This design comes from an exercise in tuning for small area and a short achievable clock period on the open sky130 flow, not from production work. RTL that was checked went through simulation tests only; none was proved equivalent to the original. Some runs may be left out. An edit can pass the tests and still lose a function that they never use. For runs 2, 8 and 9, only the layout was checked, not whether the RTL still works.

**design/flow/run.sh**
```bash
#!/bin/bash
# synth_recipe.tcl (not shown) runs the flow's synth.tcl, then flattens the netlist and writes it again
# the make line also repeats each setting of config.mk as NAME=value (left out here)
make -C /OpenROAD-flow-scripts/flow DESIGN_CONFIG=/design/flow/config.mk WORK_HOME=/design/flow/orfs CLKGATE_MAP_FILE= SYNTH_SCRIPT=/design/flow/synth_recipe.tcl finish
```
**design/flow/config.mk**
```make
export PLATFORM = sky130hd
export DESIGN_NAME = hsv2rgb_pipe
export DESIGN_NICKNAME = hsv2rgb_pipe
export VERILOG_FILES = /design/flow/design.v
export SDC_FILE = /design/flow/constraint.sdc
export NUM_CORES = 4
export LEC_CHECK = 0
export CAP_MARGIN = 20
export CORE_MARGIN = 2
export CORE_UTILIZATION = 40
export SLEW_MARGIN = 20
```
**design/flow/constraint.sdc**
```tcl
create_clock -name core_clock -period 15.0 [get_ports {clk}]
set_input_delay 3.0000 -clock core_clock [delete_from_list [all_inputs] [get_ports {clk}]]
set_output_delay 3.0000 -clock core_clock [all_outputs]
set_load 0.01 [all_outputs]
```
**design/flow/design.v**
```verilog
module hsv2rgb (
        input [7:0] h,
        input [7:0] s,
        input [7:0] v,
        output [7:0] r,
        output [7:0] g,
        output [7:0] b
    );
    wire [7:0] region = h / 43;
    wire [7:0] remainder = (h - (region *43)) * 6;
    wire [7:0] p = (v * (255 - s)) >> 8;
    wire [7:0] q = (v * (255 - ((s * remainder) >> 8))) >> 8;
    wire [7:0] t = (v * (255 - ((s * (255 - remainder)) >> 8))) >> 8;
    reg [23:0] out;
    assign {r,g,b} = out;
    always @* begin
        if (s == 0) begin
            out = {v,v,v};
        end
        else begin
            case (region)
                0: begin
                    out = {v,t,p};
                end
                1: begin
                    out = {q,v,p};
                end
                2: begin
                    out = {p,v,t};
                end
                3: begin
                    out = {p,q,v};
                end
                4: begin
                    out = {t,p,v};
                end
                default: begin
                    out = {v,p,q};
                end
            endcase
        end
    end
endmodule
module hsv2rgb_pipe (
        input clk,
        input rst_n,
        input in_valid,
        input [7:0] h,
        input [7:0] s,
        input [7:0] v,
        output reg out_valid,
        output reg [7:0] r,
        output reg [7:0] g,
        output reg [7:0] b
    );
    reg in_valid_q;
    reg [7:0] h_q, s_q, v_q;
    wire [7:0] r_c, g_c, b_c;
    hsv2rgb core (
        .h(h_q),
        .s(s_q),
        .v(v_q),
        .r(r_c),
        .g(g_c),
        .b(b_c)
    );
    always @(posedge clk or negedge rst_n) begin
        if (!rst_n) begin
            in_valid_q <= 1'b0;
            out_valid <= 1'b0;
        end else begin
            in_valid_q <= in_valid;
            out_valid <= in_valid_q;
        end
    end
    always @(posedge clk) begin
        h_q <= h;
        s_q <= s;
        v_q <= v;
        r <= r_c;
        g <= g_c;
        b <= b_c;
    end
endmodule
```
==> impl_results.rst, run 1 <==
.. list-table::
   :header-rows: 1

   * - Metric
     - Value
   * - Placed insts
     - 1994
   * - Max-capacitance violation count
     - 0
   * - Number of buffers created by CTS
     - 5
   * - Status
     - complete, no violations
   * - Number of iterations in the first detailed-routing pass
     - 5
   * - F_max
     - 70.1 MHz
   * - DIE AREA
     - between 30000 and 40000 µm²
   * - Largest fanout on the critical path
     - 16
   * - Number of DRC markers after the initial detailed-route iteration
     - 443
   * - Max-slew headroom at the worst pin
     - 0.286
   * - Critical Path AT
     - around 14000 ps
   * - Type of the tightest min-delay check
     - reg2reg
   * - Final cycle utilization of the critical path
     - 0.951
   * - Die Height
     - 185 µm
   * - Overflow left after global routing
     - 0
   * - All-Layer GR Usage
     - 0.210
   * - Floorplan die width
     - between 150 and 200 µm
   * - Final hold slack
     - about 360 ps
   * - Remaining antenna violation count after routing
     - 0
   * - IO Pins
     - 52
   * - Area growth from synthesis to layout
     - 10.3%
   * - Fin worst setup slack
     - 739 ps
   * - Average vias per placed instance
     - 5.14
   * - Total number of nets in the final design
     - 1966
   * - Delay of the slowest cell on the worst path
     - 560 ps
   * - Capturing element type of the critical path
     - flop
   * - Number of global-route vias before repair
     - around 11000
   * - Worst-Skew Late Latency
     - 330 ps
   * - Final instance area
     - between 10000 and 15000 µm²
   * - CTS H-tree depth
     - 2
   * - RD Place Congestion
     - between 0.9 and 1
   * - Post-cts hold buffer count
     - 0
   * - Clock skew after layout
     - 17.2 ps
   * - Final setup violating endpoints
     - 0
   * - Sum Neg Setup Slack
     - 0 ps
   * - Clock sink count
     - 50
   * - Fill count
     - about 3200
   * - Most used flip-flop cell after synthesis
     - sky130_fd_sc_hd__dfxtp_1
[run 1: path summary, 6_finish.rpt]
kind / startpoint / end / slack [ps] / cells past startpoint
max: h_q[3] / r[7] / 740 / 57
min: in_valid_q / out_valid / 360 / 0
max reg2reg: h_q[3] / r[7] / 740 / 57
min reg2reg: in_valid_q / out_valid / 360 / 0
max in group asynchronous: rst_n / in_valid_q / 12060 / 1
min in group asynchronous: rst_n / out_valid / 2820 / 1
[run 1: cell usage after synthesis (all sizes together) (10+ instances only)]
cell and instances:
inv 287, fa 195, ha 181, nand2 141, nor2b 112, and2 74, nand2b 62, clkbuf 52
a21oi 50, dfxtp 48, nor2 48, xnor2 46, o21ai 40, xor2 20, a21o 15, a221oi 15
nor3 14, nand3 10
[run 1: state kept, by name, indices dropped and copies added (netlist names)]
signal / flops
g: 8
out_valid: 1
in_valid_q: 1
r: 8
v_q: 8
b: 8
h_q: 8
s_q: 8
[run 1: layout make-up]
| cell class | instances | share of cell area |
|---|---|---|
| clock buffer | 6 | 0.00888 |
| clock inverter | 2 | 0.00121 |
| inverter | 287 | 0.0743 |
| multi-input combinational | 1139 | 0.757 |
| sequential | 50 | 0.0705 |
| tap | 442 | 0.0381 |
| timing repair buffer | 80 | 0.0502 |
[run 1: worst max-delay path, delay by kind of cell, from the launching register on]
family	cells	cell delay [ps]
muxes	1	240
adders and majority gates	16	6750
AOI/OAI and AO/OA	18	3620
buffers and inverters	10	770
DFF	1	420
xor gates and xnor gates	4	610
and+or+nand+nor	8	1740
[run 1: layer usage]
| layer | vias up | track usage | share of wire |
|---|---|---|---|
| met1 | 5145 | 0.284 | 0.47 |
| met3 | 42 | 0.0295 | 0.043 |
| met5 | - | 0 | 0 |
| met2 | 241 | 0.349 | 0.47 |
| met4 | 0 | 0.0590 | 0.021 |
| li1 | 4883 | - | - |
[run 1: timing repair]
| item | 4_1_cts | 5_1_grt |
|---|---|---|
| setup endpoints to repair | 0 | 24 |
| hold endpoints to repair | 0 | 0 |
| gates resized for setup | 0 | 33 |
| buffers inserted | 0 | 4 |
[run 1: logic make-up after synthesis]
| family | after synthesis | synth area share |
|---|---|---|
| buf+inv | 343 | 0.0984 |
| simple gates | 499 | 0.201 |
| flops | 50 | 0.0769 |
| fa+ha+maj | 376 | 0.469 |
| compound gates | 192 | 0.105 |
| xor+xnor | 67 | 0.0462 |
| mux | 5 | 0.00381 |
[run 1: cell usage in the layout (no fill, tap or decap), types with 4 or more instances in the layout]
master,count
sky130_fd_sc_hd__fa_1,195
sky130_fd_sc_hd__and3_1,6
sky130_fd_sc_hd__dfxtp_1,45
sky130_fd_sc_hd__a21o_1,15
sky130_fd_sc_hd__clkdlybuf4s50_1,51
sky130_fd_sc_hd__nand2b_1,62
sky130_fd_sc_hd__o21ai_0,34
sky130_fd_sc_hd__o211ai_1,4
sky130_fd_sc_hd__nor4_1,6
sky130_fd_sc_hd__a21oi_1,46
sky130_fd_sc_hd__or3_1,4
sky130_fd_sc_hd__buf_4,29
sky130_fd_sc_hd__a22o_1,4
sky130_fd_sc_hd__nor2_1,48
sky130_fd_sc_hd__nor3_1,13
sky130_fd_sc_hd__a221oi_1,14
sky130_fd_sc_hd__or2_2,9
sky130_fd_sc_hd__nand2_1,140
sky130_fd_sc_hd__a221o_1,7
sky130_fd_sc_hd__xor2_1,16
sky130_fd_sc_hd__a31oi_1,9
sky130_fd_sc_hd__inv_1,286
sky130_fd_sc_hd__a211oi_1,4
sky130_fd_sc_hd__o22ai_1,4
sky130_fd_sc_hd__nand3_1,10
sky130_fd_sc_hd__a21oi_2,4
sky130_fd_sc_hd__and2_1,73
sky130_fd_sc_hd__nand4_1,4
sky130_fd_sc_hd__clkbuf_16,5
sky130_fd_sc_hd__ha_1,181
sky130_fd_sc_hd__mux2i_1,4
sky130_fd_sc_hd__nor2b_1,112
sky130_fd_sc_hd__o21bai_1,4
sky130_fd_sc_hd__xnor2_1,43
run_1/density.png
Scale bar: 50 µm. 19 x 19 tiles, from white (low) to dark blue (high), 0 to 100% covered.
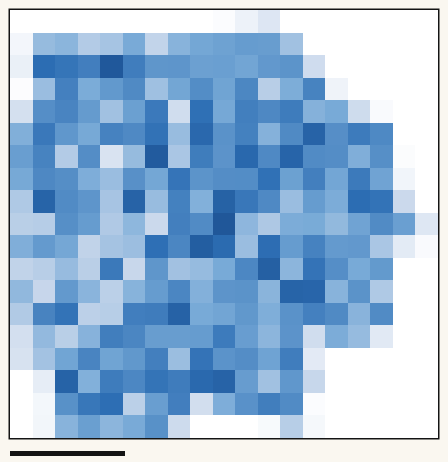
densest ninth of the die: middle
fullest tile: 84%
mean over tiles: 41%
nearly empty tiles: 21%
tiles over 75% full: 6.1%
initial standard-cell utilization of the core: 0.405
area inside the core boundary: 32500 µm²
fin util: 0.447

run_1/zoom.png
Window x 73 to 113, y 110 to 150 µm. Cells in gray, sequential cells in the stronger gray; small squares are vias.
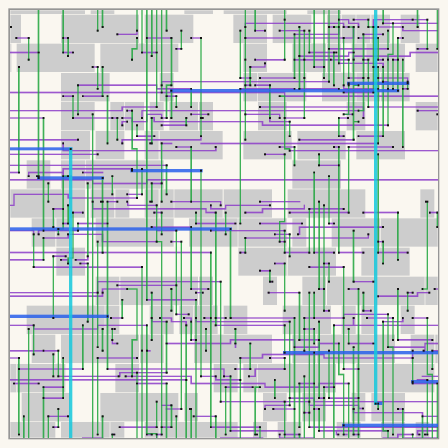
| color | layer |
|---|---|
| purple | met1 |
| blue | met3 |
| cyan | met4 |
| green | met2 |
most frequent: ha_1 (21), inv_1 (20), fa_1 (18)
sequential cells in the window: 0
cells with their middle in the window: 113

run_1/metal_stack.png
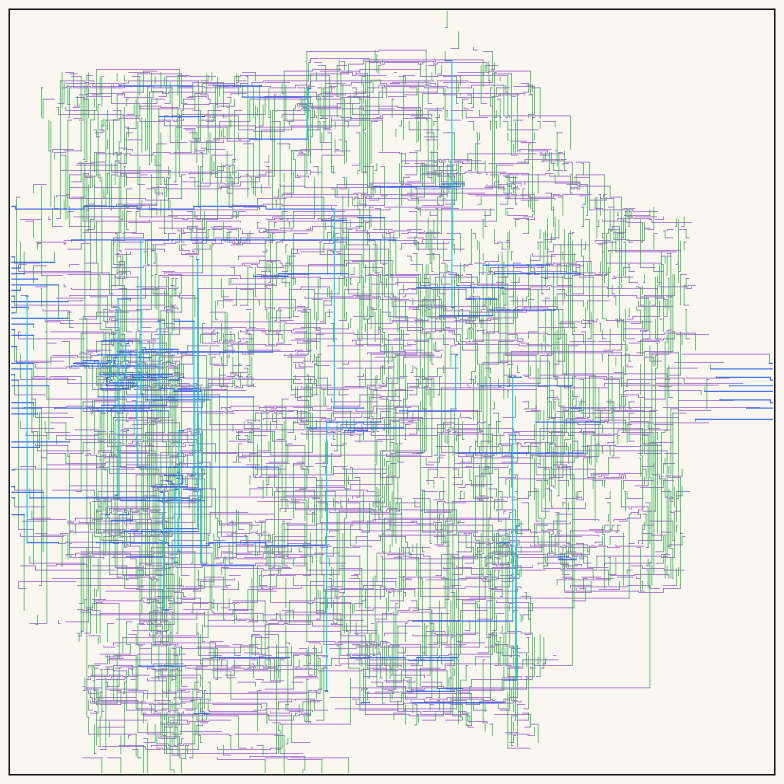
| color | layer | wire length |
|---|---|---|
| blue | met3 | 1470 µm |
| green | met2 | 15800 µm |
| purple | met1 | 15800 µm |
| cyan | met4 | 717 µm |
total routed wirelength: 33800 µm
routed wire length per instance: 16.8 µm

--- run 2 (diff from run 1) ---
==> design/flow/design.v (replaced) <==
module hsv2rgb_hue (
        input [7:0] h,
        output [2:0] region,
        output [7:0] x
    );
    wire [7:0] rg = h / 43;
    wire [7:0] rem = (h - rg * 43) * 6;
    assign region = rg[2:0];
    assign x = rg[0] ? rem : ~rem;
endmodule
module hsv2rgb_scale (
        input [7:0] a,
        input [7:0] b,
        output [7:0] y
    );
    wire [7:0] nb = ~b;
    wire [15:0] prod = a * nb;
    assign y = prod[15:8];
endmodule
module hsv2rgb_pipe (
        input clk,
        input rst_n,
        input in_valid,
        input [7:0] h,
        input [7:0] s,
        input [7:0] v,
        output reg out_valid,
        output reg [7:0] r,
        output reg [7:0] g,
        output reg [7:0] b
    );
    reg v0, v1;
    reg [7:0] h0, s0, v0d;
    wire [2:0] region;
    wire [7:0] x;
    hsv2rgb_hue hue (.h(h0), .region(region), .x(x));
    wire [15:0] sx = s0 * x;
    wire [7:0] p_c;
    hsv2rgb_scale sp (.a(v0d), .b(s0), .y(p_c));
    reg [7:0] u1, p1, v1d;
    reg [2:0] rg1;
    reg sz1;
    wire [7:0] w_c;
    hsv2rgb_scale sw (.a(v1d), .b(u1), .y(w_c));
    reg [23:0] o;
    always @* begin
        if (sz1) o = {v1d, v1d, v1d};
        else case (rg1)
            3'd0: o = {v1d, w_c, p1};
            3'd1: o = {w_c, v1d, p1};
            3'd2: o = {p1, v1d, w_c};
            3'd3: o = {p1, w_c, v1d};
            3'd4: o = {w_c, p1, v1d};
            default: o = {v1d, p1, w_c};
        endcase
    end
    always @(posedge clk or negedge rst_n) begin
        if (!rst_n) begin
            v0 <= 1'b0;
            v1 <= 1'b0;
            out_valid <= 1'b0;
        end else begin
            v0 <= in_valid;
            v1 <= v0;
            out_valid <= v1;
        end
    end
    always @(posedge clk) begin
        h0 <= h;
        s0 <= s;
        v0d <= v;
        u1 <= sx[15:8];
        p1 <= p_c;
        v1d <= v0d;
        rg1 <= region;
        sz1 <= (s0 == 8'd0);
        {r, g, b} <= o;
    end
endmodule
run_2/metal_stack.png
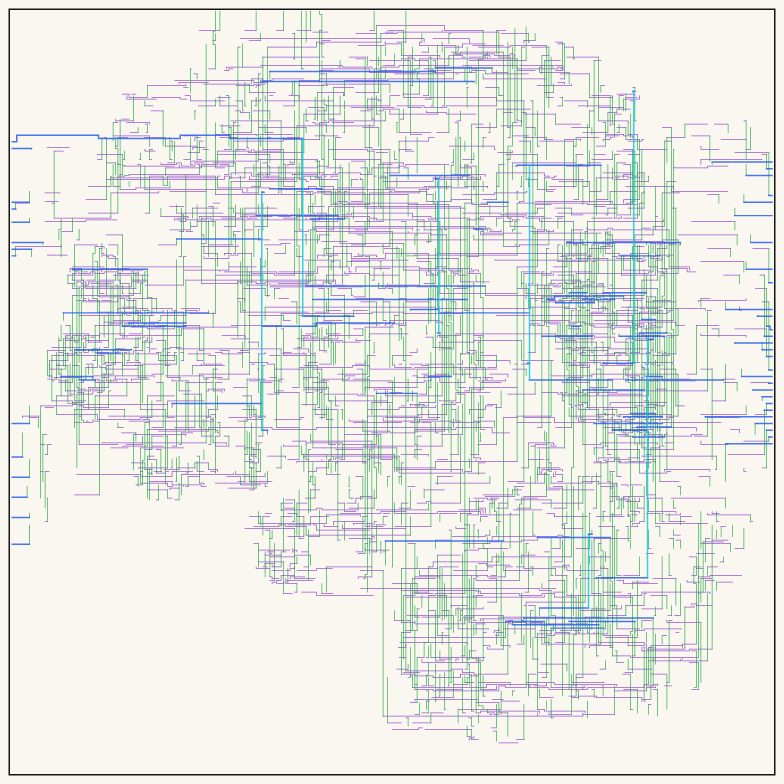
| color | layer | wire length |
|---|---|---|
| green | met2 | 9450 µm |
| blue | met3 | 999 µm |
| purple | met1 | 9250 µm |
| cyan | met4 | 277 µm |
All-Layer GR Usage: 0.176
total routed wirelength: 20000 µm

run_2/pins.png
Pins as bars across the die edge, other pins in gray.
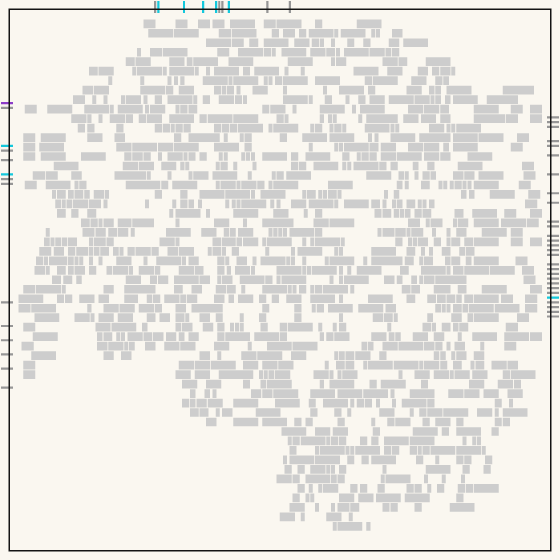
| color | port | pins | direction | edge |
|---|---|---|---|---|
| purple | clk | 1 | input | left |
| cyan | s | 8 | input | 5 top, 2 left, 1 right |
all pins by edge: 28 right, 14 left, 10 top
floorplan die width: 155 µm
Port-buffer cells: 51
Die Height: 155 µm

==> run 2 against run 1 <==
  * Die area is 30% lower
  * Final area is 30% lower
  * Still clean on timing, DRC and antenna
  * First-iteration DRC count is 28% lower
  * Critical path depth is 15 lower
  * Maximum frequency is 37% higher
  * Utilization is 0.38 points higher
  * Clock skew is 7.4 ps lower
  * Global-route usage is 3.4 points lower
  * Sequential share of layout area is 8.7 points higher
==> impl_results.rst, run 2 <==
.. list-table::
   :header-rows: 1

   * - Metric
     - Value
   * - Post-CTS Setup Repair Bufs
     - 0 (unchanged)
   * - Portion of netlist area occupied by mux cells
     - 0.00110 (-0.00271)
   * - Placed insts
     - 1304 (-35%)
   * - Overflow left after global routing
     - 0 (unchanged)
   * - Number of diodes added for antenna fixing
     - 0
   * - Number of design rule violations left after detail routing
     - 0
   * - Share of the synthesized netlist area taken by xor and xnor gates
     - 0.0413 (-0.00489)
   * - Worst-Skew Late Latency
     - 350 ps (+20 ps)
   * - Synthesized instance count
     - roughly 1000
   * - Part of the Yosys area used for sequential elements
     - 0.175
   * - Final instance area
     - 10100 µm² (-30%)
   * - Detailed-routed wire length on met2
     - 9450 µm (-40%)
   * - Number of iterations in the first detailed-routing pass
     - 5 (unchanged)
   * - Final Hold Violating Endpoints
     - 0
   * - Clock sink count
     - 79 (+58%)
   * - Clock skew after layout
     - 9.78 ps (-7.38 ps)
   * - Critical Path AT
     - 10670 ps (-3820 ps)
   * - F_max
     - 95.9 MHz (+37%)
   * - Number of DRC markers after the initial detailed-route iteration
     - 319 (-28%)
   * - Largest fanout on the critical path
     - 14 (-2)
   * - Area inside the core boundary
     - 22500 µm² (-31%)
   * - Final cycle utilization of the critical path
     - 0.695 (-0.255)
   * - Main combinational cell family by area after synthesis
     - adder cells
   * - Compound-cell area share of the yosys netlist
     - 0.119 (+0.0144)
   * - Most common cell after layout, fill and taps aside
     - sky130_fd_sc_hd__inv_1
   * - Deepest clock path buffer count
     - 2
   * - Met1 wire length
     - 9250 µm (-41%)
   * - Most used flip-flop cell after synthesis
     - sky130_fd_sc_hd__dfxtp_1
   * - Average vias per placed instance
     - 5.11 (-0.62%)
   * - Number of buffers created by CTS
     - 9 (+4)
   * - CTS H-tree depth
     - 3 (+1)
   * - Max-slew headroom at the worst pin
     - 0.364 (+0.0780)
   * - Sum Neg Setup Slack
     - 0 ps (unchanged)
   * - Root cell of the clock tree
     - sky130_fd_sc_hd__clkbuf_16
   * - Top library cells by usage in the layout, fill and taps aside
     - sky130_fd_sc_hd__inv_1, sky130_fd_sc_hd__ha_1, sky130_fd_sc_hd__fa_1
   * - Area growth from synthesis to layout
     - 11.4%
   * - Number of enable flip-flop cells after synthesis
     - 0
   * - Clock tree from TritonCTS
     - done
   * - Mean Syn Cell Area
     - 9.13 µm²
   * - Capturing element type of the critical path
     - flop
   * - Fin worst setup slack
     - 4570 ps (+3830 ps)
   * - Number of global-route vias before repair
     - 6874 (-37%)
   * - RD Place Congestion
     - 0.838 (-11%)
   * - Fin util
     - 0.451 (+0.00385)
   * - Most frequently used cell type in the post-synthesis netlist
     - sky130_fd_sc_hd__inv_1
   * - Adder-Cell Fraction of Synth Area
     - 0.404 (-0.0655)
   * - Final setup violating endpoints
     - 0 (unchanged)
   * - Max-capacitance violation count
     - 0 (unchanged)
   * - Maximum number of pins on one net before global-route repair
     - 24
   * - Yosys warns
     - 1
   * - Setup Slack @ Placement
     - 4560 ps
   * - Clock transition at the registers of the reported paths
     - 70 ps
   * - Delay of the slowest cell on the worst path
     - 580 ps (+20 ps)
   * - Fill count
     - 2208 (-31%)
   * - Routed wire length per instance
     - 15.1 µm (-10%)
   * - Status
     - complete, no violations
   * - Simple-gate share of the synthesized area
     - 0.174 (-0.0269)
   * - Met3 WL
     - 999 µm (-32%)
   * - Initial standard-cell utilization of the core
     - 0.405 (-0.000437)
   * - Post-cts hold buffer count
     - 0 (unchanged)
   * - Total number of nets in the final design
     - 1286 (-35%)
   * - DIE AREA
     - 24000 µm² (-30%)
   * - Type of the tightest min-delay check
     - reg2reg
   * - Highest signal layer in the routed design
     - met4
   * - Footprint of the multi-input gates
     - 6730 µm²
   * - Remaining antenna violation count after routing
     - 0 (unchanged)
   * - Total of cells resized after clock tree synthesis
     - 0 (unchanged)
   * - IO Pins
     - 52 (unchanged)
   * - Leading cell types by count after synthesis
     - sky130_fd_sc_hd__inv_1, sky130_fd_sc_hd__ha_1, sky130_fd_sc_hd__fa_1
run 2: path summary, 6_finish.rpt:
| kind | slack [ps] | cells after the start | from | endpoint |
|---|---|---|---|---|
| setup / recovery | 4570 | 42 | h0[7] | u1[6] |
| hold / removal | 350 | 0 | v1 | out_valid |
| setup reg to reg | 4570 | 42 | h0[7] | u1[6] |
| hold reg to reg | 350 | 0 | v1 | out_valid |
| max in group asynchronous | 12010 | 1 | rst_n | v1 |
| min in group asynchronous | 2840 | 1 | rst_n | out_valid |
run 2: final cells by class:
type	instances	area share
clock buffer	10	0.0236
clock inverter	6	0.00518
timing repair buffer	52	0.0511
inverter	173	0.0640
multi-input combinational	715	0.664
tap	285	0.0351
sequential	79	0.157
run 2: cells by family after synthesis:
family | count (synthesis)
compound gates | 149
xor+xnor | 43
fa+ha+maj | 229
buf+inv | 204
flops | 79
mux | 1
simple gates | 293
run 2: per-layer routing:
layer | vias up | global-route usage
met4 | 0 | 0.0437
met3 | 19 | 0.0337
met1 | 3275 | 0.238
li1 | 3279 | -
met2 | 170 | 0.290
met5 | - | 0
run 2: critical path: cells and delay by family, from the launching register on:
kind / cells / cell delay, ps
buffers and inverters: 6 / 460
adder cells (fa/ha/maj): 12 / 4560
AND/OR/NAND/NOR: 9 / 1750
AO/OA/AOI/OAI: 10 / 1880
flip-flops: 1 / 580
XOR/XNOR: 5 / 1080
run 2: per-stage QoR:
step | hold slack [ps]
after floorplan | 331
after global placement | 336
after detailed placement | 340
after CTS | 355
after global routing | 368
final | 350
## Run 3: files that changed since run 2, shown whole
==> design/flow/design.v <==
module hsv_mulh (input [7:0] a, input [7:0] b, output [7:0] y);
    wire pp0_0 = a[0] & b[0];
    wire pp0_1 = a[0] & b[1];
    wire pp0_2 = a[0] & b[2];
    wire pp0_3 = a[0] & b[3];
    wire pp0_4 = a[0] & b[4];
    wire pp0_5 = a[0] & b[5];
    wire pp0_6 = a[0] & b[6];
    wire pp0_7 = a[0] & b[7];
    wire pp1_0 = a[1] & b[0];
    wire pp1_1 = a[1] & b[1];
    wire pp1_2 = a[1] & b[2];
    wire pp1_3 = a[1] & b[3];
    wire pp1_4 = a[1] & b[4];
    wire pp1_5 = a[1] & b[5];
    wire pp1_6 = a[1] & b[6];
    wire pp1_7 = a[1] & b[7];
    wire pp2_0 = a[2] & b[0];
    wire pp2_1 = a[2] & b[1];
    wire pp2_2 = a[2] & b[2];
    wire pp2_3 = a[2] & b[3];
    wire pp2_4 = a[2] & b[4];
    wire pp2_5 = a[2] & b[5];
    wire pp2_6 = a[2] & b[6];
    wire pp2_7 = a[2] & b[7];
    wire pp3_0 = a[3] & b[0];
    wire pp3_1 = a[3] & b[1];
    wire pp3_2 = a[3] & b[2];
    wire pp3_3 = a[3] & b[3];
    wire pp3_4 = a[3] & b[4];
    wire pp3_5 = a[3] & b[5];
    wire pp3_6 = a[3] & b[6];
    wire pp3_7 = a[3] & b[7];
    wire pp4_0 = a[4] & b[0];
    wire pp4_1 = a[4] & b[1];
    wire pp4_2 = a[4] & b[2];
    wire pp4_3 = a[4] & b[3];
    wire pp4_4 = a[4] & b[4];
    wire pp4_5 = a[4] & b[5];
    wire pp4_6 = a[4] & b[6];
    wire pp4_7 = a[4] & b[7];
    wire pp5_0 = a[5] & b[0];
    wire pp5_1 = a[5] & b[1];
    wire pp5_2 = a[5] & b[2];
    wire pp5_3 = a[5] & b[3];
    wire pp5_4 = a[5] & b[4];
    wire pp5_5 = a[5] & b[5];
    wire pp5_6 = a[5] & b[6];
    wire pp5_7 = a[5] & b[7];
    wire pp6_0 = a[6] & b[0];
    wire pp6_1 = a[6] & b[1];
    wire pp6_2 = a[6] & b[2];
    wire pp6_3 = a[6] & b[3];
    wire pp6_4 = a[6] & b[4];
    wire pp6_5 = a[6] & b[5];
    wire pp6_6 = a[6] & b[6];
    wire pp6_7 = a[6] & b[7];
    wire pp7_0 = a[7] & b[0];
    wire pp7_1 = a[7] & b[1];
    wire pp7_2 = a[7] & b[2];
    wire pp7_3 = a[7] & b[3];
    wire pp7_4 = a[7] & b[4];
    wire pp7_5 = a[7] & b[5];
    wire pp7_6 = a[7] & b[6];
    wire pp7_7 = a[7] & b[7];
    wire t1, t2;
    hsv_ha ht1 (.a(pp0_6), .b(pp1_5), .s(t1), .co(t2));
    wire t3, t4;
    hsv_fa ft3 (.a(pp0_7), .b(pp1_6), .c(pp2_5), .s(t3), .co(t4));
    wire t5, t6;
    hsv_ha ht5 (.a(pp3_4), .b(pp4_3), .s(t5), .co(t6));
    wire t7, t8;
    hsv_fa ft7 (.a(pp1_7), .b(pp2_6), .c(pp3_5), .s(t7), .co(t8));
    wire t9, t10;
    hsv_ha ht9 (.a(pp4_4), .b(pp5_3), .s(t9), .co(t10));
    wire t11, t12;
    hsv_fa ft11 (.a(pp2_7), .b(pp3_6), .c(pp4_5), .s(t11), .co(t12));
    wire t13, t14;
    hsv_ha ht13 (.a(pp0_4), .b(pp1_3), .s(t13), .co(t14));
    wire t15, t16;
    hsv_fa ft15 (.a(pp0_5), .b(pp1_4), .c(pp2_3), .s(t15), .co(t16));
    wire t17, t18;
    hsv_ha ht17 (.a(pp3_2), .b(pp4_1), .s(t17), .co(t18));
    wire t19, t20;
    hsv_fa ft19 (.a(t1), .b(pp2_4), .c(pp3_3), .s(t19), .co(t20));
    wire t21, t22;
    hsv_fa ft21 (.a(pp4_2), .b(pp5_1), .c(pp6_0), .s(t21), .co(t22));
    wire t23, t24;
    hsv_fa ft23 (.a(t2), .b(t3), .c(t5), .s(t23), .co(t24));
    wire t25, t26;
    hsv_fa ft25 (.a(pp5_2), .b(pp6_1), .c(pp7_0), .s(t25), .co(t26));
    wire t27, t28;
    hsv_fa ft27 (.a(t4), .b(t6), .c(t7), .s(t27), .co(t28));
    wire t29, t30;
    hsv_fa ft29 (.a(t9), .b(pp6_2), .c(pp7_1), .s(t29), .co(t30));
    wire t31, t32;
    hsv_fa ft31 (.a(t8), .b(t10), .c(t11), .s(t31), .co(t32));
    wire t33, t34;
    hsv_fa ft33 (.a(pp5_4), .b(pp6_3), .c(pp7_2), .s(t33), .co(t34));
    wire t35, t36;
    hsv_fa ft35 (.a(t12), .b(pp3_7), .c(pp4_6), .s(t35), .co(t36));
    wire t37, t38;
    hsv_fa ft37 (.a(pp5_5), .b(pp6_4), .c(pp7_3), .s(t37), .co(t38));
    wire t39, t40;
    hsv_fa ft39 (.a(pp4_7), .b(pp5_6), .c(pp6_5), .s(t39), .co(t40));
    wire t41, t42;
    hsv_ha ht41 (.a(pp0_3), .b(pp1_2), .s(t41), .co(t42));
    wire t43, t44;
    hsv_fa ft43 (.a(t13), .b(pp2_2), .c(pp3_1), .s(t43), .co(t44));
    wire t45, t46;
    hsv_fa ft45 (.a(t14), .b(t15), .c(t17), .s(t45), .co(t46));
    wire t47, t48;
    hsv_fa ft47 (.a(t16), .b(t18), .c(t19), .s(t47), .co(t48));
    wire t49, t50;
    hsv_fa ft49 (.a(t20), .b(t22), .c(t23), .s(t49), .co(t50));
    wire t51, t52;
    hsv_fa ft51 (.a(t24), .b(t26), .c(t27), .s(t51), .co(t52));
    wire t53, t54;
    hsv_fa ft53 (.a(t28), .b(t30), .c(t31), .s(t53), .co(t54));
    wire t55, t56;
    hsv_fa ft55 (.a(t32), .b(t34), .c(t35), .s(t55), .co(t56));
    wire t57, t58;
    hsv_fa ft57 (.a(t36), .b(t38), .c(t39), .s(t57), .co(t58));
    wire t59, t60;
    hsv_fa ft59 (.a(t40), .b(pp5_7), .c(pp6_6), .s(t59), .co(t60));
    wire t61, t62;
    hsv_ha ht61 (.a(pp0_2), .b(pp1_1), .s(t61), .co(t62));
    wire t63, t64;
    hsv_fa ft63 (.a(t41), .b(pp2_1), .c(pp3_0), .s(t63), .co(t64));
    wire t65, t66;
    hsv_fa ft65 (.a(t42), .b(t43), .c(pp4_0), .s(t65), .co(t66));
    wire t67, t68;
    hsv_fa ft67 (.a(t44), .b(t45), .c(pp5_0), .s(t67), .co(t68));
    wire t69, t70;
    hsv_fa ft69 (.a(t46), .b(t47), .c(t21), .s(t69), .co(t70));
    wire t71, t72;
    hsv_fa ft71 (.a(t48), .b(t49), .c(t25), .s(t71), .co(t72));
    wire t73, t74;
    hsv_fa ft73 (.a(t50), .b(t51), .c(t29), .s(t73), .co(t74));
    wire t75, t76;
    hsv_fa ft75 (.a(t52), .b(t53), .c(t33), .s(t75), .co(t76));
    wire t77, t78;
    hsv_fa ft77 (.a(t54), .b(t55), .c(t37), .s(t77), .co(t78));
    wire t79, t80;
    hsv_fa ft79 (.a(t56), .b(t57), .c(pp7_4), .s(t79), .co(t80));
    wire t81, t82;
    hsv_fa ft81 (.a(t58), .b(t59), .c(pp7_5), .s(t81), .co(t82));
    wire t83, t84;
    hsv_fa ft83 (.a(t60), .b(pp6_7), .c(pp7_6), .s(t83), .co(t84));
    wire [15:0] ra = {1'b0, t84, t82, t80, t78, t76, t74, t72, t70, t68, t66, t64, t62, t61, pp0_1, pp0_0};
    wire [15:0] rb = {1'b0, pp7_7, t83, t81, t79, t77, t75, t73, t71, t69, t67, t65, t63, pp2_0, pp1_0, 1'b0};
    wire [15:0] sum = ra + rb;
    assign y = sum[15:8];
endmodule
module hsv_fa (input a, input b, input c, output s, output co);
    assign s = a ^ b ^ c;
    assign co = (a & b) | (c & (a ^ b));
endmodule
module hsv_ha (input a, input b, output s, output co);
    assign s = a ^ b;
    assign co = a & b;
endmodule
module hsv_hue (input [7:0] h, input [7:0] s, output [2:0] sel, output [7:0] x);
    wire [2:0] region = (h >= 8'd215) ? 3'd5 : (h >= 8'd172) ? 3'd4 :
                        (h >= 8'd129) ? 3'd3 : (h >= 8'd86) ? 3'd2 :
                        (h >= 8'd43) ? 3'd1 : 3'd0;
    wire [6:0] h3 = h[6:0] + {h[5:0], 1'b0};
    wire [6:0] k3 = h3 - {4'd0, region};
    wire even = ~region[0];
    assign x = {k3 ^ {7{even}}, even};
    assign sel = (s == 8'd0) ? 3'd7 : region;
endmodule
module hsv2rgb_pipe (
        input clk,
        input rst_n,
        input in_valid,
        input [7:0] h,
        input [7:0] s,
        input [7:0] v,
        output reg out_valid,
        output reg [7:0] r,
        output reg [7:0] g,
        output reg [7:0] b
    );
    reg vld0, vld1;
    wire [2:0] sel_c;
    wire [7:0] x_c;
    hsv_hue hue (.h(h), .s(s), .sel(sel_c), .x(x_c));
    reg [2:0] sel0;
    reg [7:0] x0, s0, v0;
    wire [7:0] u_c, p_c;
    hsv_mulh mu (.a(s0), .b(x0), .y(u_c));
    hsv_mulh mp (.a(v0), .b(~s0), .y(p_c));
    reg [2:0] sel1;
    reg [7:0] nu1, p1, v1;
    wire [7:0] w_c;
    hsv_mulh mw (.a(v1), .b(nu1), .y(w_c));
    reg [23:0] o;
    always @* begin
        case (sel1)
            3'd0: o = {v1, w_c, p1};
            3'd1: o = {w_c, v1, p1};
            3'd2: o = {p1, v1, w_c};
            3'd3: o = {p1, w_c, v1};
            3'd4: o = {w_c, p1, v1};
            3'd5: o = {v1, p1, w_c};
            default: o = {v1, v1, v1};
        endcase
    end
    always @(posedge clk or negedge rst_n) begin
        if (!rst_n) begin
            vld0 <= 1'b0;
            vld1 <= 1'b0;
            out_valid <= 1'b0;
        end else begin
            vld0 <= in_valid;
            vld1 <= vld0;
            out_valid <= vld1;
        end
    end
    always @(posedge clk) begin
        sel0 <= sel_c;
        x0 <= x_c;
        s0 <= s;
        v0 <= v;
        sel1 <= sel0;
        nu1 <= ~u_c;
        p1 <= p_c;
        v1 <= v0;
        {r, g, b} <= o;
    end
endmodule
==> design/flow/config.mk <==
export PLATFORM = sky130hd
export DESIGN_NAME = hsv2rgb_pipe
export DESIGN_NICKNAME = hsv2rgb_pipe
export VERILOG_FILES = /design/flow/design.v
export SDC_FILE = /design/flow/constraint.sdc
export NUM_CORES = 4
export LEC_CHECK = 0
export CAP_MARGIN = 20
export CORE_MARGIN = 2
export CORE_UTILIZATION = 40
export SLEW_MARGIN = 20
export SYNTH_HIERARCHICAL = 1
export SYNTH_MINIMUM_KEEP_SIZE = 0
==> run 3 against run 2 <==
  * Synthesized area shrank 4.9%
  * Via count shrank 9.9%
  * Count of clock-buffer cells in the layout shrank 1
  * Die area shrank 4.8%
  * Still clean
  * Final area shrank 4.7%
  * Critical path depth shrank 27
  * Register-to-register slack gained 5300 ps
  * Clock skew is essentially flat
==> impl_results.rst, run 3 <==
.. list-table::
   :header-rows: 1

   * - Metric
     - Value
   * - Floorplan die width
     - 151 µm (-2.4%)
   * - Number of diodes added for antenna fixing
     - 0 (unchanged)
   * - Number of buffers created by CTS
     - 9 (unchanged)
   * - Met2 Track Usage GR
     - 0.285 (-0.00472)
   * - DIE AREA
     - 22800 µm² (-4.8%)
   * - Area growth from synthesis to layout
     - 11.7%
   * - Critical Path AT
     - 6640 ps (-4030 ps)
   * - Number of design rule violations left after detail routing
     - 0 (unchanged)
   * - Most common cell after layout, fill and taps aside
     - sky130_fd_sc_hd__and2_1
   * - Fill count
     - 2000 (-9.4%)
   * - Die Height
     - 151 µm (-2.4%)
   * - Remaining antenna violation count after routing
     - 0 (unchanged)
   * - Overflow left after global routing
     - 0 (unchanged)
   * - Type of the tightest min-delay check
     - reg2reg
   * - Post-CTS Setup Repair Bufs
     - 0 (unchanged)
   * - Flop and latch count out of synthesis
     - 81
   * - Sum Neg Setup Slack
     - 0 ps (unchanged)
   * - Number of antenna violations at the first check in global routing
     - 0
   * - Most frequently used cell type in the post-synthesis netlist
     - sky130_fd_sc_hd__and2_1
   * - RD Place Congestion
     - 0.816 (-2.7%)
   * - Deepest clock path buffer count
     - 2 (unchanged)
   * - Startpoint of the worst register-to-register path
     - v1[2]
   * - Total routed wirelength
     - 18400 µm (-7.7%)
   * - Largest fanout on the critical path
     - 10 (-4)
   * - Mean Syn Cell Area
     - 10.3 µm² (+13%)
   * - Synthesized instance count
     - 843 (-16%)
   * - Worst Max-Slew Pin Slew
     - 693 ps
   * - Top-area cell type share of the netlist area
     - 0.250
   * - Total of cells resized after clock tree synthesis
     - 0 (unchanged)
   * - Worst Setup SP
     - h[3]
   * - Clock sink count
     - 81 (+2.5%)
   * - Initial standard-cell utilization of the core
     - 0.409 (+0.00452)
   * - Number of enable flip-flop cells after synthesis
     - 0 (unchanged)
   * - Average vias per placed instance
     - 5.21 (+2.0%)
   * - Maximum number of pins on one net before global-route repair
     - 47 (+96%)
   * - Total number of nets in the final design
     - 1099 (-15%)
   * - CTS H-tree depth
     - 3 (unchanged)
   * - Post-synthesis cell type with the largest combined area
     - sky130_fd_sc_hd__fa_1
   * - Max-slew headroom at the worst pin
     - 0.538 (+0.174)
   * - Final cycle utilization of the critical path
     - 0.428 (-0.267)
   * - Port-buffer cells
     - 51 (unchanged)
   * - Number of iterations in the first detailed-routing pass
     - 4 (-1)
   * - Max-capacitance violation count
     - 0 (unchanged)
   * - Start point of the worst min-delay path
     - sel0[2]
   * - Clock skew after layout
     - 10.2 ps (+0.393 ps)
   * - Post-Synthesis Net Count
     - approximately 1100
   * - Area inside the core boundary
     - 21200 µm² (-6.0%)
   * - Area contributors post-synth
     - sky130_fd_sc_hd__fa_1, sky130_fd_sc_hd__dfxtp_1, sky130_fd_sc_hd__and2_1, sky130_fd_sc_hd__ha_1, sky130_fd_sc_hd__a211oi_2
   * - Most used flip-flop cell after synthesis
     - sky130_fd_sc_hd__dfxtp_1
   * - Yosys warns
     - 7 (+6)
   * - Root cell of the clock tree
     - sky130_fd_sc_hd__clkbuf_16
   * - Capturing element type of the critical path
     - flop
   * - F_max
     - 156 MHz (+62%)
   * - Final setup violating endpoints
     - 0 (unchanged)
   * - Part of the Yosys area used for sequential elements
     - 0.189 (+0.0137)
   * - Clock transition at the registers of the reported paths
     - 70 ps (about the same)
   * - Top library cells by usage in the layout, fill and taps aside
     - sky130_fd_sc_hd__and2_1, sky130_fd_sc_hd__fa_1, sky130_fd_sc_hd__ha_1, sky130_fd_sc_hd__dfxtp_1, sky130_fd_sc_hd__clkdlybuf4s50_1
   * - Number of DRC markers after the initial detailed-route iteration
     - 281 (-12%)
   * - Post-cts hold buffer count
     - 0 (unchanged)
   * - Leading cell types by count after synthesis
     - sky130_fd_sc_hd__and2_1, sky130_fd_sc_hd__fa_1, sky130_fd_sc_hd__dfxtp_1, sky130_fd_sc_hd__ha_1
   * - Distinct cell type count after synthesis
     - 50
   * - Final Hold Violating Endpoints
     - 0 (unchanged)
   * - Number of global-route vias before repair
     - 6251 (-9.1%)
   * - Clock tree from TritonCTS
     - done
   * - Worst-Skew Late Latency
     - 350 ps (about the same)
   * - Status
     - complete, no violations
   * - IO Pins
     - 52 (unchanged)
==> run 3: layout make-up <==
class / count / area [µm²] / share of cell area
flip-flops and latches: 81 / 1640 / 0.169
clock buffers: 9 / 225 / 0.0233
multi-input cells: 703 / 6710 / 0.694
well taps: 275 / 344 / 0.0356
inverters: 37 / 139 / 0.0144
clock inverters: 7 / 85.1 / 0.00880
repair buffers: 54 / 533 / 0.0551
==> run 3: layer usage <==
| layer | routed length [µm] | up-vias |
|---|---|---|
| met5 | 0 | - |
| met4 | 193 | 0 |
| met3 | 565 | 13 |
| met2 | 8630 | 84 |
| met1 | 9050 | 3006 |
| li1 | - | 2974 |
==> run 3: stage by stage <==
step | area [µm²] | std cells | worst slack [ps] | hold slack (ps)
after floorplan | 8660 | 843 | 9350 | 310
after global placement | 9360 | 1150 | 8250 | 314
after detailed placement | 9360 | 1150 | 8170 | 318
after CTS | 9670 | 1166 | 8540 | 334
after global routing | 9670 | 1166 | 8250 | 347
final | 9670 | 1166 | 8580 | 334
==> run 3: Yosys stat by module (local to each module, per instance) <==
module        cells inside  flops+latches  cell area, µm²
hsv2rgb_pipe           253             81            2870
hsv_hue                 83              0             698
hsv_mulh               127              0             910
hsv_fa                   1              0            20.0
hsv_ha                   1              0            12.5
==> run 3: logic make-up (layout without fill, tap and decap cells) <==
family                     count (synthesis)  count (layout)  synth area share
muxes                                      8               8           0.00925
AOI/OAI and AO/OA                        148             148             0.140
xor gates and xnor gates                  33              33            0.0386
DFF                                       81              81             0.189
adders and majority gates                186             186             0.362
and+or+nand+nor                          328             328             0.225
buffers and inverters                     59             107            0.0361
==> run 3: critical path, stage by stage <==
cell and delay [ps]:
sky130_fd_sc_hd__clkdlybuf4s50_1 550, sky130_fd_sc_hd__inv_1 130, sky130_fd_sc_hd__ha_1 190, sky130_fd_sc_hd__a211oi_1 290
sky130_fd_sc_hd__nor2_1 80, sky130_fd_sc_hd__nor3_1 210, sky130_fd_sc_hd__a22o_1 630, sky130_fd_sc_hd__ha_1 260
sky130_fd_sc_hd__inv_1 40, sky130_fd_sc_hd__ha_1 200, sky130_fd_sc_hd__fa_1 400, sky130_fd_sc_hd__a21o_1 190
sky130_fd_sc_hd__a21oi_1 180, sky130_fd_sc_hd__xnor2_1 190, sky130_fd_sc_hd__xnor2_2 80
==> run 3: worst paths after layout <==
kind / end / cells after the start / slack (ps)
setup / recovery: x0[6] / 15 / 8580
hold / removal: sel1[2] / 0 / 330
setup reg to reg: r[5] / 13 / 9890
hold reg to reg: sel1[2] / 0 / 330
max in group asynchronous: vld1 / 1 / 12030
min in group asynchronous: vld0 / 1 / 2830
run_3/metal_stack.png
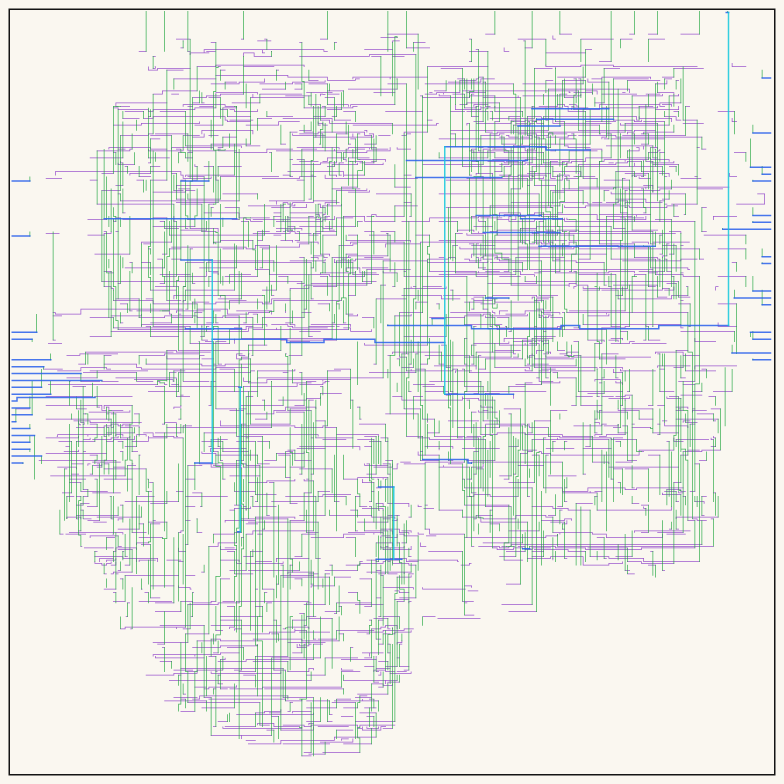
| color | layer | wire length |
|---|---|---|
| cyan | met4 | 194 µm |
| green | met2 | 8630 µm |
| blue | met3 | 566 µm |
| purple | met1 | 9060 µm |
count of vias placed by the detailed router: 6077
routed wire length per instance: 15.8 µm

run_3/final_congestion.png
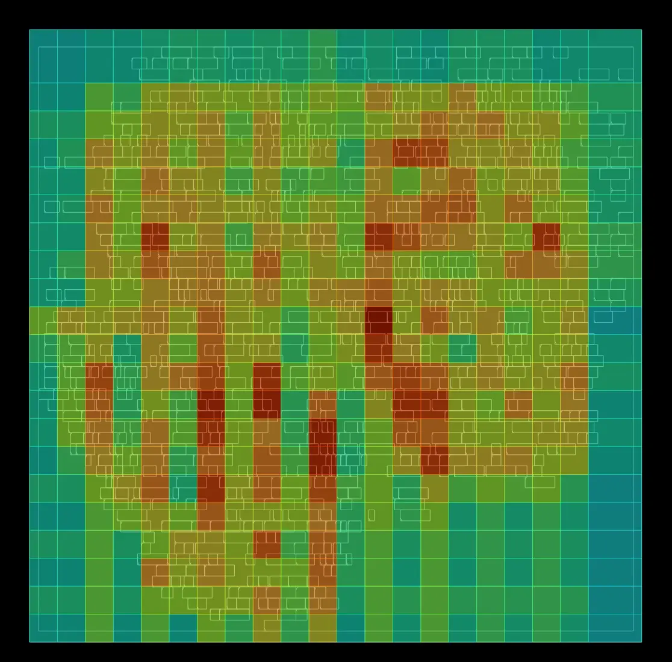
fin util: 0.457
most crowded layer after global routing: met2
met3 capacity usage during global routing: 0.0289
met1 GRT Util: 0.241
All-Layer GR Usage: 0.174

--- run 4 (diff from run 3) ---
--- a/design/flow/config.mk
+++ b/design/flow/config.mk
@@ -9,5 +9,3 @@
 export CORE_MARGIN = 2
 export CORE_UTILIZATION = 40
 export SLEW_MARGIN = 20
-export SYNTH_HIERARCHICAL = 1
-export SYNTH_MINIMUM_KEEP_SIZE = 0
run_4/zoom.png
Window x 54 to 94, y 84 to 124 µm. Cells in gray, sequential cells in the stronger gray; small squares are vias.
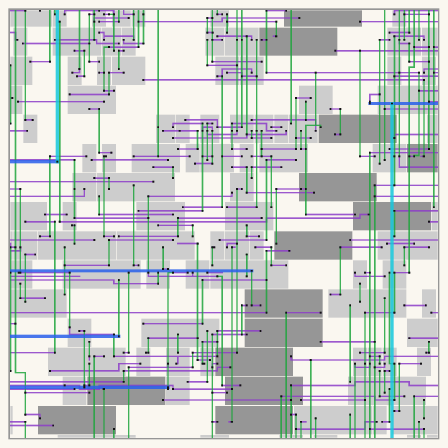
| color | layer |
|---|---|
| cyan | met4 |
| green | met2 |
| purple | met1 |
| blue | met3 |
cells with their middle in the window: 95
netlist names of flops here include: v1 (8), p1 (5)
sequential cells in the window: 13
most frequent: inv_1 (17), dfxtp_1 (13), fa_1 (12)

run_4/metal_stack.png
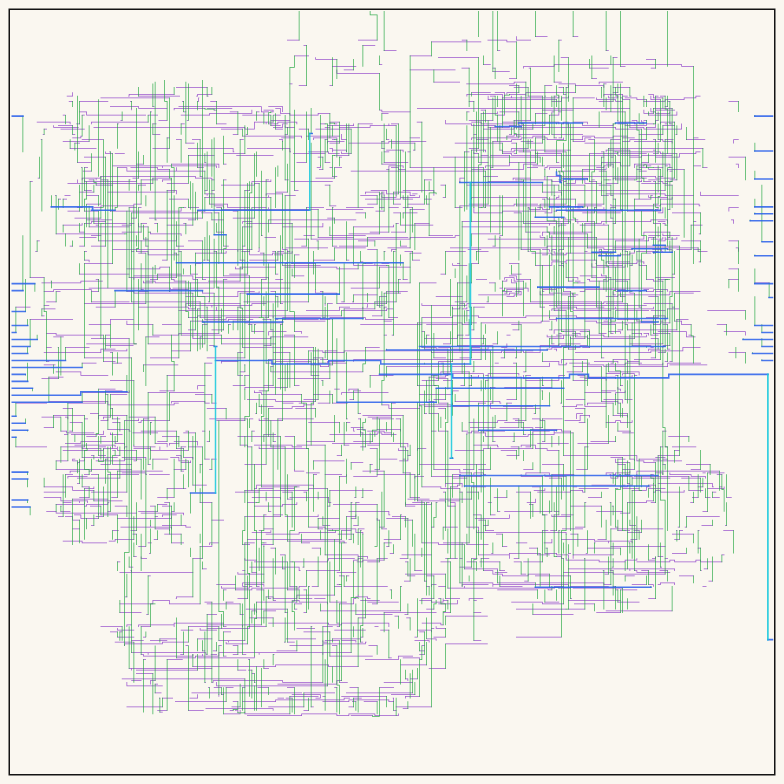
| color | layer | wire length |
|---|---|---|
| green | met2 | 8550 µm |
| cyan | met4 | 149 µm |
| purple | met1 | 8260 µm |
| blue | met3 | 849 µm |
count of vias placed by the detailed router: 6330
routed wire length per instance: 13.9 µm

==> run 4 against run 3 <==
  * Still clean
  * Final cell count rose by 9.5%
  * Register-to-register slack got worse by 170 ps
  * Clock skew rose by 1.2 ps
  * Synthesized area fell by 3.1%
  * Utilization rose by 0.50 points
  * Worst hold slack got worse by 8.4 ps
  * Largest cell class unchanged
==> impl_results.rst, run 4 <==
.. list-table::
   :header-rows: 1

   * - Metric
     - Value
   * - Status
     - complete, no violations
   * - Top-area cell type share of the netlist area
     - 0.258 (+0.00793)
   * - Leading cell types by count after synthesis
     - sky130_fd_sc_hd__inv_1, sky130_fd_sc_hd__nand2_1, sky130_fd_sc_hd__fa_1
   * - Capturing element type of the critical path
     - flop
   * - DIE AREA
     - 22200 µm² (-3.0%)
   * - Most common cell after layout, fill and taps aside
     - sky130_fd_sc_hd__inv_1
   * - Final setup violating endpoints
     - 0 (unchanged)
   * - WP depth
     - 17 (+2)
   * - Total routed wirelength
     - 17800 µm (-3.4%)
   * - Number of iterations in the first detailed-routing pass
     - 5 (+1)
   * - Post-cts hold buffer count
     - 0 (unchanged)
   * - Post-Synthesis Net Count
     - 1181 (+12%)
   * - Area growth from synthesis to layout
     - 12.5%
   * - Number of buffers created by CTS
     - 9 (unchanged)
   * - Average vias per placed instance
     - 4.96 (-4.9%)
   * - Worst Setup SP
     - h[3]
   * - CTS H-tree depth
     - 3 (unchanged)
   * - Max-slew headroom at the worst pin
     - 0.538 (-0.000624)
   * - Number of antenna violations at the first check in global routing
     - 0 (unchanged)
   * - Number of design rule violations left after detail routing
     - 0 (unchanged)
   * - Critical path's top delay family
     - adder cells
   * - Area inside the core boundary
     - 20400 µm² (-3.4%)
   * - All-Layer GR Usage
     - 0.176 (+0.00177)
   * - Total of cells resized after clock tree synthesis
     - 0 (unchanged)
   * - Buffering stage count on the worst path with inverters included
     - 3 (unchanged)
   * - FF-to-FF setup slack
     - 9720 ps (-170 ps)
   * - Cell with the most instances on the worst path
     - sky130_fd_sc_hd__nor2_1
   * - IO Pins
     - 52 (unchanged)
   * - Final cycle utilization of the critical path
     - 0.393 (-0.0354)
   * - Yosys warns
     - 1 (-6)
   * - Crit-path slowest cell
     - sky130_fd_sc_hd__clkdlybuf4s50_1
   * - Top library cells by usage in the layout, fill and taps aside
     - sky130_fd_sc_hd__inv_1, sky130_fd_sc_hd__nand2_1, sky130_fd_sc_hd__fa_1
   * - Root cell of the clock tree
     - sky130_fd_sc_hd__clkbuf_16
   * - Cells on worst reg2reg path
     - 16 (+3)
   * - Crit-path cells
     - clkdlybuf4s50_1 -> inv_1 -> ha_1 -> nand2_1 -> nand2_1 -> a21oi_1 -> nor2_1 -> o21a_1 -> fa_1 -> inv_1 -> ha_1 -> fa_1 -> a21oi_1 -> nor2_1 -> nor2_1 -> xor2_1 -> xnor2_1
   * - Synthesized instance count
     - 968 (+15%)
   * - Part of the Yosys area used for sequential elements
     - 0.195 (+0.00600)
   * - Clock sink count
     - 81 (unchanged)
   * - Post-CTS Setup Repair Bufs
     - 0 (unchanged)
   * - Sum Neg Setup Slack
     - 0 ps (unchanged)
   * - Clock skew after layout
     - 11.4 ps (+1.24 ps)
   * - Most frequently used cell type in the post-synthesis netlist
     - sky130_fd_sc_hd__inv_1
   * - Post-synthesis cell type with the largest combined area
     - sky130_fd_sc_hd__fa_1
   * - Number of global-route vias before repair
     - 6609 (+5.7%)
   * - Clock transition at the registers of the reported paths
     - 50 ps (-20 ps)
   * - Port-buffer cells
     - 51 (unchanged)
   * - Area contributors post-synth
     - sky130_fd_sc_hd__fa_1, sky130_fd_sc_hd__dfxtp_1, sky130_fd_sc_hd__ha_1, sky130_fd_sc_hd__inv_1, sky130_fd_sc_hd__nand2_1
   * - Mean Syn Cell Area
     - 8.67 µm² (-16%)
   * - Total number of nets in the final design
     - 1215 (+11%)
   * - Clock tree from TritonCTS
     - done
   * - Flop and latch count out of synthesis
     - 81 (unchanged)
   * - F_max
     - 170 MHz (+9.0%)
   * - Type of the tightest min-delay check
     - reg2reg
   * - Delay of the slowest cell on the worst path
     - 530 ps (-100 ps)
   * - Overflow left after global routing
     - 0 (unchanged)
   * - Fill count
     - 2076 (+3.8%)
   * - Maximum number of pins on one net before global-route repair
     - 50 (+6.4%)
   * - Number of diodes added for antenna fixing
     - 0 (unchanged)
   * - Deepest clock path buffer count
     - 2 (unchanged)
   * - Worst Max-Slew Pin Slew
     - 691 ps (-1.62 ps)
   * - Timing endpoint of the critical path
     - x0[6]
   * - Final Hold Violating Endpoints
     - 0 (unchanged)
   * - Initial standard-cell utilization of the core
     - 0.411 (+0.00147)
   * - Distinct cell type count after synthesis
     - 58 (+16%)
[run 4: stage by stage]
step | setup WS (ps) | instance area (µm²) | hold WS [ps] | std cells
3_5_place_dp | 8750 | 9150 | 314 | 1261
2_1_floorplan | 9510 | 8390 | 310 | 968
4_1_cts | 9100 | 9440 | 327 | 1277
6_report | 9110 | 9440 | 326 | 1277
5_1_grt | 8880 | 9440 | 327 | 1277
3_3_place_gp | 8810 | 9150 | 315 | 1261
[run 4: layer usage]
metal  up-vias  global-route usage  routed length, µm
met3        12              0.0330                849
met1      3076               0.232               8260
met4         0              0.0386                148
li1       3120                   -                  -
met2       122               0.302               8550
met5         -                   0                  0
[run 4: layout make-up]
type                    instances  area [µm²]  area share
clock buffers                  12         256      0.0272
clock inverters                 4        35.0     0.00371
inverters                     182         683      0.0723
multi-input cells             672        5950       0.630
flip-flops and latches         81        1640       0.173
well taps                     270         338      0.0358
repair buffers                 56         548      0.0580
[run 4: kinds of logic (layout without fill, tap and decap cells)]
family	Yosys count	after routing	share of synthesized area
AND/OR/NAND/NOR	298	298	0.178
buffers and inverters	215	254	0.0965
multiplexers	3	3	0.00358
flip-flops	81	81	0.195
adder cells (fa/ha/maj)	186	186	0.374
XOR/XNOR	28	28	0.0301
AO/OA/AOI/OAI	157	157	0.123
[run 4: how the worst min path moves through the flow]
stage	from	to	slack (ps)	depth (start not counted)
final	sel0[0]	sel1[0]	330	0
after global routing	sel0[0]	sel1[0]	330	0
after CTS	sel0[0]	sel1[0]	330	0
after detailed placement	sel0[0]	sel1[0]	310	0
after global placement	sel0[2]	sel1[2]	310	0
after floorplan	sel0[0]	sel1[0]	310	0
[run 4: worst reg2reg max path: cells and delay by family, from the launching register on]
family | cells | cell delay (ps)
adders and majority gates | 5 | 2300
DFF | 1 | 670
buffers and inverters | 3 | 140
AOI/OAI and AO/OA | 7 | 1890
and+or+nand+nor | 1 | 160
--- run 5 (diff from run 4) ---
==> design/flow/flow/run.sh (new file) <==
#!/bin/bash
# The standard layout, with plain buffers on the ports instead of the
# delay buffers buffer_ports picks by default.
set -euo pipefail
export BUFFER_PORTS_ARGS="-buffer_cell sky130_fd_sc_hd__buf_2"
bash standard.sh > standard.log 2>&1
==> design/flow/standard.sh (new file) <==
#!/bin/bash
# synth_recipe.tcl (not shown) runs the flow's synth.tcl, then flattens the netlist and writes it again
# the make line also repeats each setting of config.mk as NAME=value (left out here)
make -C /OpenROAD-flow-scripts/flow DESIGN_CONFIG=/design/flow/config.mk WORK_HOME=/design/flow/orfs CLKGATE_MAP_FILE= SYNTH_SCRIPT=/design/flow/synth_recipe.tcl "${@:-finish}"
removed: design/flow/run.sh
==> run 5 against run 4 <==
  * Synthesized area unchanged
  * Global-route usage down 0.44 points
  * Wire length down 0.94%
  * Setup slack better by 400 ps
  * Die area unchanged
  * Sequential share of layout area up 0.50 points
  * Maximum frequency up 7.4%
  * Largest cell class unchanged
  * Still clean
==> impl_results.rst, run 5 <==
.. list-table::
   :header-rows: 1

   * - Metric
     - Value
   * - Capturing element type of the critical path
     - flop
   * - Compound-cell area share of the yosys netlist
     - 0.123 (unchanged)
   * - Crit-path slowest cell
     - sky130_fd_sc_hd__fa_1
   * - Critical Path AT
     - roughly 5800 ps
   * - Most used flip-flop cell after synthesis
     - sky130_fd_sc_hd__dfxtp_1
   * - Fraction of final layout cells sized beyond drive strength 1
     - 0.0794
   * - Post-Synthesis Net Count
     - 1181 (unchanged)
   * - RD Place Congestion
     - 0.828
   * - Clock tree from TritonCTS
     - done
   * - Final Hold Violating Endpoints
     - 0 (unchanged)
   * - Die Height
     - 149 µm
   * - Wire length of the first global-routing pass
     - 30500 µm
   * - Endpoint, Worst Hold
     - sel1[1]
   * - Max-slew headroom at the worst pin
     - 0.489 (-0.0483)
   * - Final cycle utilization of the critical path
     - 0.366 (-0.0270)
   * - Number of diodes added for antenna fixing
     - 0 (unchanged)
   * - Portion of netlist area occupied by mux cells
     - 0.00358 (unchanged)
   * - Share of the synthesized netlist area taken by xor and xnor gates
     - 0.0301 (unchanged)
   * - Status
     - complete, no violations
   * - Slew Viols, Final
     - 0
   * - Floorplan die width
     - 149 µm
   * - Total routed wirelength
     - 17600 µm (-0.94%)
   * - Delay of the slowest cell on the worst path
     - 480 ps (-50 ps)
   * - FF-to-FF setup slack
     - 9760 ps (+40 ps)
   * - Final instance area
     - 9180 µm² (-2.8%)
   * - Deepest clock path buffer count
     - 2 (unchanged)
   * - Worst-Skew Late Latency
     - approximately 340 ps
   * - Area after DPL
     - 8900 µm² (-2.8%)
   * - Leading cell types by count after synthesis
     - sky130_fd_sc_hd__inv_1, sky130_fd_sc_hd__nand2_1, sky130_fd_sc_hd__fa_1
   * - Area contributors post-synth
     - sky130_fd_sc_hd__fa_1, sky130_fd_sc_hd__dfxtp_1, sky130_fd_sc_hd__ha_1, sky130_fd_sc_hd__inv_1, sky130_fd_sc_hd__nand2_1
   * - Startpoint of the worst register-to-register path
     - v1[0]
   * - Cell with the most instances on the worst path
     - sky130_fd_sc_hd__nor2_1
   * - Count of vias placed by the detailed router
     - 6254 (-1.2%)
   * - Number of buffers created by CTS
     - 9 (unchanged)
   * - Cells on worst reg2reg path
     - 16 (unchanged)
   * - Clock period minus worst slack
     - 5490 ps
   * - Distinct cell type count after synthesis
     - 58 (unchanged)
   * - Post-Syn Area
     - 8390 µm²
   * - Port-buffer cells
     - 51 (unchanged)
   * - Most frequently used cell type in the post-synthesis netlist
     - sky130_fd_sc_hd__inv_1
   * - Number of antenna violations at the first check in global routing
     - 0 (unchanged)
   * - All-Layer GR Usage
     - 0.171 (-0.00438)
   * - Number of DRC markers after the initial detailed-route iteration
     - 310
   * - Adder-Cell Fraction of Synth Area
     - 0.374 (unchanged)
   * - Number of iterations in the first detailed-routing pass
     - 4 (-1)
   * - Proportion of synthesized flip-flops having asynchronous set or reset
     - 0.0370
   * - Routed wire length per instance
     - 13.8 µm (-0.94%)
   * - Worst flop-to-flop path endpoint
     - r[6]
   * - F_max
     - 182 MHz (+7.4%)
   * - Sum Neg Setup Slack
     - 0 ps (unchanged)
   * - Max-capacitance violation count
     - 0
   * - Start point of the worst min-delay path
     - sel0[1]
   * - Root cell of the clock tree
     - sky130_fd_sc_hd__clkbuf_16
   * - Number of global-route vias before repair
     - 6318 (-4.4%)
   * - Maximum number of pins on one net before global-route repair
     - 50 (unchanged)
   * - Top-area cell type share of the netlist area
     - 0.258 (unchanged)
   * - Area growth from synthesis to layout
     - 9.36%
   * - Clock transition at the registers of the reported paths
     - 60 ps (about the same)
   * - Total number of nets in the final design
     - 1215 (unchanged)
   * - Post-CTS Setup Repair Bufs
     - 0 (unchanged)
   * - Yosys warns
     - 1 (unchanged)
   * - Worst Max-Slew Pin Slew
     - 763 ps (+72.2 ps)
   * - Sum of net half-perimeters after detailed placement
     - 13700 µm
   * - Remaining antenna violation count after routing
     - 0
   * - Simple-gate share of the synthesized area
     - 0.178 (unchanged)
   * - Number of enable flip-flop cells after synthesis
     - 0
   * - Crit-path cells
     - buf_2 -> inv_1 -> ha_1 -> nand2_1 -> nand2_1 -> a21oi_1 -> nor2_1 -> o21a_1 -> fa_1 -> inv_1 -> ha_1 -> fa_1 -> a21oi_1 -> nor2_1 -> nor2_1 -> xor2_1 -> xnor2_1
   * - Post-synthesis cell type with the largest combined area
     - sky130_fd_sc_hd__fa_1
   * - Total of cells resized after clock tree synthesis
     - 0 (unchanged)
   * - Top library cells by usage in the layout, fill and taps aside
     - sky130_fd_sc_hd__inv_1, sky130_fd_sc_hd__nand2_1, sky130_fd_sc_hd__fa_1
   * - Most common cell after layout, fill and taps aside
     - sky130_fd_sc_hd__inv_1
   * - Post-cts hold buffer count
     - 0 (unchanged)
   * - Overflow left after global routing
     - 0 (unchanged)
   * - Synthesized instance count
     - 968 (unchanged)
   * - Number of design rule violations left after detail routing
     - 0 (unchanged)
   * - Instance count along the most critical hold path
     - 0 (unchanged)
   * - Largest fanout on the critical path
     - 5
   * - CTS H-tree depth
     - 3 (unchanged)
   * - Main combinational cell family by area after synthesis
     - adder cells
   * - Crit start category
     - input port
   * - Clock sink count
     - 81 (unchanged)
   * - Final setup violating endpoints
     - 0 (unchanged)
   * - Worst Setup Path Type
     - in2reg
   * - Initial standard-cell utilization of the core
     - 0.411 (unchanged)
   * - Flop and latch count out of synthesis
     - 81 (unchanged)
   * - Std-Cell Rows
     - 52
   * - Part of the Yosys area used for sequential elements
     - 0.195 (unchanged)
   * - DIE AREA
     - 22200 µm² (unchanged)
   * - Type of the tightest min-delay check
     - reg2reg
   * - Mean Syn Cell Area
     - 8.67 µm² (unchanged)
   * - Average vias per placed instance
     - 4.90 (-1.2%)
   * - Critical path's top delay family
     - adder cells
   * - Clock skew after layout
     - 10.7 ps (-0.668 ps)
   * - Buffering stage count on the worst path with inverters included
     - 3 (unchanged)
   * - Crit path required time
     - 15270 ps
   * - Setup repair after global routing missed its margin
     - no
   * - IO Pins
     - 52 (unchanged)
==> run 5: kinds of logic after synthesis <==
kind of cell               Yosys count
xor gates and xnor gates            28
DFF                                 81
adders and majority gates          186
AOI/OAI and AO/OA                  157
muxes                                3
and+or+nand+nor                    298
buffers and inverters              215
==> run 5: worst max-delay path by stage <==
stage | startpoint | endpoint | slack (ps) | depth (start not counted)
global route | h[3] | x0[6] | 9290 | 17
global placement | h[3] | x0[6] | 9250 | 17
finish | h[3] | x0[6] | 9510 | 17
floorplan | h[4] | x0[6] | 9510 | 19
detailed placement | h[3] | x0[6] | 9140 | 17
CTS | h[3] | x0[6] | 9510 | 17
==> run 5: stage by stage <==
stage / hold slack, ps / instances / setup slack, ps
after floorplan: 310 / 968 / 9510
after global placement: 318 / 1261 / 9250
after detailed placement: 319 / 1261 / 9140
after CTS: 338 / 1277 / 9510
after global routing: 348 / 1277 / 9290
final: 334 / 1277 / 9510
==> run 5: worst register-to-register path, cell delays in order, from the launching register on <==
cell	delay (ps)
sky130_fd_sc_hd__dfxtp_1	640
sky130_fd_sc_hd__nand2_1	160
sky130_fd_sc_hd__fa_1	520
sky130_fd_sc_hd__fa_1	510
sky130_fd_sc_hd__inv_1	50
sky130_fd_sc_hd__fa_1	470
sky130_fd_sc_hd__inv_1	50
sky130_fd_sc_hd__fa_1	500
sky130_fd_sc_hd__inv_1	40
sky130_fd_sc_hd__ha_1	320
sky130_fd_sc_hd__a21o_1	200
sky130_fd_sc_hd__a221o_2	450
sky130_fd_sc_hd__a211o_2	360
sky130_fd_sc_hd__o31a_1	300
sky130_fd_sc_hd__xnor2_2	270
sky130_fd_sc_hd__a21oi_1	120
sky130_fd_sc_hd__o21a_1	200
==> run 5: area by class of cell <==
type / instances / area (µm²)
clock buffers: 12 / 246
fillers: 2051 / 11300
inverters: 182 / 683
clock inverters: 4 / 35.0
multi-input cells: 672 / 5950
repair buffers: 56 / 293
flip-flops and latches: 81 / 1640
well taps: 270 / 338
==> run 5: layer usage <==
metal	vias to the layer above	global-route usage	share of wire
li1	3126	-	-
met4	0	0.0414	0.012
met5	-	0	0
met1	2997	0.236	0.47
met2	118	0.283	0.46
met3	13	0.0294	0.048
run_5/zoom.png
Window x 54 to 94, y 84 to 124 µm. Cells in gray, sequential cells in the stronger gray; small squares are vias.
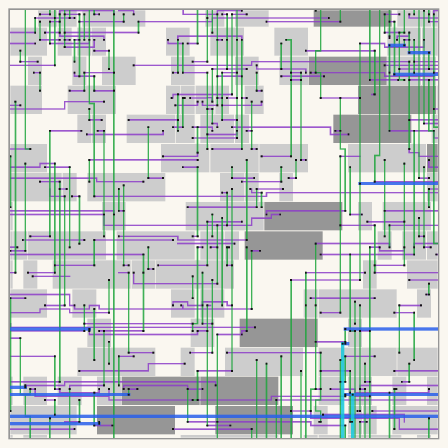
| color | layer |
|---|---|
| green | met2 |
| purple | met1 |
| cyan | met4 |
| blue | met3 |
cells with their middle in the window: 99
most frequent: inv_1 (19), fa_1 (15), dfxtp_1 (11)
sequential cells in the window: 11
netlist names of flops here include: v1 (7), p1 (4)

run_5/density.png
Scale bar: 50 µm. 15 x 15 tiles, from white (low) to dark blue (high), 0 to 100% covered.
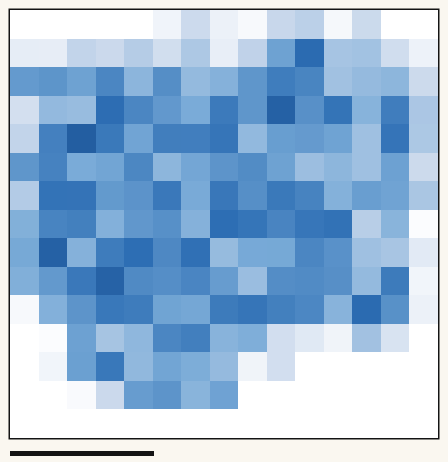
tiles over 75% full: 3.1%
mean over tiles: 40%
emptiest ninth of the die: bottom right
fullest tile: 82%
nearly empty tiles: 18%
fin util: 0.449
area inside the core boundary: 20400 µm²

run_5/final_congestion.png
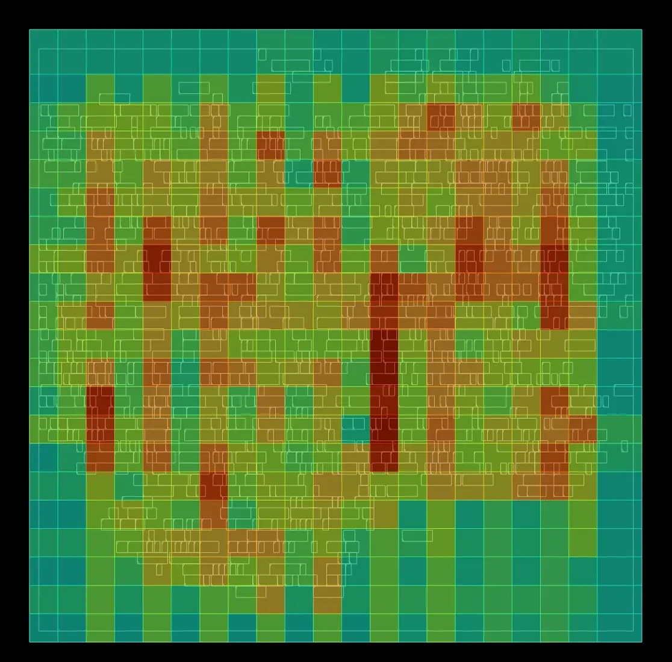

--- run 6 (diff from run 5) ---
==> design/flow/flow/run.sh (replaced) <==
#!/bin/bash
# The standard layout, with plain buffers on the ports, and timing repair
# aiming for setup slack of 11 ns at the design's clock period.
set -euo pipefail
export BUFFER_PORTS_ARGS="-buffer_cell sky130_fd_sc_hd__buf_2"
bash standard.sh SETUP_SLACK_MARGIN=11 finish > standard.log 2>&1
run_6/final_congestion.png
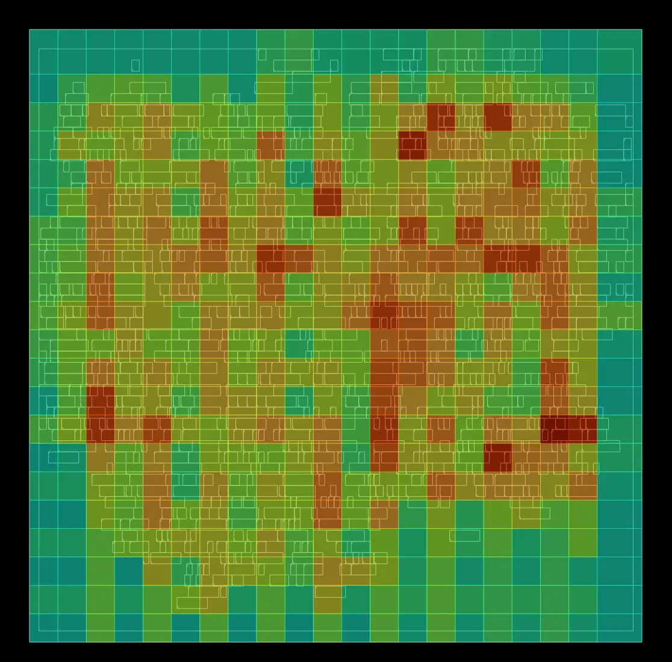
met1 GRT Util: 0.242
met2 Track Usage GR: 0.319
routed wire length per instance: 14.5 µm

run_6/zoom.png
Window x 54 to 94, y 84 to 124 µm. Cells in gray, sequential cells in the stronger gray; small squares are vias.
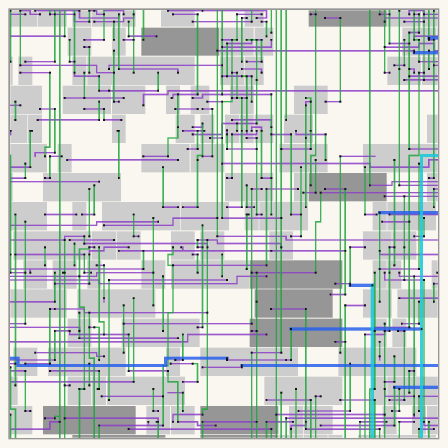
| color | layer |
|---|---|
| green | met2 |
| blue | met3 |
| cyan | met4 |
| purple | met1 |
cells with their middle in the window: 98
sequential cells in the window: 8
netlist names of flops here include: v1 (5), p1 (2)
most frequent: inv_1 (15), fa_1 (12)

==> run 6 against run 5 <==
  * Flip-flop and latch count unchanged
  * Critical endpoint unchanged
  * Wire length increased by 8.3%
  * Utilization increased by 4.8 points
  * Sequential share of layout area decreased by 0.99 points
  * Count of clock-buffer cells in the layout decreased by 1
  * Critical path type unchanged
  * Worst hold slack got worse by 0.60 ps
  * Still clean
==> impl_results.rst, run 6 <==
.. list-table::
   :header-rows: 1

   * - Metric
     - Value
   * - Most used flip-flop cell after synthesis
     - sky130_fd_sc_hd__dfxtp_1
   * - Area inside the core boundary
     - 20400 µm² (unchanged)
   * - Part of the Yosys area used for sequential elements
     - 0.195 (unchanged)
   * - Area contributors post-synth
     - sky130_fd_sc_hd__fa_1, sky130_fd_sc_hd__dfxtp_1, sky130_fd_sc_hd__ha_1, sky130_fd_sc_hd__inv_1, sky130_fd_sc_hd__nand2_1
   * - Critical Path AT
     - 5420 ps (-340 ps)
   * - Clock tree from TritonCTS
     - done
   * - Setup repair after global routing missed its margin
     - yes
   * - Type of the tightest min-delay check
     - reg2reg
   * - Deepest clock path buffer count
     - 2 (unchanged)
   * - Number of enable flip-flop cells after synthesis
     - 0 (unchanged)
   * - Clock skew after layout
     - 14.4 ps (+3.68 ps)
   * - Cells on worst reg2reg path
     - 16 (unchanged)
   * - Sum Neg Setup Slack
     - 0 ps (unchanged)
   * - Worst Setup Path Type
     - in2reg
   * - Worst-Skew Late Latency
     - 350 ps (about the same)
   * - Total routed wirelength
     - 19100 µm (+8.3%)
   * - Floorplan die width
     - 149 µm (unchanged)
   * - Average vias per placed instance
     - 4.96 (+1.3%)
   * - Leading cell types by count after synthesis
     - sky130_fd_sc_hd__inv_1, sky130_fd_sc_hd__nand2_1, sky130_fd_sc_hd__fa_1
   * - Final Hold Violating Endpoints
     - 0 (unchanged)
   * - RD Place Congestion
     - 0.821 (-0.92%)
   * - Number of diodes added for antenna fixing
     - 0 (unchanged)
   * - Top library cells by usage in the layout, fill and taps aside
     - sky130_fd_sc_hd__inv_1, sky130_fd_sc_hd__fa_1, sky130_fd_sc_hd__nand2_1
   * - Worst flop-to-flop path endpoint
     - r[6]
   * - IO Pins
     - 52 (unchanged)
   * - Fraction of final layout cells sized beyond drive strength 1
     - 0.213 (+0.134)
   * - Number of DRC markers after the initial detailed-route iteration
     - 261 (-16%)
   * - Number of antenna violations at the first check in global routing
     - 0 (unchanged)
   * - Fin util
     - 0.497 (+0.0480)
   * - Number of iterations in the first detailed-routing pass
     - 4 (unchanged)
   * - Largest fanout on the critical path
     - 2 (-3)
   * - CTS H-tree depth
     - 3 (unchanged)
   * - Remaining antenna violation count after routing
     - 0 (unchanged)
   * - Overflow left after global routing
     - 0 (unchanged)
   * - Number of buffers created by CTS
     - 9 (unchanged)
   * - DIE AREA
     - 22200 µm² (unchanged)
   * - Startpoint of the worst register-to-register path
     - nu1[5]
   * - Initial standard-cell utilization of the core
     - 0.411 (unchanged)
   * - Post-Syn Area
     - 8390 µm² (unchanged)
   * - Count of vias placed by the detailed router
     - 6551 (+4.7%)
   * - Mean Syn Cell Area
     - 8.67 µm² (unchanged)
   * - Crit start category
     - input port
   * - Endpoint, Worst Hold
     - sel1[1]
   * - Clock transition at the registers of the reported paths
     - 60 ps (about the same)
   * - Worst Max-Slew Pin Slew
     - 700 ps (-63.4 ps)
   * - Die Height
     - 149 µm (unchanged)
   * - Most common cell after layout, fill and taps aside
     - sky130_fd_sc_hd__inv_1
   * - Post-cts hold buffer count
     - 0 (unchanged)
   * - Area growth from synthesis to layout
     - 21.0%
   * - Proportion of synthesized flip-flops having asynchronous set or reset
     - 0.0370 (unchanged)
   * - Crit path required time
     - 15280 ps (about the same)
   * - Number of global-route vias before repair
     - 6802 (+7.7%)
   * - Distinct cell type count after synthesis
     - 58 (unchanged)
   * - Synthesized instance count
     - 968 (unchanged)
   * - All-Layer GR Usage
     - 0.184 (+0.0128)
   * - Status
     - complete, no violations
   * - Maximum number of pins on one net before global-route repair
     - 50 (unchanged)
   * - Final setup violating endpoints
     - 0 (unchanged)
   * - F_max
     - 194 MHz (+6.6%)
   * - FF-to-FF setup slack
     - 10250 ps (+490 ps)
   * - Start point of the worst min-delay path
     - sel0[1]
   * - Sum of net half-perimeters after detailed placement
     - 14000 µm (+2.6%)
   * - Clock period minus worst slack
     - 5150 ps (-341 ps)
   * - Final cycle utilization of the critical path
     - 0.343 (-0.0227)
   * - Capturing element type of the critical path
     - flop
   * - Most frequently used cell type in the post-synthesis netlist
     - sky130_fd_sc_hd__inv_1
   * - Port-buffer cells
     - 51 (unchanged)
   * - Root cell of the clock tree
     - sky130_fd_sc_hd__clkbuf_16
   * - Wire length of the first global-routing pass
     - 32600 µm (+6.8%)
   * - Total number of nets in the final design
     - 1258 (+3.5%)
   * - Fill count
     - 1988 (-3.1%)
   * - Max-capacitance violation count
     - 0 (unchanged)
   * - Slew Viols, Final
     - 0 (unchanged)
   * - Post-synthesis cell type with the largest combined area
     - sky130_fd_sc_hd__fa_1
   * - Yosys warns
     - 1 (unchanged)
   * - Number of design rule violations left after detail routing
     - 0 (unchanged)
   * - Instance count along the most critical hold path
     - 0 (unchanged)
   * - Max-slew headroom at the worst pin
     - 0.532 (+0.0424)
   * - Std-Cell Rows
     - 52 (unchanged)
   * - Fin worst setup slack
     - 9850 ps (+341 ps)
   * - Flop and latch count out of synthesis
     - 81 (unchanged)
   * - Top-area cell type share of the netlist area
     - 0.258 (unchanged)
   * - Clock sink count
     - 81 (unchanged)
   * - Setup Slack @ Placement
     - 9010 ps (-137 ps)
   * - Post-Synthesis Net Count
     - 1181 (unchanged)
run 6: cell counts after synthesis:
Identical to the previous run, type by type.
run 6: worst max-delay path by stage:
stage / start / slack, ps / endpoint / depth (start not counted)
CTS: h[3] / 9850 / x0[6] / 17
finish: h[3] / 9850 / x0[6] / 17
detailed placement: h[3] / 9010 / x0[6] / 19
floorplan: h[3] / 9670 / x0[6] / 16
global route: h[3] / 9700 / x0[6] / 17
global placement: h[4] / 9110 / x0[6] / 16
run 6: repair_timing:
action                                  in CTS  in global routing
endpoints found under the setup margin      47                 45
setup buffers                               30                 15
pin swaps                                   36                 27
gates resized for setup                     73                 36
run 6: area by class of cell:
class	count	area, µm²	share of cell area
clock buffer	11	233	0.0229
clock inverter	5	40.0	0.00394
inverter	182	717	0.0706
multi-input combinational	672	6430	0.633
sequential	81	1710	0.168
tap	270	338	0.0333
timing repair buffer	99	694	0.0684
run 6: logic make-up (layout without fill, tap and decap cells):
group,count (synthesis),after routing,share of synthesized area
flops,81,81,0.195
simple gates,298,298,0.178
compound gates,157,157,0.123
fa+ha+maj,186,186,0.374
buf+inv,215,297,0.0965
xor+xnor,28,28,0.0301
mux,3,3,0.00358
run 6: per-stage QoR:
| stage | hold slack (ps) | instances | cell area, µm² |
|---|---|---|---|
| 2_1_floorplan | 310 | 968 | 8730 |
| 3_3_place_gp | 315 | 1259 | 9150 |
| 6_report | 334 | 1320 | 10200 |
| 5_1_grt | 339 | 1320 | 10200 |
| 4_1_cts | 336 | 1305 | 9890 |
| 3_5_place_dp | 312 | 1259 | 9150 |
run 6: worst max-delay path, stage by stage:
cell	delay [ps]
sky130_fd_sc_hd__buf_12	90
sky130_fd_sc_hd__inv_12	30
sky130_fd_sc_hd__ha_4	150
sky130_fd_sc_hd__nand2_4	50
sky130_fd_sc_hd__nand2_2	50
sky130_fd_sc_hd__a21oi_2	130
sky130_fd_sc_hd__nor2_2	50
sky130_fd_sc_hd__o21a_1	210
sky130_fd_sc_hd__fa_1	500
sky130_fd_sc_hd__inv_2	50
sky130_fd_sc_hd__ha_4	150
sky130_fd_sc_hd__fa_2	350
sky130_fd_sc_hd__a21oi_2	130
sky130_fd_sc_hd__nor2_1	40
sky130_fd_sc_hd__nor2_1	130
sky130_fd_sc_hd__xor2_1	170
sky130_fd_sc_hd__xnor2_1	130
run 6: layer usage:
layer / vias up / share of wire / track usage
li1: 3213 / - / -
met1: 3205 / 0.46 / 0.242
met2: 112 / 0.49 / 0.319
met3: 21 / 0.034 / 0.0278
met4: 0 / 0.016 / 0.0490
met5: - / 0 / 0
run_6/metal_stack.png
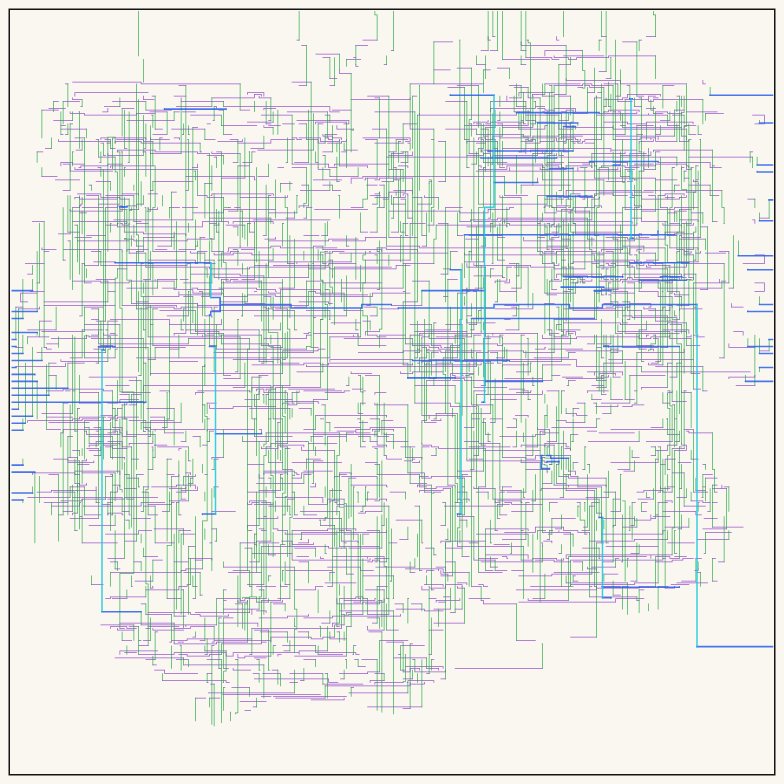

--- run 7 (diff from run 6) ---
==> design/flow/flow/run.sh (replaced) <==
#!/bin/bash
# The standard layout, with plain buffers on the ports, and timing repair
# aiming for setup slack of 10 ns at the design's clock period.
set -euo pipefail
export BUFFER_PORTS_ARGS="-buffer_cell sky130_fd_sc_hd__buf_2"
bash standard.sh SETUP_SLACK_MARGIN=10 finish > standard.log 2>&1
run_7/metal_stack.png
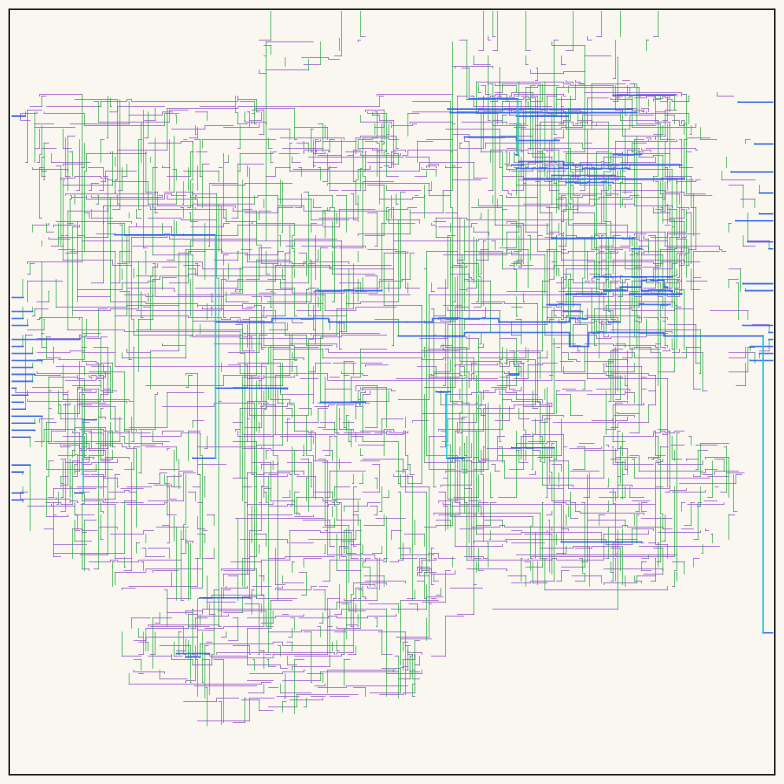
| color | layer | wire length |
|---|---|---|
| blue | met3 | 749 µm |
| purple | met1 | 8710 µm |
| green | met2 | 8600 µm |
| cyan | met4 | 139 µm |
count of vias placed by the detailed router: 6370
All-Layer GR Usage: 0.176
routed wire length per instance: 14.1 µm

run_7/density.png
Scale bar: 50 µm. 15 x 15 tiles, from white (low) to dark blue (high), 0 to 100% covered.
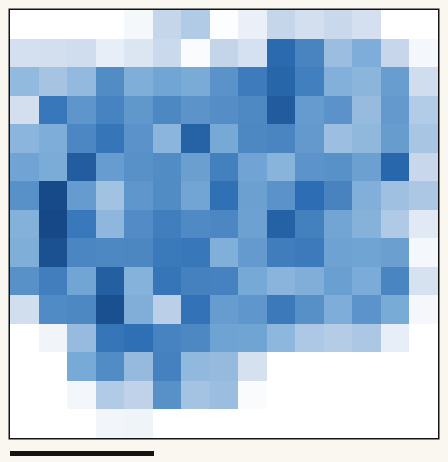
mean over tiles: 41%
emptiest ninth of the die: bottom right
tiles over 75% full: 5.8%
nearly empty tiles: 17%
fullest tile: 90%
initial standard-cell utilization of the core: 0.411
fin util: 0.462

==> run 7 against run 6 <==
  * Critical path depth unchanged
  * Critical path type unchanged
  * Via count shrank 2.8%
  * Synthesized area stayed put
  * Critical endpoint unchanged
  * Largest cell class unchanged
==> impl_results.rst, run 7 <==
.. list-table::
   :header-rows: 1

   * - Metric
     - Value
   * - Status
     - complete, no violations
   * - Type of the tightest min-delay check
     - reg2reg
   * - Area inside the core boundary
     - 20400 µm² (unchanged)
   * - F_max
     - 193 MHz (-0.90%)
   * - Remaining antenna violation count after routing
     - 0 (unchanged)
   * - Std-Cell Rows
     - 52 (unchanged)
   * - Capturing element type of the critical path
     - flop
   * - Area contributors post-synth
     - sky130_fd_sc_hd__fa_1, sky130_fd_sc_hd__dfxtp_1, sky130_fd_sc_hd__ha_1, sky130_fd_sc_hd__inv_1, sky130_fd_sc_hd__nand2_1
   * - Cells on worst reg2reg path
     - 16 (unchanged)
   * - Post-Synthesis Net Count
     - 1181 (unchanged)
   * - Number of diodes added for antenna fixing
     - 0 (unchanged)
   * - Maximum number of pins on one net before global-route repair
     - 50 (unchanged)
   * - IO Pins
     - 52 (unchanged)
   * - CTS H-tree depth
     - 3 (unchanged)
   * - Post-synthesis cell type with the largest combined area
     - sky130_fd_sc_hd__fa_1
   * - Worst Max-Slew Pin Slew
     - 746 ps (+45.8 ps)
   * - Overflow left after global routing
     - 0 (unchanged)
   * - Critical path's top delay family
     - adder cells
   * - Crit-path slowest cell
     - sky130_fd_sc_hd__fa_1
   * - Average vias per placed instance
     - 4.95 (-0.19%)
   * - Max-slew headroom at the worst pin
     - 0.501 (-0.0306)
   * - Area growth from synthesis to layout
     - 12.5%
   * - Post-Syn Area
     - 8390 µm² (unchanged)
   * - Die Height
     - 149 µm (unchanged)
   * - Instance count along the most critical hold path
     - 0 (unchanged)
   * - Buffering stage count on the worst path with inverters included
     - 3 (unchanged)
   * - Number of DRC markers after the initial detailed-route iteration
     - 385 (+48%)
   * - Synthesized instance count
     - 968 (unchanged)
   * - Distinct cell type count after synthesis
     - 58 (unchanged)
   * - Worst-Skew Late Latency
     - 350 ps (about the same)
   * - Number of design rule violations left after detail routing
     - 0 (unchanged)
   * - Final instance count without filler cells
     - 1286 (-2.6%)
   * - Yosys warns
     - 1 (unchanged)
   * - Clock transition at the registers of the reported paths
     - 70 ps (about the same)
   * - DIE AREA
     - 22200 µm² (unchanged)
   * - Number of iterations in the first detailed-routing pass
     - 6 (+2)
   * - Sum Neg Setup Slack
     - 0 ps (unchanged)
   * - Top-area cell type share of the netlist area
     - 0.258 (unchanged)
   * - Critical Path AT
     - 5420 ps (about the same)
   * - Placed insts
     - 1260 (+0.079%)
   * - Number of buffers created by CTS
     - 9 (unchanged)
   * - Port-buffer cells
     - 51 (unchanged)
   * - Flop and latch count out of synthesis
     - 81 (unchanged)
   * - Crit start category
     - input port
   * - Number of antenna violations at the first check in global routing
     - 0 (unchanged)
   * - Number of global-route vias before repair
     - 6594 (-3.1%)
   * - Total routed wirelength
     - 18200 µm (-4.8%)
   * - Floorplan die width
     - 149 µm (unchanged)
   * - Sum of net half-perimeters after detailed placement
     - 13800 µm (-1.3%)
   * - WP depth
     - 17 (unchanged)
   * - Most frequently used cell type in the post-synthesis netlist
     - sky130_fd_sc_hd__inv_1
   * - Mean Syn Cell Area
     - 8.67 µm² (unchanged)
   * - Deepest clock path buffer count
     - 2 (unchanged)
   * - Delay of the slowest cell on the worst path
     - 490 ps (about the same)
   * - Clock tree from TritonCTS
     - done
   * - Largest fanout on the critical path
     - 4 (+2)
## run 7: logic make-up after synthesis
| family | share of synthesized area |
|---|---|
| multiplexers | 0.00358 |
| XOR/XNOR | 0.0301 |
| AND/OR/NAND/NOR | 0.178 |
| flip-flops | 0.195 |
| adder cells (fa/ha/maj) | 0.374 |
| buffers and inverters | 0.0965 |
| AO/OA/AOI/OAI | 0.123 |
## run 7: area by class of cell
class	count	area, µm²
Multi-Input combinational cell	672	6080
Tap cell	270	338
Clock inverter	6	45.0
Timing Repair Buffer	66	395
Inverter	182	698
Fill cell	2018	11000
Sequential cell	81	1660
Clock buffer	9	225
## run 7: per-layer routing
layer,wire [µm],global-route usage,vias up
met2,8600,0.298,133
met3,748,0.0312,12
met1,8710,0.237,3082
li1,-,-,3143
met5,0,0,-
met4,139,0.0386,0
## run 7: through the flow
stage / hold WS (ps) / area [µm²] / setup WS [ps]
6_report: 331 / 9440 / 9810
5_1_grt: 338 / 9440 / 9720
2_1_floorplan: 310 / 8440 / 9670
3_3_place_gp: 314 / 8930 / 9020
3_5_place_dp: 316 / 8930 / 8930
4_1_cts: 332 / 9320 / 9850
## run 7: final timing paths
| kind | end | start | slack (ps) |
|---|---|---|---|
| min in group asynchronous | out_valid | rst_n | 2430 |
| max in group asynchronous | vld1 | rst_n | 12470 |
| worst min-delay path | sel1[1] | sel0[1] | 330 |
| worst max-delay path | x0[6] | h[3] | 9810 |
| worst min register to register | sel1[1] | sel0[1] | 330 |
| worst max register to register | b[6] | v1[2] | 10000 |
## run 7: worst register-to-register path: stages (launching register included)
cell,delay (ps)
sky130_fd_sc_hd__dfxtp_4,450
sky130_fd_sc_hd__nand2_1,100
sky130_fd_sc_hd__fa_1,460
sky130_fd_sc_hd__fa_1,510
sky130_fd_sc_hd__inv_1,50
sky130_fd_sc_hd__fa_1,490
sky130_fd_sc_hd__inv_1,60
sky130_fd_sc_hd__fa_1,490
sky130_fd_sc_hd__inv_1,40
sky130_fd_sc_hd__ha_1,310
sky130_fd_sc_hd__a21o_1,200
sky130_fd_sc_hd__a221o_2,450
sky130_fd_sc_hd__a211o_2,370
sky130_fd_sc_hd__o31a_1,300
sky130_fd_sc_hd__xnor2_2,280
sky130_fd_sc_hd__a21oi_1,120
sky130_fd_sc_hd__o21a_1,190
## run 7: timing repair
item,in CTS,in global routing
setup endpoints to repair,24,23
pin swaps,14,10
buffers inserted,8,3
resized for setup,23,22
hold buffers,0,0
run_7/pins.png
Pins as bars across the die edge, other pins in gray.
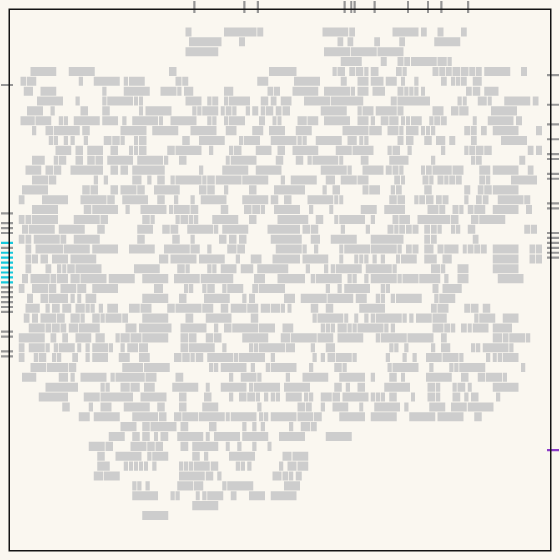

--- run 8 (diff from run 7) ---
--- a/design/flow/design.v
+++ b/design/flow/design.v
@@ -160,15 +160,17 @@
     assign s = a ^ b;
     assign co = a & b;
 endmodule
-module hsv_hue (input [7:0] h, input [7:0] s, output [2:0] sel, output [7:0] x);
+module hsv_hue0 (input [7:0] h, input [7:0] s, output [2:0] sel, output [6:0] h3);
     wire [2:0] region = (h >= 8'd215) ? 3'd5 : (h >= 8'd172) ? 3'd4 :
                         (h >= 8'd129) ? 3'd3 : (h >= 8'd86) ? 3'd2 :
                         (h >= 8'd43) ? 3'd1 : 3'd0;
-    wire [6:0] h3 = h[6:0] + {h[5:0], 1'b0};
-    wire [6:0] k3 = h3 - {4'd0, region};
-    wire even = ~region[0];
+    assign h3 = h[6:0] + {h[5:0], 1'b0};
+    assign sel = (s == 8'd0) ? 3'd7 : region;
+endmodule
+module hsv_hue1 (input [6:0] h3, input [2:0] sel, output [7:0] x);
+    wire [6:0] k3 = h3 - {4'd0, sel};
+    wire even = ~sel[0];
     assign x = {k3 ^ {7{even}}, even};
-    assign sel = (s == 8'd0) ? 3'd7 : region;
 endmodule
 module hsv2rgb_pipe (
         input clk,
@@ -184,12 +186,15 @@
     );
     reg vld0, vld1;
     wire [2:0] sel_c;
+    wire [6:0] h3_c;
+    hsv_hue0 hue0 (.h(h), .s(s), .sel(sel_c), .h3(h3_c));
+    reg [2:0] sel0;
+    reg [6:0] h30;
+    reg [7:0] s0, v0;
     wire [7:0] x_c;
-    hsv_hue hue (.h(h), .s(s), .sel(sel_c), .x(x_c));
-    reg [2:0] sel0;
-    reg [7:0] x0, s0, v0;
+    hsv_hue1 hue1 (.h3(h30), .sel(sel0), .x(x_c));
     wire [7:0] u_c, p_c;
-    hsv_mulh mu (.a(s0), .b(x0), .y(u_c));
+    hsv_mulh mu (.a(s0), .b(x_c), .y(u_c));
     hsv_mulh mp (.a(v0), .b(~s0), .y(p_c));
     reg [2:0] sel1;
     reg [7:0] nu1, p1, v1;
@@ -220,7 +225,7 @@
     end
     always @(posedge clk) begin
         sel0 <= sel_c;
-        x0 <= x_c;
+        h30 <= h3_c;
         s0 <= s;
         v0 <= v;
         sel1 <= sel0;
==> design/flow/flow/run.sh (replaced) <==
#!/bin/bash
# The standard layout, with plain buffers on the ports instead of the
# delay buffers buffer_ports picks by default.
set -euo pipefail
export BUFFER_PORTS_ARGS="-buffer_cell sky130_fd_sc_hd__buf_2"
bash standard.sh > standard.log 2>&1
run_8/pins.png
Pins as bars across the die edge, other pins in gray.
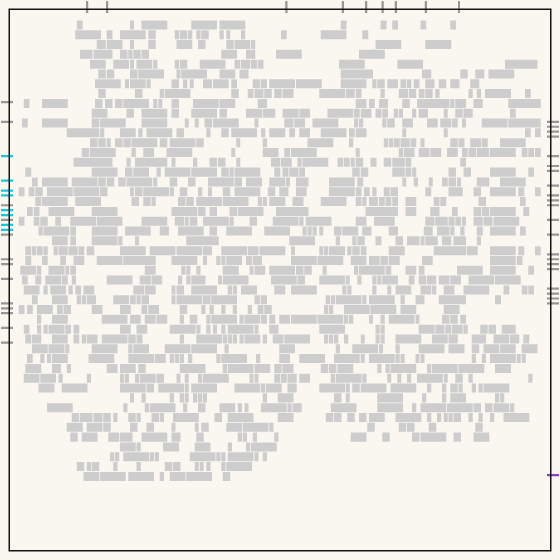
| color | port | pins | direction | edge |
|---|---|---|---|---|
| cyan | s | 8 | input | left |
| purple | clk | 1 | input | right |
all pins by edge: 22 right, 21 left, 9 top
floorplan die width: 150 µm
Die Height: 150 µm

run_8/density.png
Scale bar: 50 µm. 15 x 15 tiles, from white (low) to dark blue (high), 0 to 100% covered.
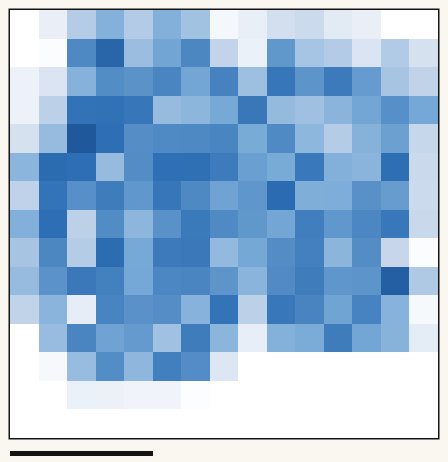
fullest tile: 84%
densest ninth of the die: middle
nearly empty tiles: 18%
mean over tiles: 40%
tiles over 75% full: 3.1%
initial standard-cell utilization of the core: 0.406
fin util: 0.445
area inside the core boundary: 20900 µm²

==> run 8 against run 7 <==
  * Via count shrank 0.69%
  * Die area rose by 1.1%
  * Final cell count fell by 1.4%
  * Wire length rose by 0.41%
  * Non-clock buffer count fell by 12
  * Register-to-register slack lost 1100 ps
  * Flip-flop and latch count down 1
  * Critical path depth increased by 5
  * Synthesized cell count down 1.4%
==> impl_results.rst, run 8 <==
.. list-table::
   :header-rows: 1

   * - Metric
     - Value
   * - Clock tree from TritonCTS
     - done
   * - Synthesized instance count
     - 954 (-1.4%)
   * - Distinct cell type count after synthesis
     - 63 (+8.6%)
   * - Crit-path cells
     - ha_1 -> inv_1 -> fa_1 -> a211o_1 -> nor3_1 -> xnor2_1 -> nand2_1 -> fa_1 -> inv_1 -> fa_1 -> fa_1 -> inv_1 -> fa_1 -> inv_1 -> ha_1 -> a21o_1 -> a21oi_1 -> nor2b_1 -> a211oi_2 -> a21oi_1 -> a21o_1 -> xnor2_1
   * - Area contributors post-synth
     - sky130_fd_sc_hd__fa_1, sky130_fd_sc_hd__dfxtp_1, sky130_fd_sc_hd__ha_1, sky130_fd_sc_hd__inv_1, sky130_fd_sc_hd__nand2_1
   * - Final instance area
     - 9300 µm² (-1.5%)
   * - Type of the tightest min-delay check
     - reg2reg
   * - Number of global-route vias before repair
     - 6437 (-2.4%)
   * - Delay of the slowest cell on the worst path
     - 700 ps (+210 ps)
   * - Number of iterations in the first detailed-routing pass
     - 7 (+1)
   * - Most common cell after layout, fill and taps aside
     - sky130_fd_sc_hd__inv_1
   * - DIE AREA
     - 22400 µm² (+1.1%)
   * - Capturing element type of the critical path
     - flop
   * - Post-Syn Area
     - 8490 µm² (+1.1%)
   * - Max-slew headroom at the worst pin
     - 0.481 (-0.0198)
   * - Routed wire length per instance
     - 14.4 µm (+1.8%)
   * - Final Hold Violating Endpoints
     - 0
   * - Proportion of synthesized flip-flops having asynchronous set or reset
     - 0.0375
   * - Remaining antenna violation count after routing
     - 0 (unchanged)
   * - Count of vias placed by the detailed router
     - 6326 (-0.69%)
   * - Area growth from synthesis to layout
     - 9.54%
   * - Cells on worst reg2reg path
     - 22 (+6)
   * - Port-buffer cells
     - 51 (unchanged)
   * - Crit path required time
     - 15230 ps
   * - Critical Path AT
     - 6370 ps (+950 ps)
   * - Post-CTS Setup Repair Bufs
     - 0 (-8)
   * - Mean Syn Cell Area
     - 8.89 µm² (+2.6%)
   * - All-Layer GR Usage
     - 0.176 (-0.000440)
   * - Top library cells by usage in the layout, fill and taps aside
     - sky130_fd_sc_hd__inv_1, sky130_fd_sc_hd__fa_1, sky130_fd_sc_hd__nand2_1
   * - Status
     - complete, no violations
   * - Maximum number of pins on one net before global-route repair
     - 39 (-22%)
   * - Deepest clock path buffer count
     - 2 (unchanged)
   * - Final setup violating endpoints
     - 0
   * - Std-Cell Rows
     - 53 (+1.9%)
   * - Clock skew after layout
     - ~8.6 ps
   * - Total routed wirelength
     - 18300 µm (+0.41%)
   * - Post-synthesis cell type with the largest combined area
     - sky130_fd_sc_hd__fa_1
   * - Clock sink count
     - 80
   * - Average vias per placed instance
     - 4.99 (+0.72%)
   * - Worst Setup Path Type
     - reg2reg
   * - Cell with the most instances on the worst path
     - sky130_fd_sc_hd__fa_1
   * - Largest fanout on the critical path
     - 16 (+12)
   * - Overflow left after global routing
     - 0 (unchanged)
   * - Total of cells resized after clock tree synthesis
     - 0 (-100%)
   * - Post-Synthesis Net Count
     - 1169 (-1.0%)
   * - Root cell of the clock tree
     - sky130_fd_sc_hd__clkbuf_16
   * - Fill count
     - 2069 (+2.5%)
   * - Number of design rule violations left after detail routing
     - 0 (unchanged)
   * - Most frequently used cell type in the post-synthesis netlist
     - sky130_fd_sc_hd__inv_1
   * - Fraction of final layout cells sized beyond drive strength 1
     - 0.0866
   * - F_max
     - 163 MHz (-15%)
   * - Flop and latch count out of synthesis
     - 80 (-1.2%)
   * - Sum of net half-perimeters after detailed placement
     - 14300 µm (+3.2%)
   * - Clock transition at the registers of the reported paths
     - 70 ps (about the same)
   * - Instance count along the most critical hold path
     - 0 (unchanged)
   * - Yosys warns
     - 1 (unchanged)
   * - IO Pins
     - 52 (unchanged)
   * - Number of DRC markers after the initial detailed-route iteration
     - 313 (-19%)
   * - Top-area cell type share of the netlist area
     - 0.252 (-0.00517)
   * - Met1 GRT Util
     - 0.235 (-0.00180)
   * - Most crowded layer after global routing
     - met2
   * - RD Place Congestion
     - 0.790
   * - Sum Neg Setup Slack
     - 0 ps (unchanged)
   * - Part of the Yosys area used for sequential elements
     - 0.191
   * - Number of antenna violations at the first check in global routing
     - 0 (unchanged)
   * - Post-cts hold buffer count
     - 0 (unchanged)
   * - Worst Max-Slew Pin Slew
     - 772 ps (+26.8 ps)
   * - Number of diodes added for antenna fixing
     - 0 (unchanged)
   * - Slew Viols, Final
     - 0
   * - Setup repair after global routing missed its margin
     - no
   * - CTS H-tree depth
     - 3 (unchanged)
   * - Crit start category
     - flop
   * - Crit-path slowest cell
     - sky130_fd_sc_hd__dfxtp_1
   * - Worst-Skew Late Latency
     - 340 ps (about the same)
   * - Final hold slack
     - 350 ps (+18.9 ps)
   * - Total number of nets in the final design
     - 1203
   * - Number of buffers created by CTS
     - 9 (unchanged)
   * - Met3 capacity usage during global routing
     - 0.0323 (+0.00112)
   * - Final cycle utilization of the critical path
     - 0.409
   * - Max-capacitance violation count
     - 0
   * - Met2 Track Usage GR
     - 0.291 (-0.00778)
   * - Area after DPL
     - 8990 µm² (+0.62%)
[run 8: changes by cell type after synthesis, moves of 5 or more]
cell                       previous run  this run
sky130_fd_sc_hd__nand2_1            109        98
sky130_fd_sc_hd__o21a_1               8         3
sky130_fd_sc_hd__a221o_1              0         5
sky130_fd_sc_hd__nand2b_1            28        33
sky130_fd_sc_hd__nor2b_1             40        51
sky130_fd_sc_hd__nor2_1              32        19
sky130_fd_sc_hd__inv_1              182       175
sky130_fd_sc_hd__and2_1              61        44
sky130_fd_sc_hd__a21o_1               8        20
sky130_fd_sc_hd__o21ai_0             41        21
[run 8: worst max-delay path, delay by kind of cell (launching register included)]
kind / cells / cell delay (ps)
compound gates: 6 / 1240
buf+inv: 4 / 200
fa+ha+maj: 7 / 3000
xor+xnor: 2 / 460
simple gates: 3 / 420
flops: 1 / 700
[run 8: metrics by stage]
| step | cells | setup slack, ps | util |
|---|---|---|---|
| 4_1_cts | 1268 | 8810 | 0.445 |
| 3_5_place_dp | 1252 | 8820 | 0.430 |
| 2_1_floorplan | 954 | 9600 | - |
| 6_report | 1268 | 8860 | 0.445 |
| 5_1_grt | 1268 | 8390 | 0.445 |
| 3_3_place_gp | 1252 | 8940 | 0.430 |
[run 8: cell type report]
cell class              instances  area, µm²  share of cell area
flip-flops and latches         80       1620               0.174
clock inverters                 7       82.6             0.00888
well taps                     275        344              0.0370
repair buffers                 54        278              0.0299
multi-input cells             667       6090               0.655
clock buffers                   9        225              0.0242
inverters                     176        661              0.0711
[run 8: worst paths after layout]
check | startpoint | end | slack [ps]
worst max-delay path | sel0[0] | nu1[6] | 8860
worst min-delay path | sel0[2] | sel1[2] | 350
worst max register to register | sel0[0] | nu1[6] | 8860
worst min register to register | sel0[2] | sel1[2] | 350
max in group asynchronous | rst_n | vld1 | 12460
min in group asynchronous | rst_n | out_valid | 2440
[run 8: cell families (layout without fill, tap and decap cells)]
kind of cell / Yosys count / in the layout / synth area share
simple gates: 282 / 282 / 0.173
buf+inv: 207 / 246 / 0.0920
fa+ha+maj: 188 / 188 / 0.372
compound gates: 159 / 159 / 0.132
flops: 80 / 80 / 0.191
xor+xnor: 33 / 33 / 0.0349
mux: 5 / 5 / 0.00605
[run 8: routing by layer]
metal	wire (µm)	vias to the layer above
met5	0	-
met4	394	0
met3	825	18
met2	8310	146
met1	8740	3052
li1	-	3110
run_8/final_congestion.png
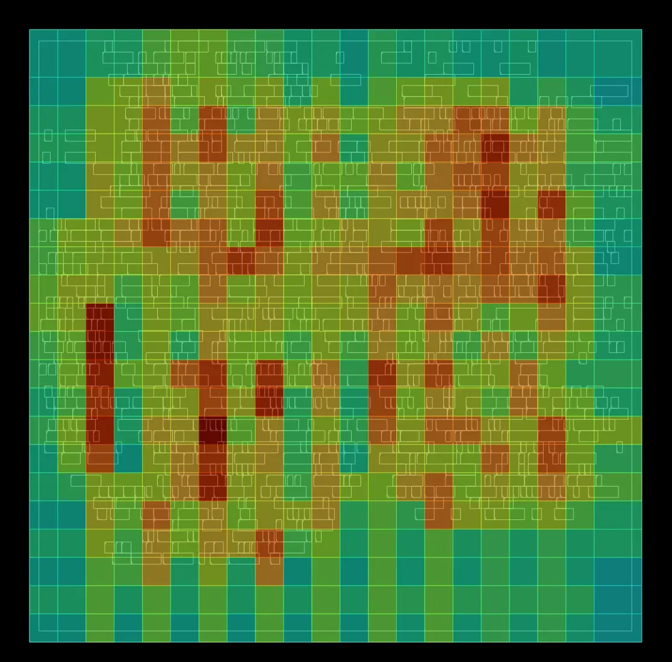

--- run 9 (diff from run 8) ---
--- a/design/flow/design.v
+++ b/design/flow/design.v
@@ -160,17 +160,15 @@
     assign s = a ^ b;
     assign co = a & b;
 endmodule
-module hsv_hue0 (input [7:0] h, input [7:0] s, output [2:0] sel, output [6:0] h3);
+module hsv_hue (input [7:0] h, input [7:0] s, output [2:0] sel, output [7:0] x);
     wire [2:0] region = (h >= 8'd215) ? 3'd5 : (h >= 8'd172) ? 3'd4 :
                         (h >= 8'd129) ? 3'd3 : (h >= 8'd86) ? 3'd2 :
                         (h >= 8'd43) ? 3'd1 : 3'd0;
-    assign h3 = h[6:0] + {h[5:0], 1'b0};
+    wire [6:0] h3 = h[6:0] + {h[5:0], 1'b0};
+    wire [6:0] k3 = h3 - {4'd0, region};
+    wire even = ~region[0];
+    assign x = {k3 ^ {7{even}}, even};
     assign sel = (s == 8'd0) ? 3'd7 : region;
-endmodule
-module hsv_hue1 (input [6:0] h3, input [2:0] sel, output [7:0] x);
-    wire [6:0] k3 = h3 - {4'd0, sel};
-    wire even = ~sel[0];
-    assign x = {k3 ^ {7{even}}, even};
 endmodule
 module hsv2rgb_pipe (
         input clk,
@@ -184,54 +182,63 @@
         output reg [7:0] g,
         output reg [7:0] b
     );
-    reg vld0, vld1;
+    reg vld0, vld1, vld2;
+    reg [7:0] h0, s0, v0;
     wire [2:0] sel_c;
-    wire [6:0] h3_c;
-    hsv_hue0 hue0 (.h(h), .s(s), .sel(sel_c), .h3(h3_c));
-    reg [2:0] sel0;
-    reg [6:0] h30;
-    reg [7:0] s0, v0;
     wire [7:0] x_c;
-    hsv_hue1 hue1 (.h3(h30), .sel(sel0), .x(x_c));
+    hsv_hue hue (.h(h0), .s(s0), .sel(sel_c), .x(x_c));
+    reg [2:0] sel1;
+    reg [7:0] x1, s1, v1;
     wire [7:0] u_c, p_c;
-    hsv_mulh mu (.a(s0), .b(x_c), .y(u_c));
-    hsv_mulh mp (.a(v0), .b(~s0), .y(p_c));
-    reg [2:0] sel1;
-    reg [7:0] nu1, p1, v1;
+    hsv_mulh mu (.a(s1), .b(x1), .y(u_c));
+    hsv_mulh mp (.a(v1), .b(~s1), .y(p_c));
+    reg [2:0] sel2;
+    reg [7:0] nu2, p2, v2;
     wire [7:0] w_c;
-    hsv_mulh mw (.a(v1), .b(nu1), .y(w_c));
-    reg [23:0] o;
+    hsv_mulh mw (.a(v2), .b(nu2), .y(w_c));
+    reg [2:0] wsel;
+    reg [2:0] vsel;
     always @* begin
-        case (sel1)
-            3'd0: o = {v1, w_c, p1};
-            3'd1: o = {w_c, v1, p1};
-            3'd2: o = {p1, v1, w_c};
-            3'd3: o = {p1, w_c, v1};
-            3'd4: o = {w_c, p1, v1};
-            3'd5: o = {v1, p1, w_c};
-            default: o = {v1, v1, v1};
+        case (sel2)
+            3'd0: begin wsel = 3'b010; vsel = 3'b100; end
+            3'd1: begin wsel = 3'b100; vsel = 3'b010; end
+            3'd2: begin wsel = 3'b001; vsel = 3'b010; end
+            3'd3: begin wsel = 3'b010; vsel = 3'b001; end
+            3'd4: begin wsel = 3'b100; vsel = 3'b001; end
+            3'd5: begin wsel = 3'b001; vsel = 3'b100; end
+            default: begin wsel = 3'b000; vsel = 3'b111; end
         endcase
     end
+    wire [7:0] r_n = vsel[2] ? v2 : p2;
+    wire [7:0] g_n = vsel[1] ? v2 : p2;
+    wire [7:0] b_n = vsel[0] ? v2 : p2;
     always @(posedge clk or negedge rst_n) begin
         if (!rst_n) begin
             vld0 <= 1'b0;
             vld1 <= 1'b0;
+            vld2 <= 1'b0;
             out_valid <= 1'b0;
         end else begin
             vld0 <= in_valid;
             vld1 <= vld0;
-            out_valid <= vld1;
+            vld2 <= vld1;
+            out_valid <= vld2;
         end
     end
     always @(posedge clk) begin
-        sel0 <= sel_c;
-        h30 <= h3_c;
+        h0 <= h;
         s0 <= s;
         v0 <= v;
-        sel1 <= sel0;
-        nu1 <= ~u_c;
-        p1 <= p_c;
+        sel1 <= sel_c;
+        x1 <= x_c;
+        s1 <= s0;
         v1 <= v0;
-        {r, g, b} <= o;
+        sel2 <= sel1;
+        nu2 <= ~u_c;
+        p2 <= p_c;
+        v2 <= v1;
+        r <= wsel[2] ? w_c : r_n;
+        g <= wsel[1] ? w_c : g_n;
+        b <= wsel[0] ? w_c : b_n;
     end
 endmodule
run_9/final_congestion.png
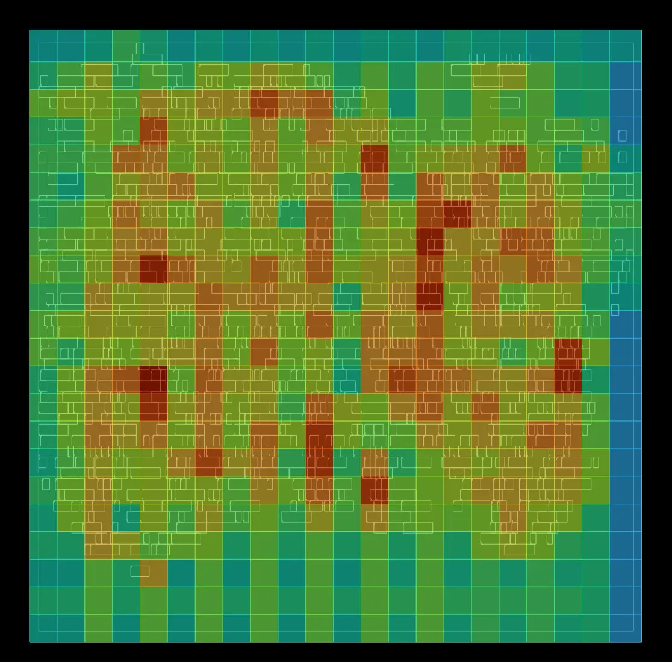
met3 capacity usage during global routing: 0.0224
All-Layer GR Usage: 0.160
fin util: 0.444
met2 Track Usage GR: 0.266

run_9/pins.png
Pins as bars across the die edge, other pins in gray.
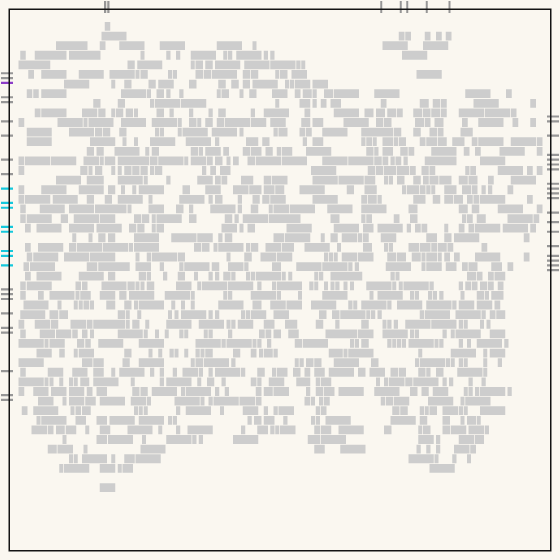
| color | port | pins | direction | edge |
|---|---|---|---|---|
| purple | clk | 1 | input | left |
| cyan | s | 8 | input | left |
floorplan die width: 153 µm
Die Height: 153 µm

==> run 9 against run 8 <==
  * First-iteration DRC count fell by 3.5%
  * Via count decreased by 0.40%
  * Worst hold slack worse by 23 ps
  * Count of clock-buffer cells in the layout increased by 1
  * Final cell count up 3.5%
  * Utilization down 0.14 points
  * Non-clock buffer count is 2 lower
  * Flip-flop and latch count rose by 26
  * Setup slack better by 1500 ps
  * Critical path type unchanged
==> impl_results.rst, run 9 <==
.. list-table::
   :header-rows: 1

   * - Metric
     - Value
   * - Status
     - complete, no violations
   * - Clock sink count
     - 106 (+33%)
   * - IO Pins
     - 52 (unchanged)
   * - Average vias per placed instance
     - 4.80 (-3.8%)
   * - Routed wire length per instance
     - 13.8 µm (-4.3%)
   * - Clock period minus worst slack
     - around 4600 ps
   * - DIE AREA
     - 23400 µm² (+4.4%)
   * - Area growth from synthesis to layout
     - 9.17%
   * - Max-slew headroom at the worst pin
     - 0.289 (-0.192)
   * - Number of antenna violations at the first check in global routing
     - 0 (unchanged)
   * - Part of the Yosys area used for sequential elements
     - 0.242 (+0.0511)
   * - Maximum number of pins on one net before global-route repair
     - 19 (-51%)
   * - Buffering stage count on the worst path with inverters included
     - 4 (unchanged)
   * - Post-cts hold buffer count
     - 0 (unchanged)
   * - Most used flip-flop cell after synthesis
     - sky130_fd_sc_hd__dfxtp_1
   * - Remaining antenna violation count after routing
     - 0 (unchanged)
   * - Post-CTS Setup Repair Bufs
     - 0 (unchanged)
   * - Crit start category
     - flop
   * - Final Hold Violating Endpoints
     - 0 (unchanged)
   * - Top library cells by usage in the layout, fill and taps aside
     - sky130_fd_sc_hd__inv_1, sky130_fd_sc_hd__fa_1, sky130_fd_sc_hd__nand2_1
   * - Clock skew after layout
     - 7.97 ps (-0.622 ps)
   * - Sum Neg Setup Slack
     - 0 ps (unchanged)
   * - Post-Synthesis Net Count
     - 1202 (+2.8%)
   * - RD Place Congestion
     - 0.848 (+7.3%)
   * - Total routed wirelength
     - 18100 µm (-0.93%)
   * - Number of diodes added for antenna fixing
     - 0 (unchanged)
   * - Critical path's top delay family
     - adder cells
   * - Overflow left after global routing
     - 0 (unchanged)
   * - Yosys warns
     - 1 (unchanged)
   * - Delay of the slowest cell on the worst path
     - 540 ps (-160 ps)
   * - Flop and latch count out of synthesis
     - 106 (+33%)
   * - Count of vias placed by the detailed router
     - 6301 (-0.40%)
   * - Mean Syn Cell Area
     - 8.97 µm² (+0.80%)
   * - Critical Path AT
     - 4880 ps (-1490 ps)
   * - Worst-Skew Late Latency
     - 350 ps (about the same)
   * - Max-capacitance violation count
     - 0 (unchanged)
   * - Post-Syn Area
     - 8870 µm² (+4.5%)
   * - Fraction of final layout cells sized beyond drive strength 1
     - 0.0716 (-0.0150)
   * - Sum of net half-perimeters after detailed placement
     - 14500 µm (+1.5%)
   * - Crit-path cells
     - and2_1 -> fa_1 -> inv_1 -> fa_1 -> inv_1 -> fa_1 -> inv_1 -> fa_1 -> inv_1 -> ha_1 -> a21oi_1 -> o21ai_0 -> a21oi_1 -> o211ai_2 -> a2111o_1 -> a31oi_1
   * - Worst Setup Path Type
     - reg2reg
   * - Initial standard-cell utilization of the core
     - 0.406 (about the same)
   * - Wire length of the first global-routing pass
     - 30900 µm
   * - Std-Cell Rows
     - 54 (+1.9%)
   * - Final cycle utilization of the critical path
     - 0.307 (-0.102)
   * - Number of DRC markers after the initial detailed-route iteration
     - 302 (-3.5%)
   * - Most common cell after layout, fill and taps aside
     - sky130_fd_sc_hd__inv_1
   * - Type of the tightest min-delay check
     - reg2reg
   * - F_max
     - 217 MHz (+33%)
   * - Capturing element type of the critical path
     - flop
   * - Most frequently used cell type in the post-synthesis netlist
     - sky130_fd_sc_hd__inv_1
   * - Clock tree from TritonCTS
     - done
   * - Post-synthesis cell type with the largest combined area
     - sky130_fd_sc_hd__fa_1
   * - Number of iterations in the first detailed-routing pass
     - 7 (unchanged)
   * - Total of cells resized after clock tree synthesis
     - 0 (unchanged)
   * - Clock transition at the registers of the reported paths
     - 70 ps (about the same)
   * - Slew Viols, Final
     - 0 (unchanged)
   * - Root cell of the clock tree
     - sky130_fd_sc_hd__clkbuf_16
   * - Leading cell types by count after synthesis
     - sky130_fd_sc_hd__inv_1, sky130_fd_sc_hd__fa_1, sky130_fd_sc_hd__nand2_1
   * - Number of design rule violations left after detail routing
     - 0 (unchanged)
   * - Number of buffers created by CTS
     - 9 (unchanged)
   * - Fill count
     - 2167 (+4.7%)
   * - Area inside the core boundary
     - 21800 µm² (+4.5%)
   * - Setup repair after global routing missed its margin
     - no
   * - Deepest clock path buffer count
     - 2 (unchanged)
   * - Synthesized instance count
     - 989 (+3.7%)
   * - Port-buffer cells
     - 51 (unchanged)
   * - Crit path required time
     - 15280 ps (+50 ps)
   * - Proportion of synthesized flip-flops having asynchronous set or reset
     - 0.0377 (+0.000236)
   * - Number of global-route vias before repair
     - 6395 (-0.65%)
   * - Total number of nets in the final design
     - 1241 (+3.2%)
   * - Largest fanout on the critical path
     - 16 (unchanged)
   * - Area contributors post-synth
     - sky130_fd_sc_hd__fa_1, sky130_fd_sc_hd__dfxtp_1, sky130_fd_sc_hd__ha_1, sky130_fd_sc_hd__inv_1, sky130_fd_sc_hd__nand2_1
   * - Distinct cell type count after synthesis
     - 54 (-14%)
   * - Crit-path slowest cell
     - sky130_fd_sc_hd__dfxtp_1
   * - Worst Max-Slew Pin Slew
     - 1060 ps (+292 ps)
   * - Number of enable flip-flop cells after synthesis
     - 0
   * - Final setup violating endpoints
     - 0 (unchanged)
   * - Top-area cell type share of the netlist area
     - 0.244 (-0.00861)
   * - CTS H-tree depth
     - 3 (unchanged)
run 9: worst paths after layout:
kind / start / to / slack, ps / cells after the start
setup / recovery: s1[4] / nu2[7] / 10390 / 16
min in group asynchronous: rst_n / vld1 / 2440 / 1
hold reg to reg: v0[6] / v1[6] / 330 / 0
max in group asynchronous: rst_n / vld0 / 12450 / 1
hold / removal: v0[6] / v1[6] / 330 / 0
setup reg to reg: s1[4] / nu2[7] / 10390 / 16
run 9: kinds of logic after synthesis:
group,count (synthesis),share of synthesized area
buffers and inverters,241,0.102
adder cells (fa/ha/maj),186,0.354
flip-flops,106,0.242
AO/OA/AOI/OAI,125,0.0923
XOR/XNOR,28,0.0277
AND/OR/NAND/NOR,295,0.174
multiplexers,8,0.00903
run 9: area by class of cell:
type / count / area (µm²) / share of cell area
multi-input cells: 642 / 5820 / 0.601
flip-flops and latches: 106 / 2140 / 0.221
inverters: 217 / 815 / 0.0841
well taps: 280 / 350 / 0.0362
repair buffers: 52 / 263 / 0.0271
clock buffers: 10 / 239 / 0.0247
clock inverters: 6 / 51.3 / 0.00530
run 9: worst reg2reg max path, delay by kind of cell, from the launching register on:
kind	cells	cell delay (ps)
adders and majority gates	5	2260
and+or+nand+nor	1	270
DFF	1	540
buffers and inverters	4	200
AOI/OAI and AO/OA	6	1240
run 9: per-layer routing:
layer  wire length (µm)  share of wire  GRT usage  vias up
met3                571          0.032     0.0224       18
met1               8940           0.49      0.223     3044
met5                  0              0          0        -
met4                255          0.014     0.0388        0
li1                   -              -          -     3130
met2               8340           0.46      0.266      109
run 9: stage by stage:
step	hold slack (ps)	area (µm²)	setup slack, ps	cells
after floorplan	310	8870	10720	989
after global placement	311	9390	10400	1297
after detailed placement	314	9390	10390	1297
after CTS	327	9680	10380	1313
after global routing	338	9680	10040	1313
final	327	9680	10390	1313

==> screenshots <==
Pin map.
Pins as bars across the die edge, other pins in gray.
panel A
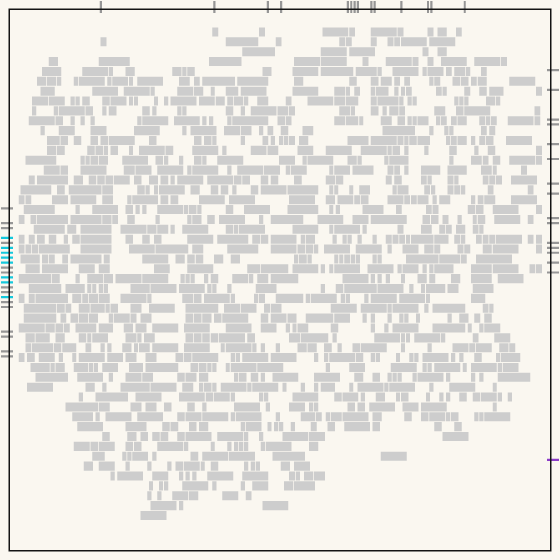
panel B
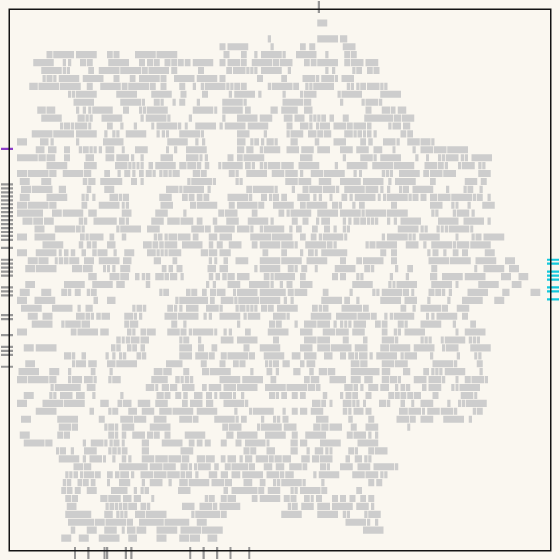
- run 1 = panel B
- run 6 = panel A

Key to panel A:
| color | port | pins | direction | edge |
|---|---|---|---|---|
| purple | clk | 1 | input | right |
| cyan | s | 8 | input | left |
all pins by edge: 22 left, 16 right, 14 top


==> gallery <==
Local utilization.
Scale bar: 50 µm. 15 x 15 tiles, from white (low) to dark blue (high), 0 to 100% covered.
picture 1
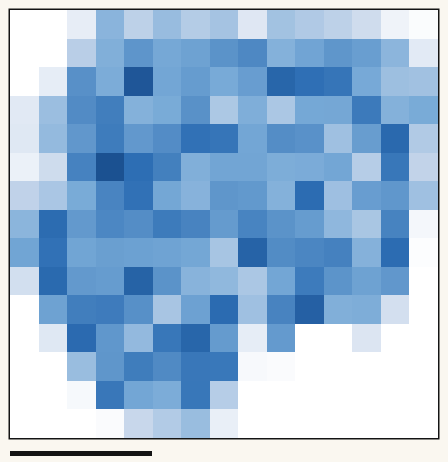
picture 2
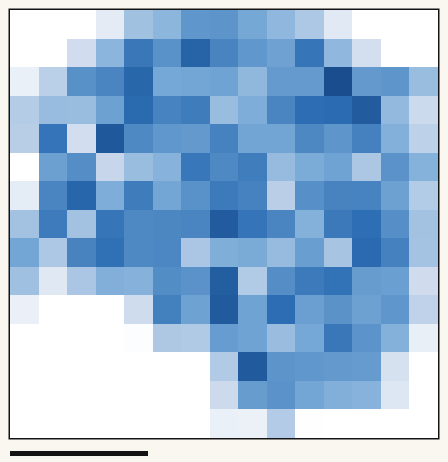
picture 3
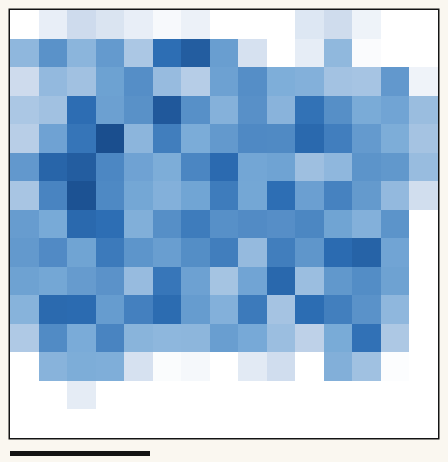
Run 2 is picture 2.
Run 9 is picture 3.
Run 3 is picture 1.

Key to picture 1:
tiles over 75% full: 6.2%
mean over tiles: 41%
nearly empty tiles: 18%
emptiest ninth of the die: bottom right
fullest tile: 87%

afterwards: timing with drivers on the ports:
No port has a modelled driver above. Below, the same layouts with a new extraction and two added sets of constraints. Step 1 assumes that a clkbuf_16 drives the clock port and a buf_2 every other input. Step 2 also shifts input and output timing later by t, the mid clock arrival at the registers, as if the neighbouring blocks saw the same clock. a / b / c = ideal / step 1 / step 2; a / b = the first two.
run	t (ns)	slack for setup (ns)	hold slack, ns
run 1	0.369	0.739 / 0.739 / 0.739	0.364 / 0.364 / 0.364
run 2	0.386	4.568 / 4.568 / 4.568	0.350 / 0.350 / 0.350
run 3	0.391	8.577 / 8.597 / 8.206	0.334 / 0.334 / 0.334
run 4	0.380	9.108 / 9.128 / 8.748	0.326 / 0.326 / 0.326
run 5	0.383	9.513 / 9.539 / 9.156	0.334 / 0.334 / 0.334
run 6	0.391	9.854 / 9.831 / 9.440	0.334 / 0.334 / 0.334
run 7	0.384	9.807 / 9.791 / 9.407	0.331 / 0.331 / 0.331
run 8	0.388	8.859 / 8.859 / 8.859	0.350 / 0.350 / 0.350
run 9	0.387	10.394 / 10.394 / 10.394	0.327 / 0.327 / 0.327
After both steps setup and hold are still met in every run listed. For run 6, which loses most, drivers alone change the setup slack by -0.023 ns; drivers and shift together by -0.414 ns.
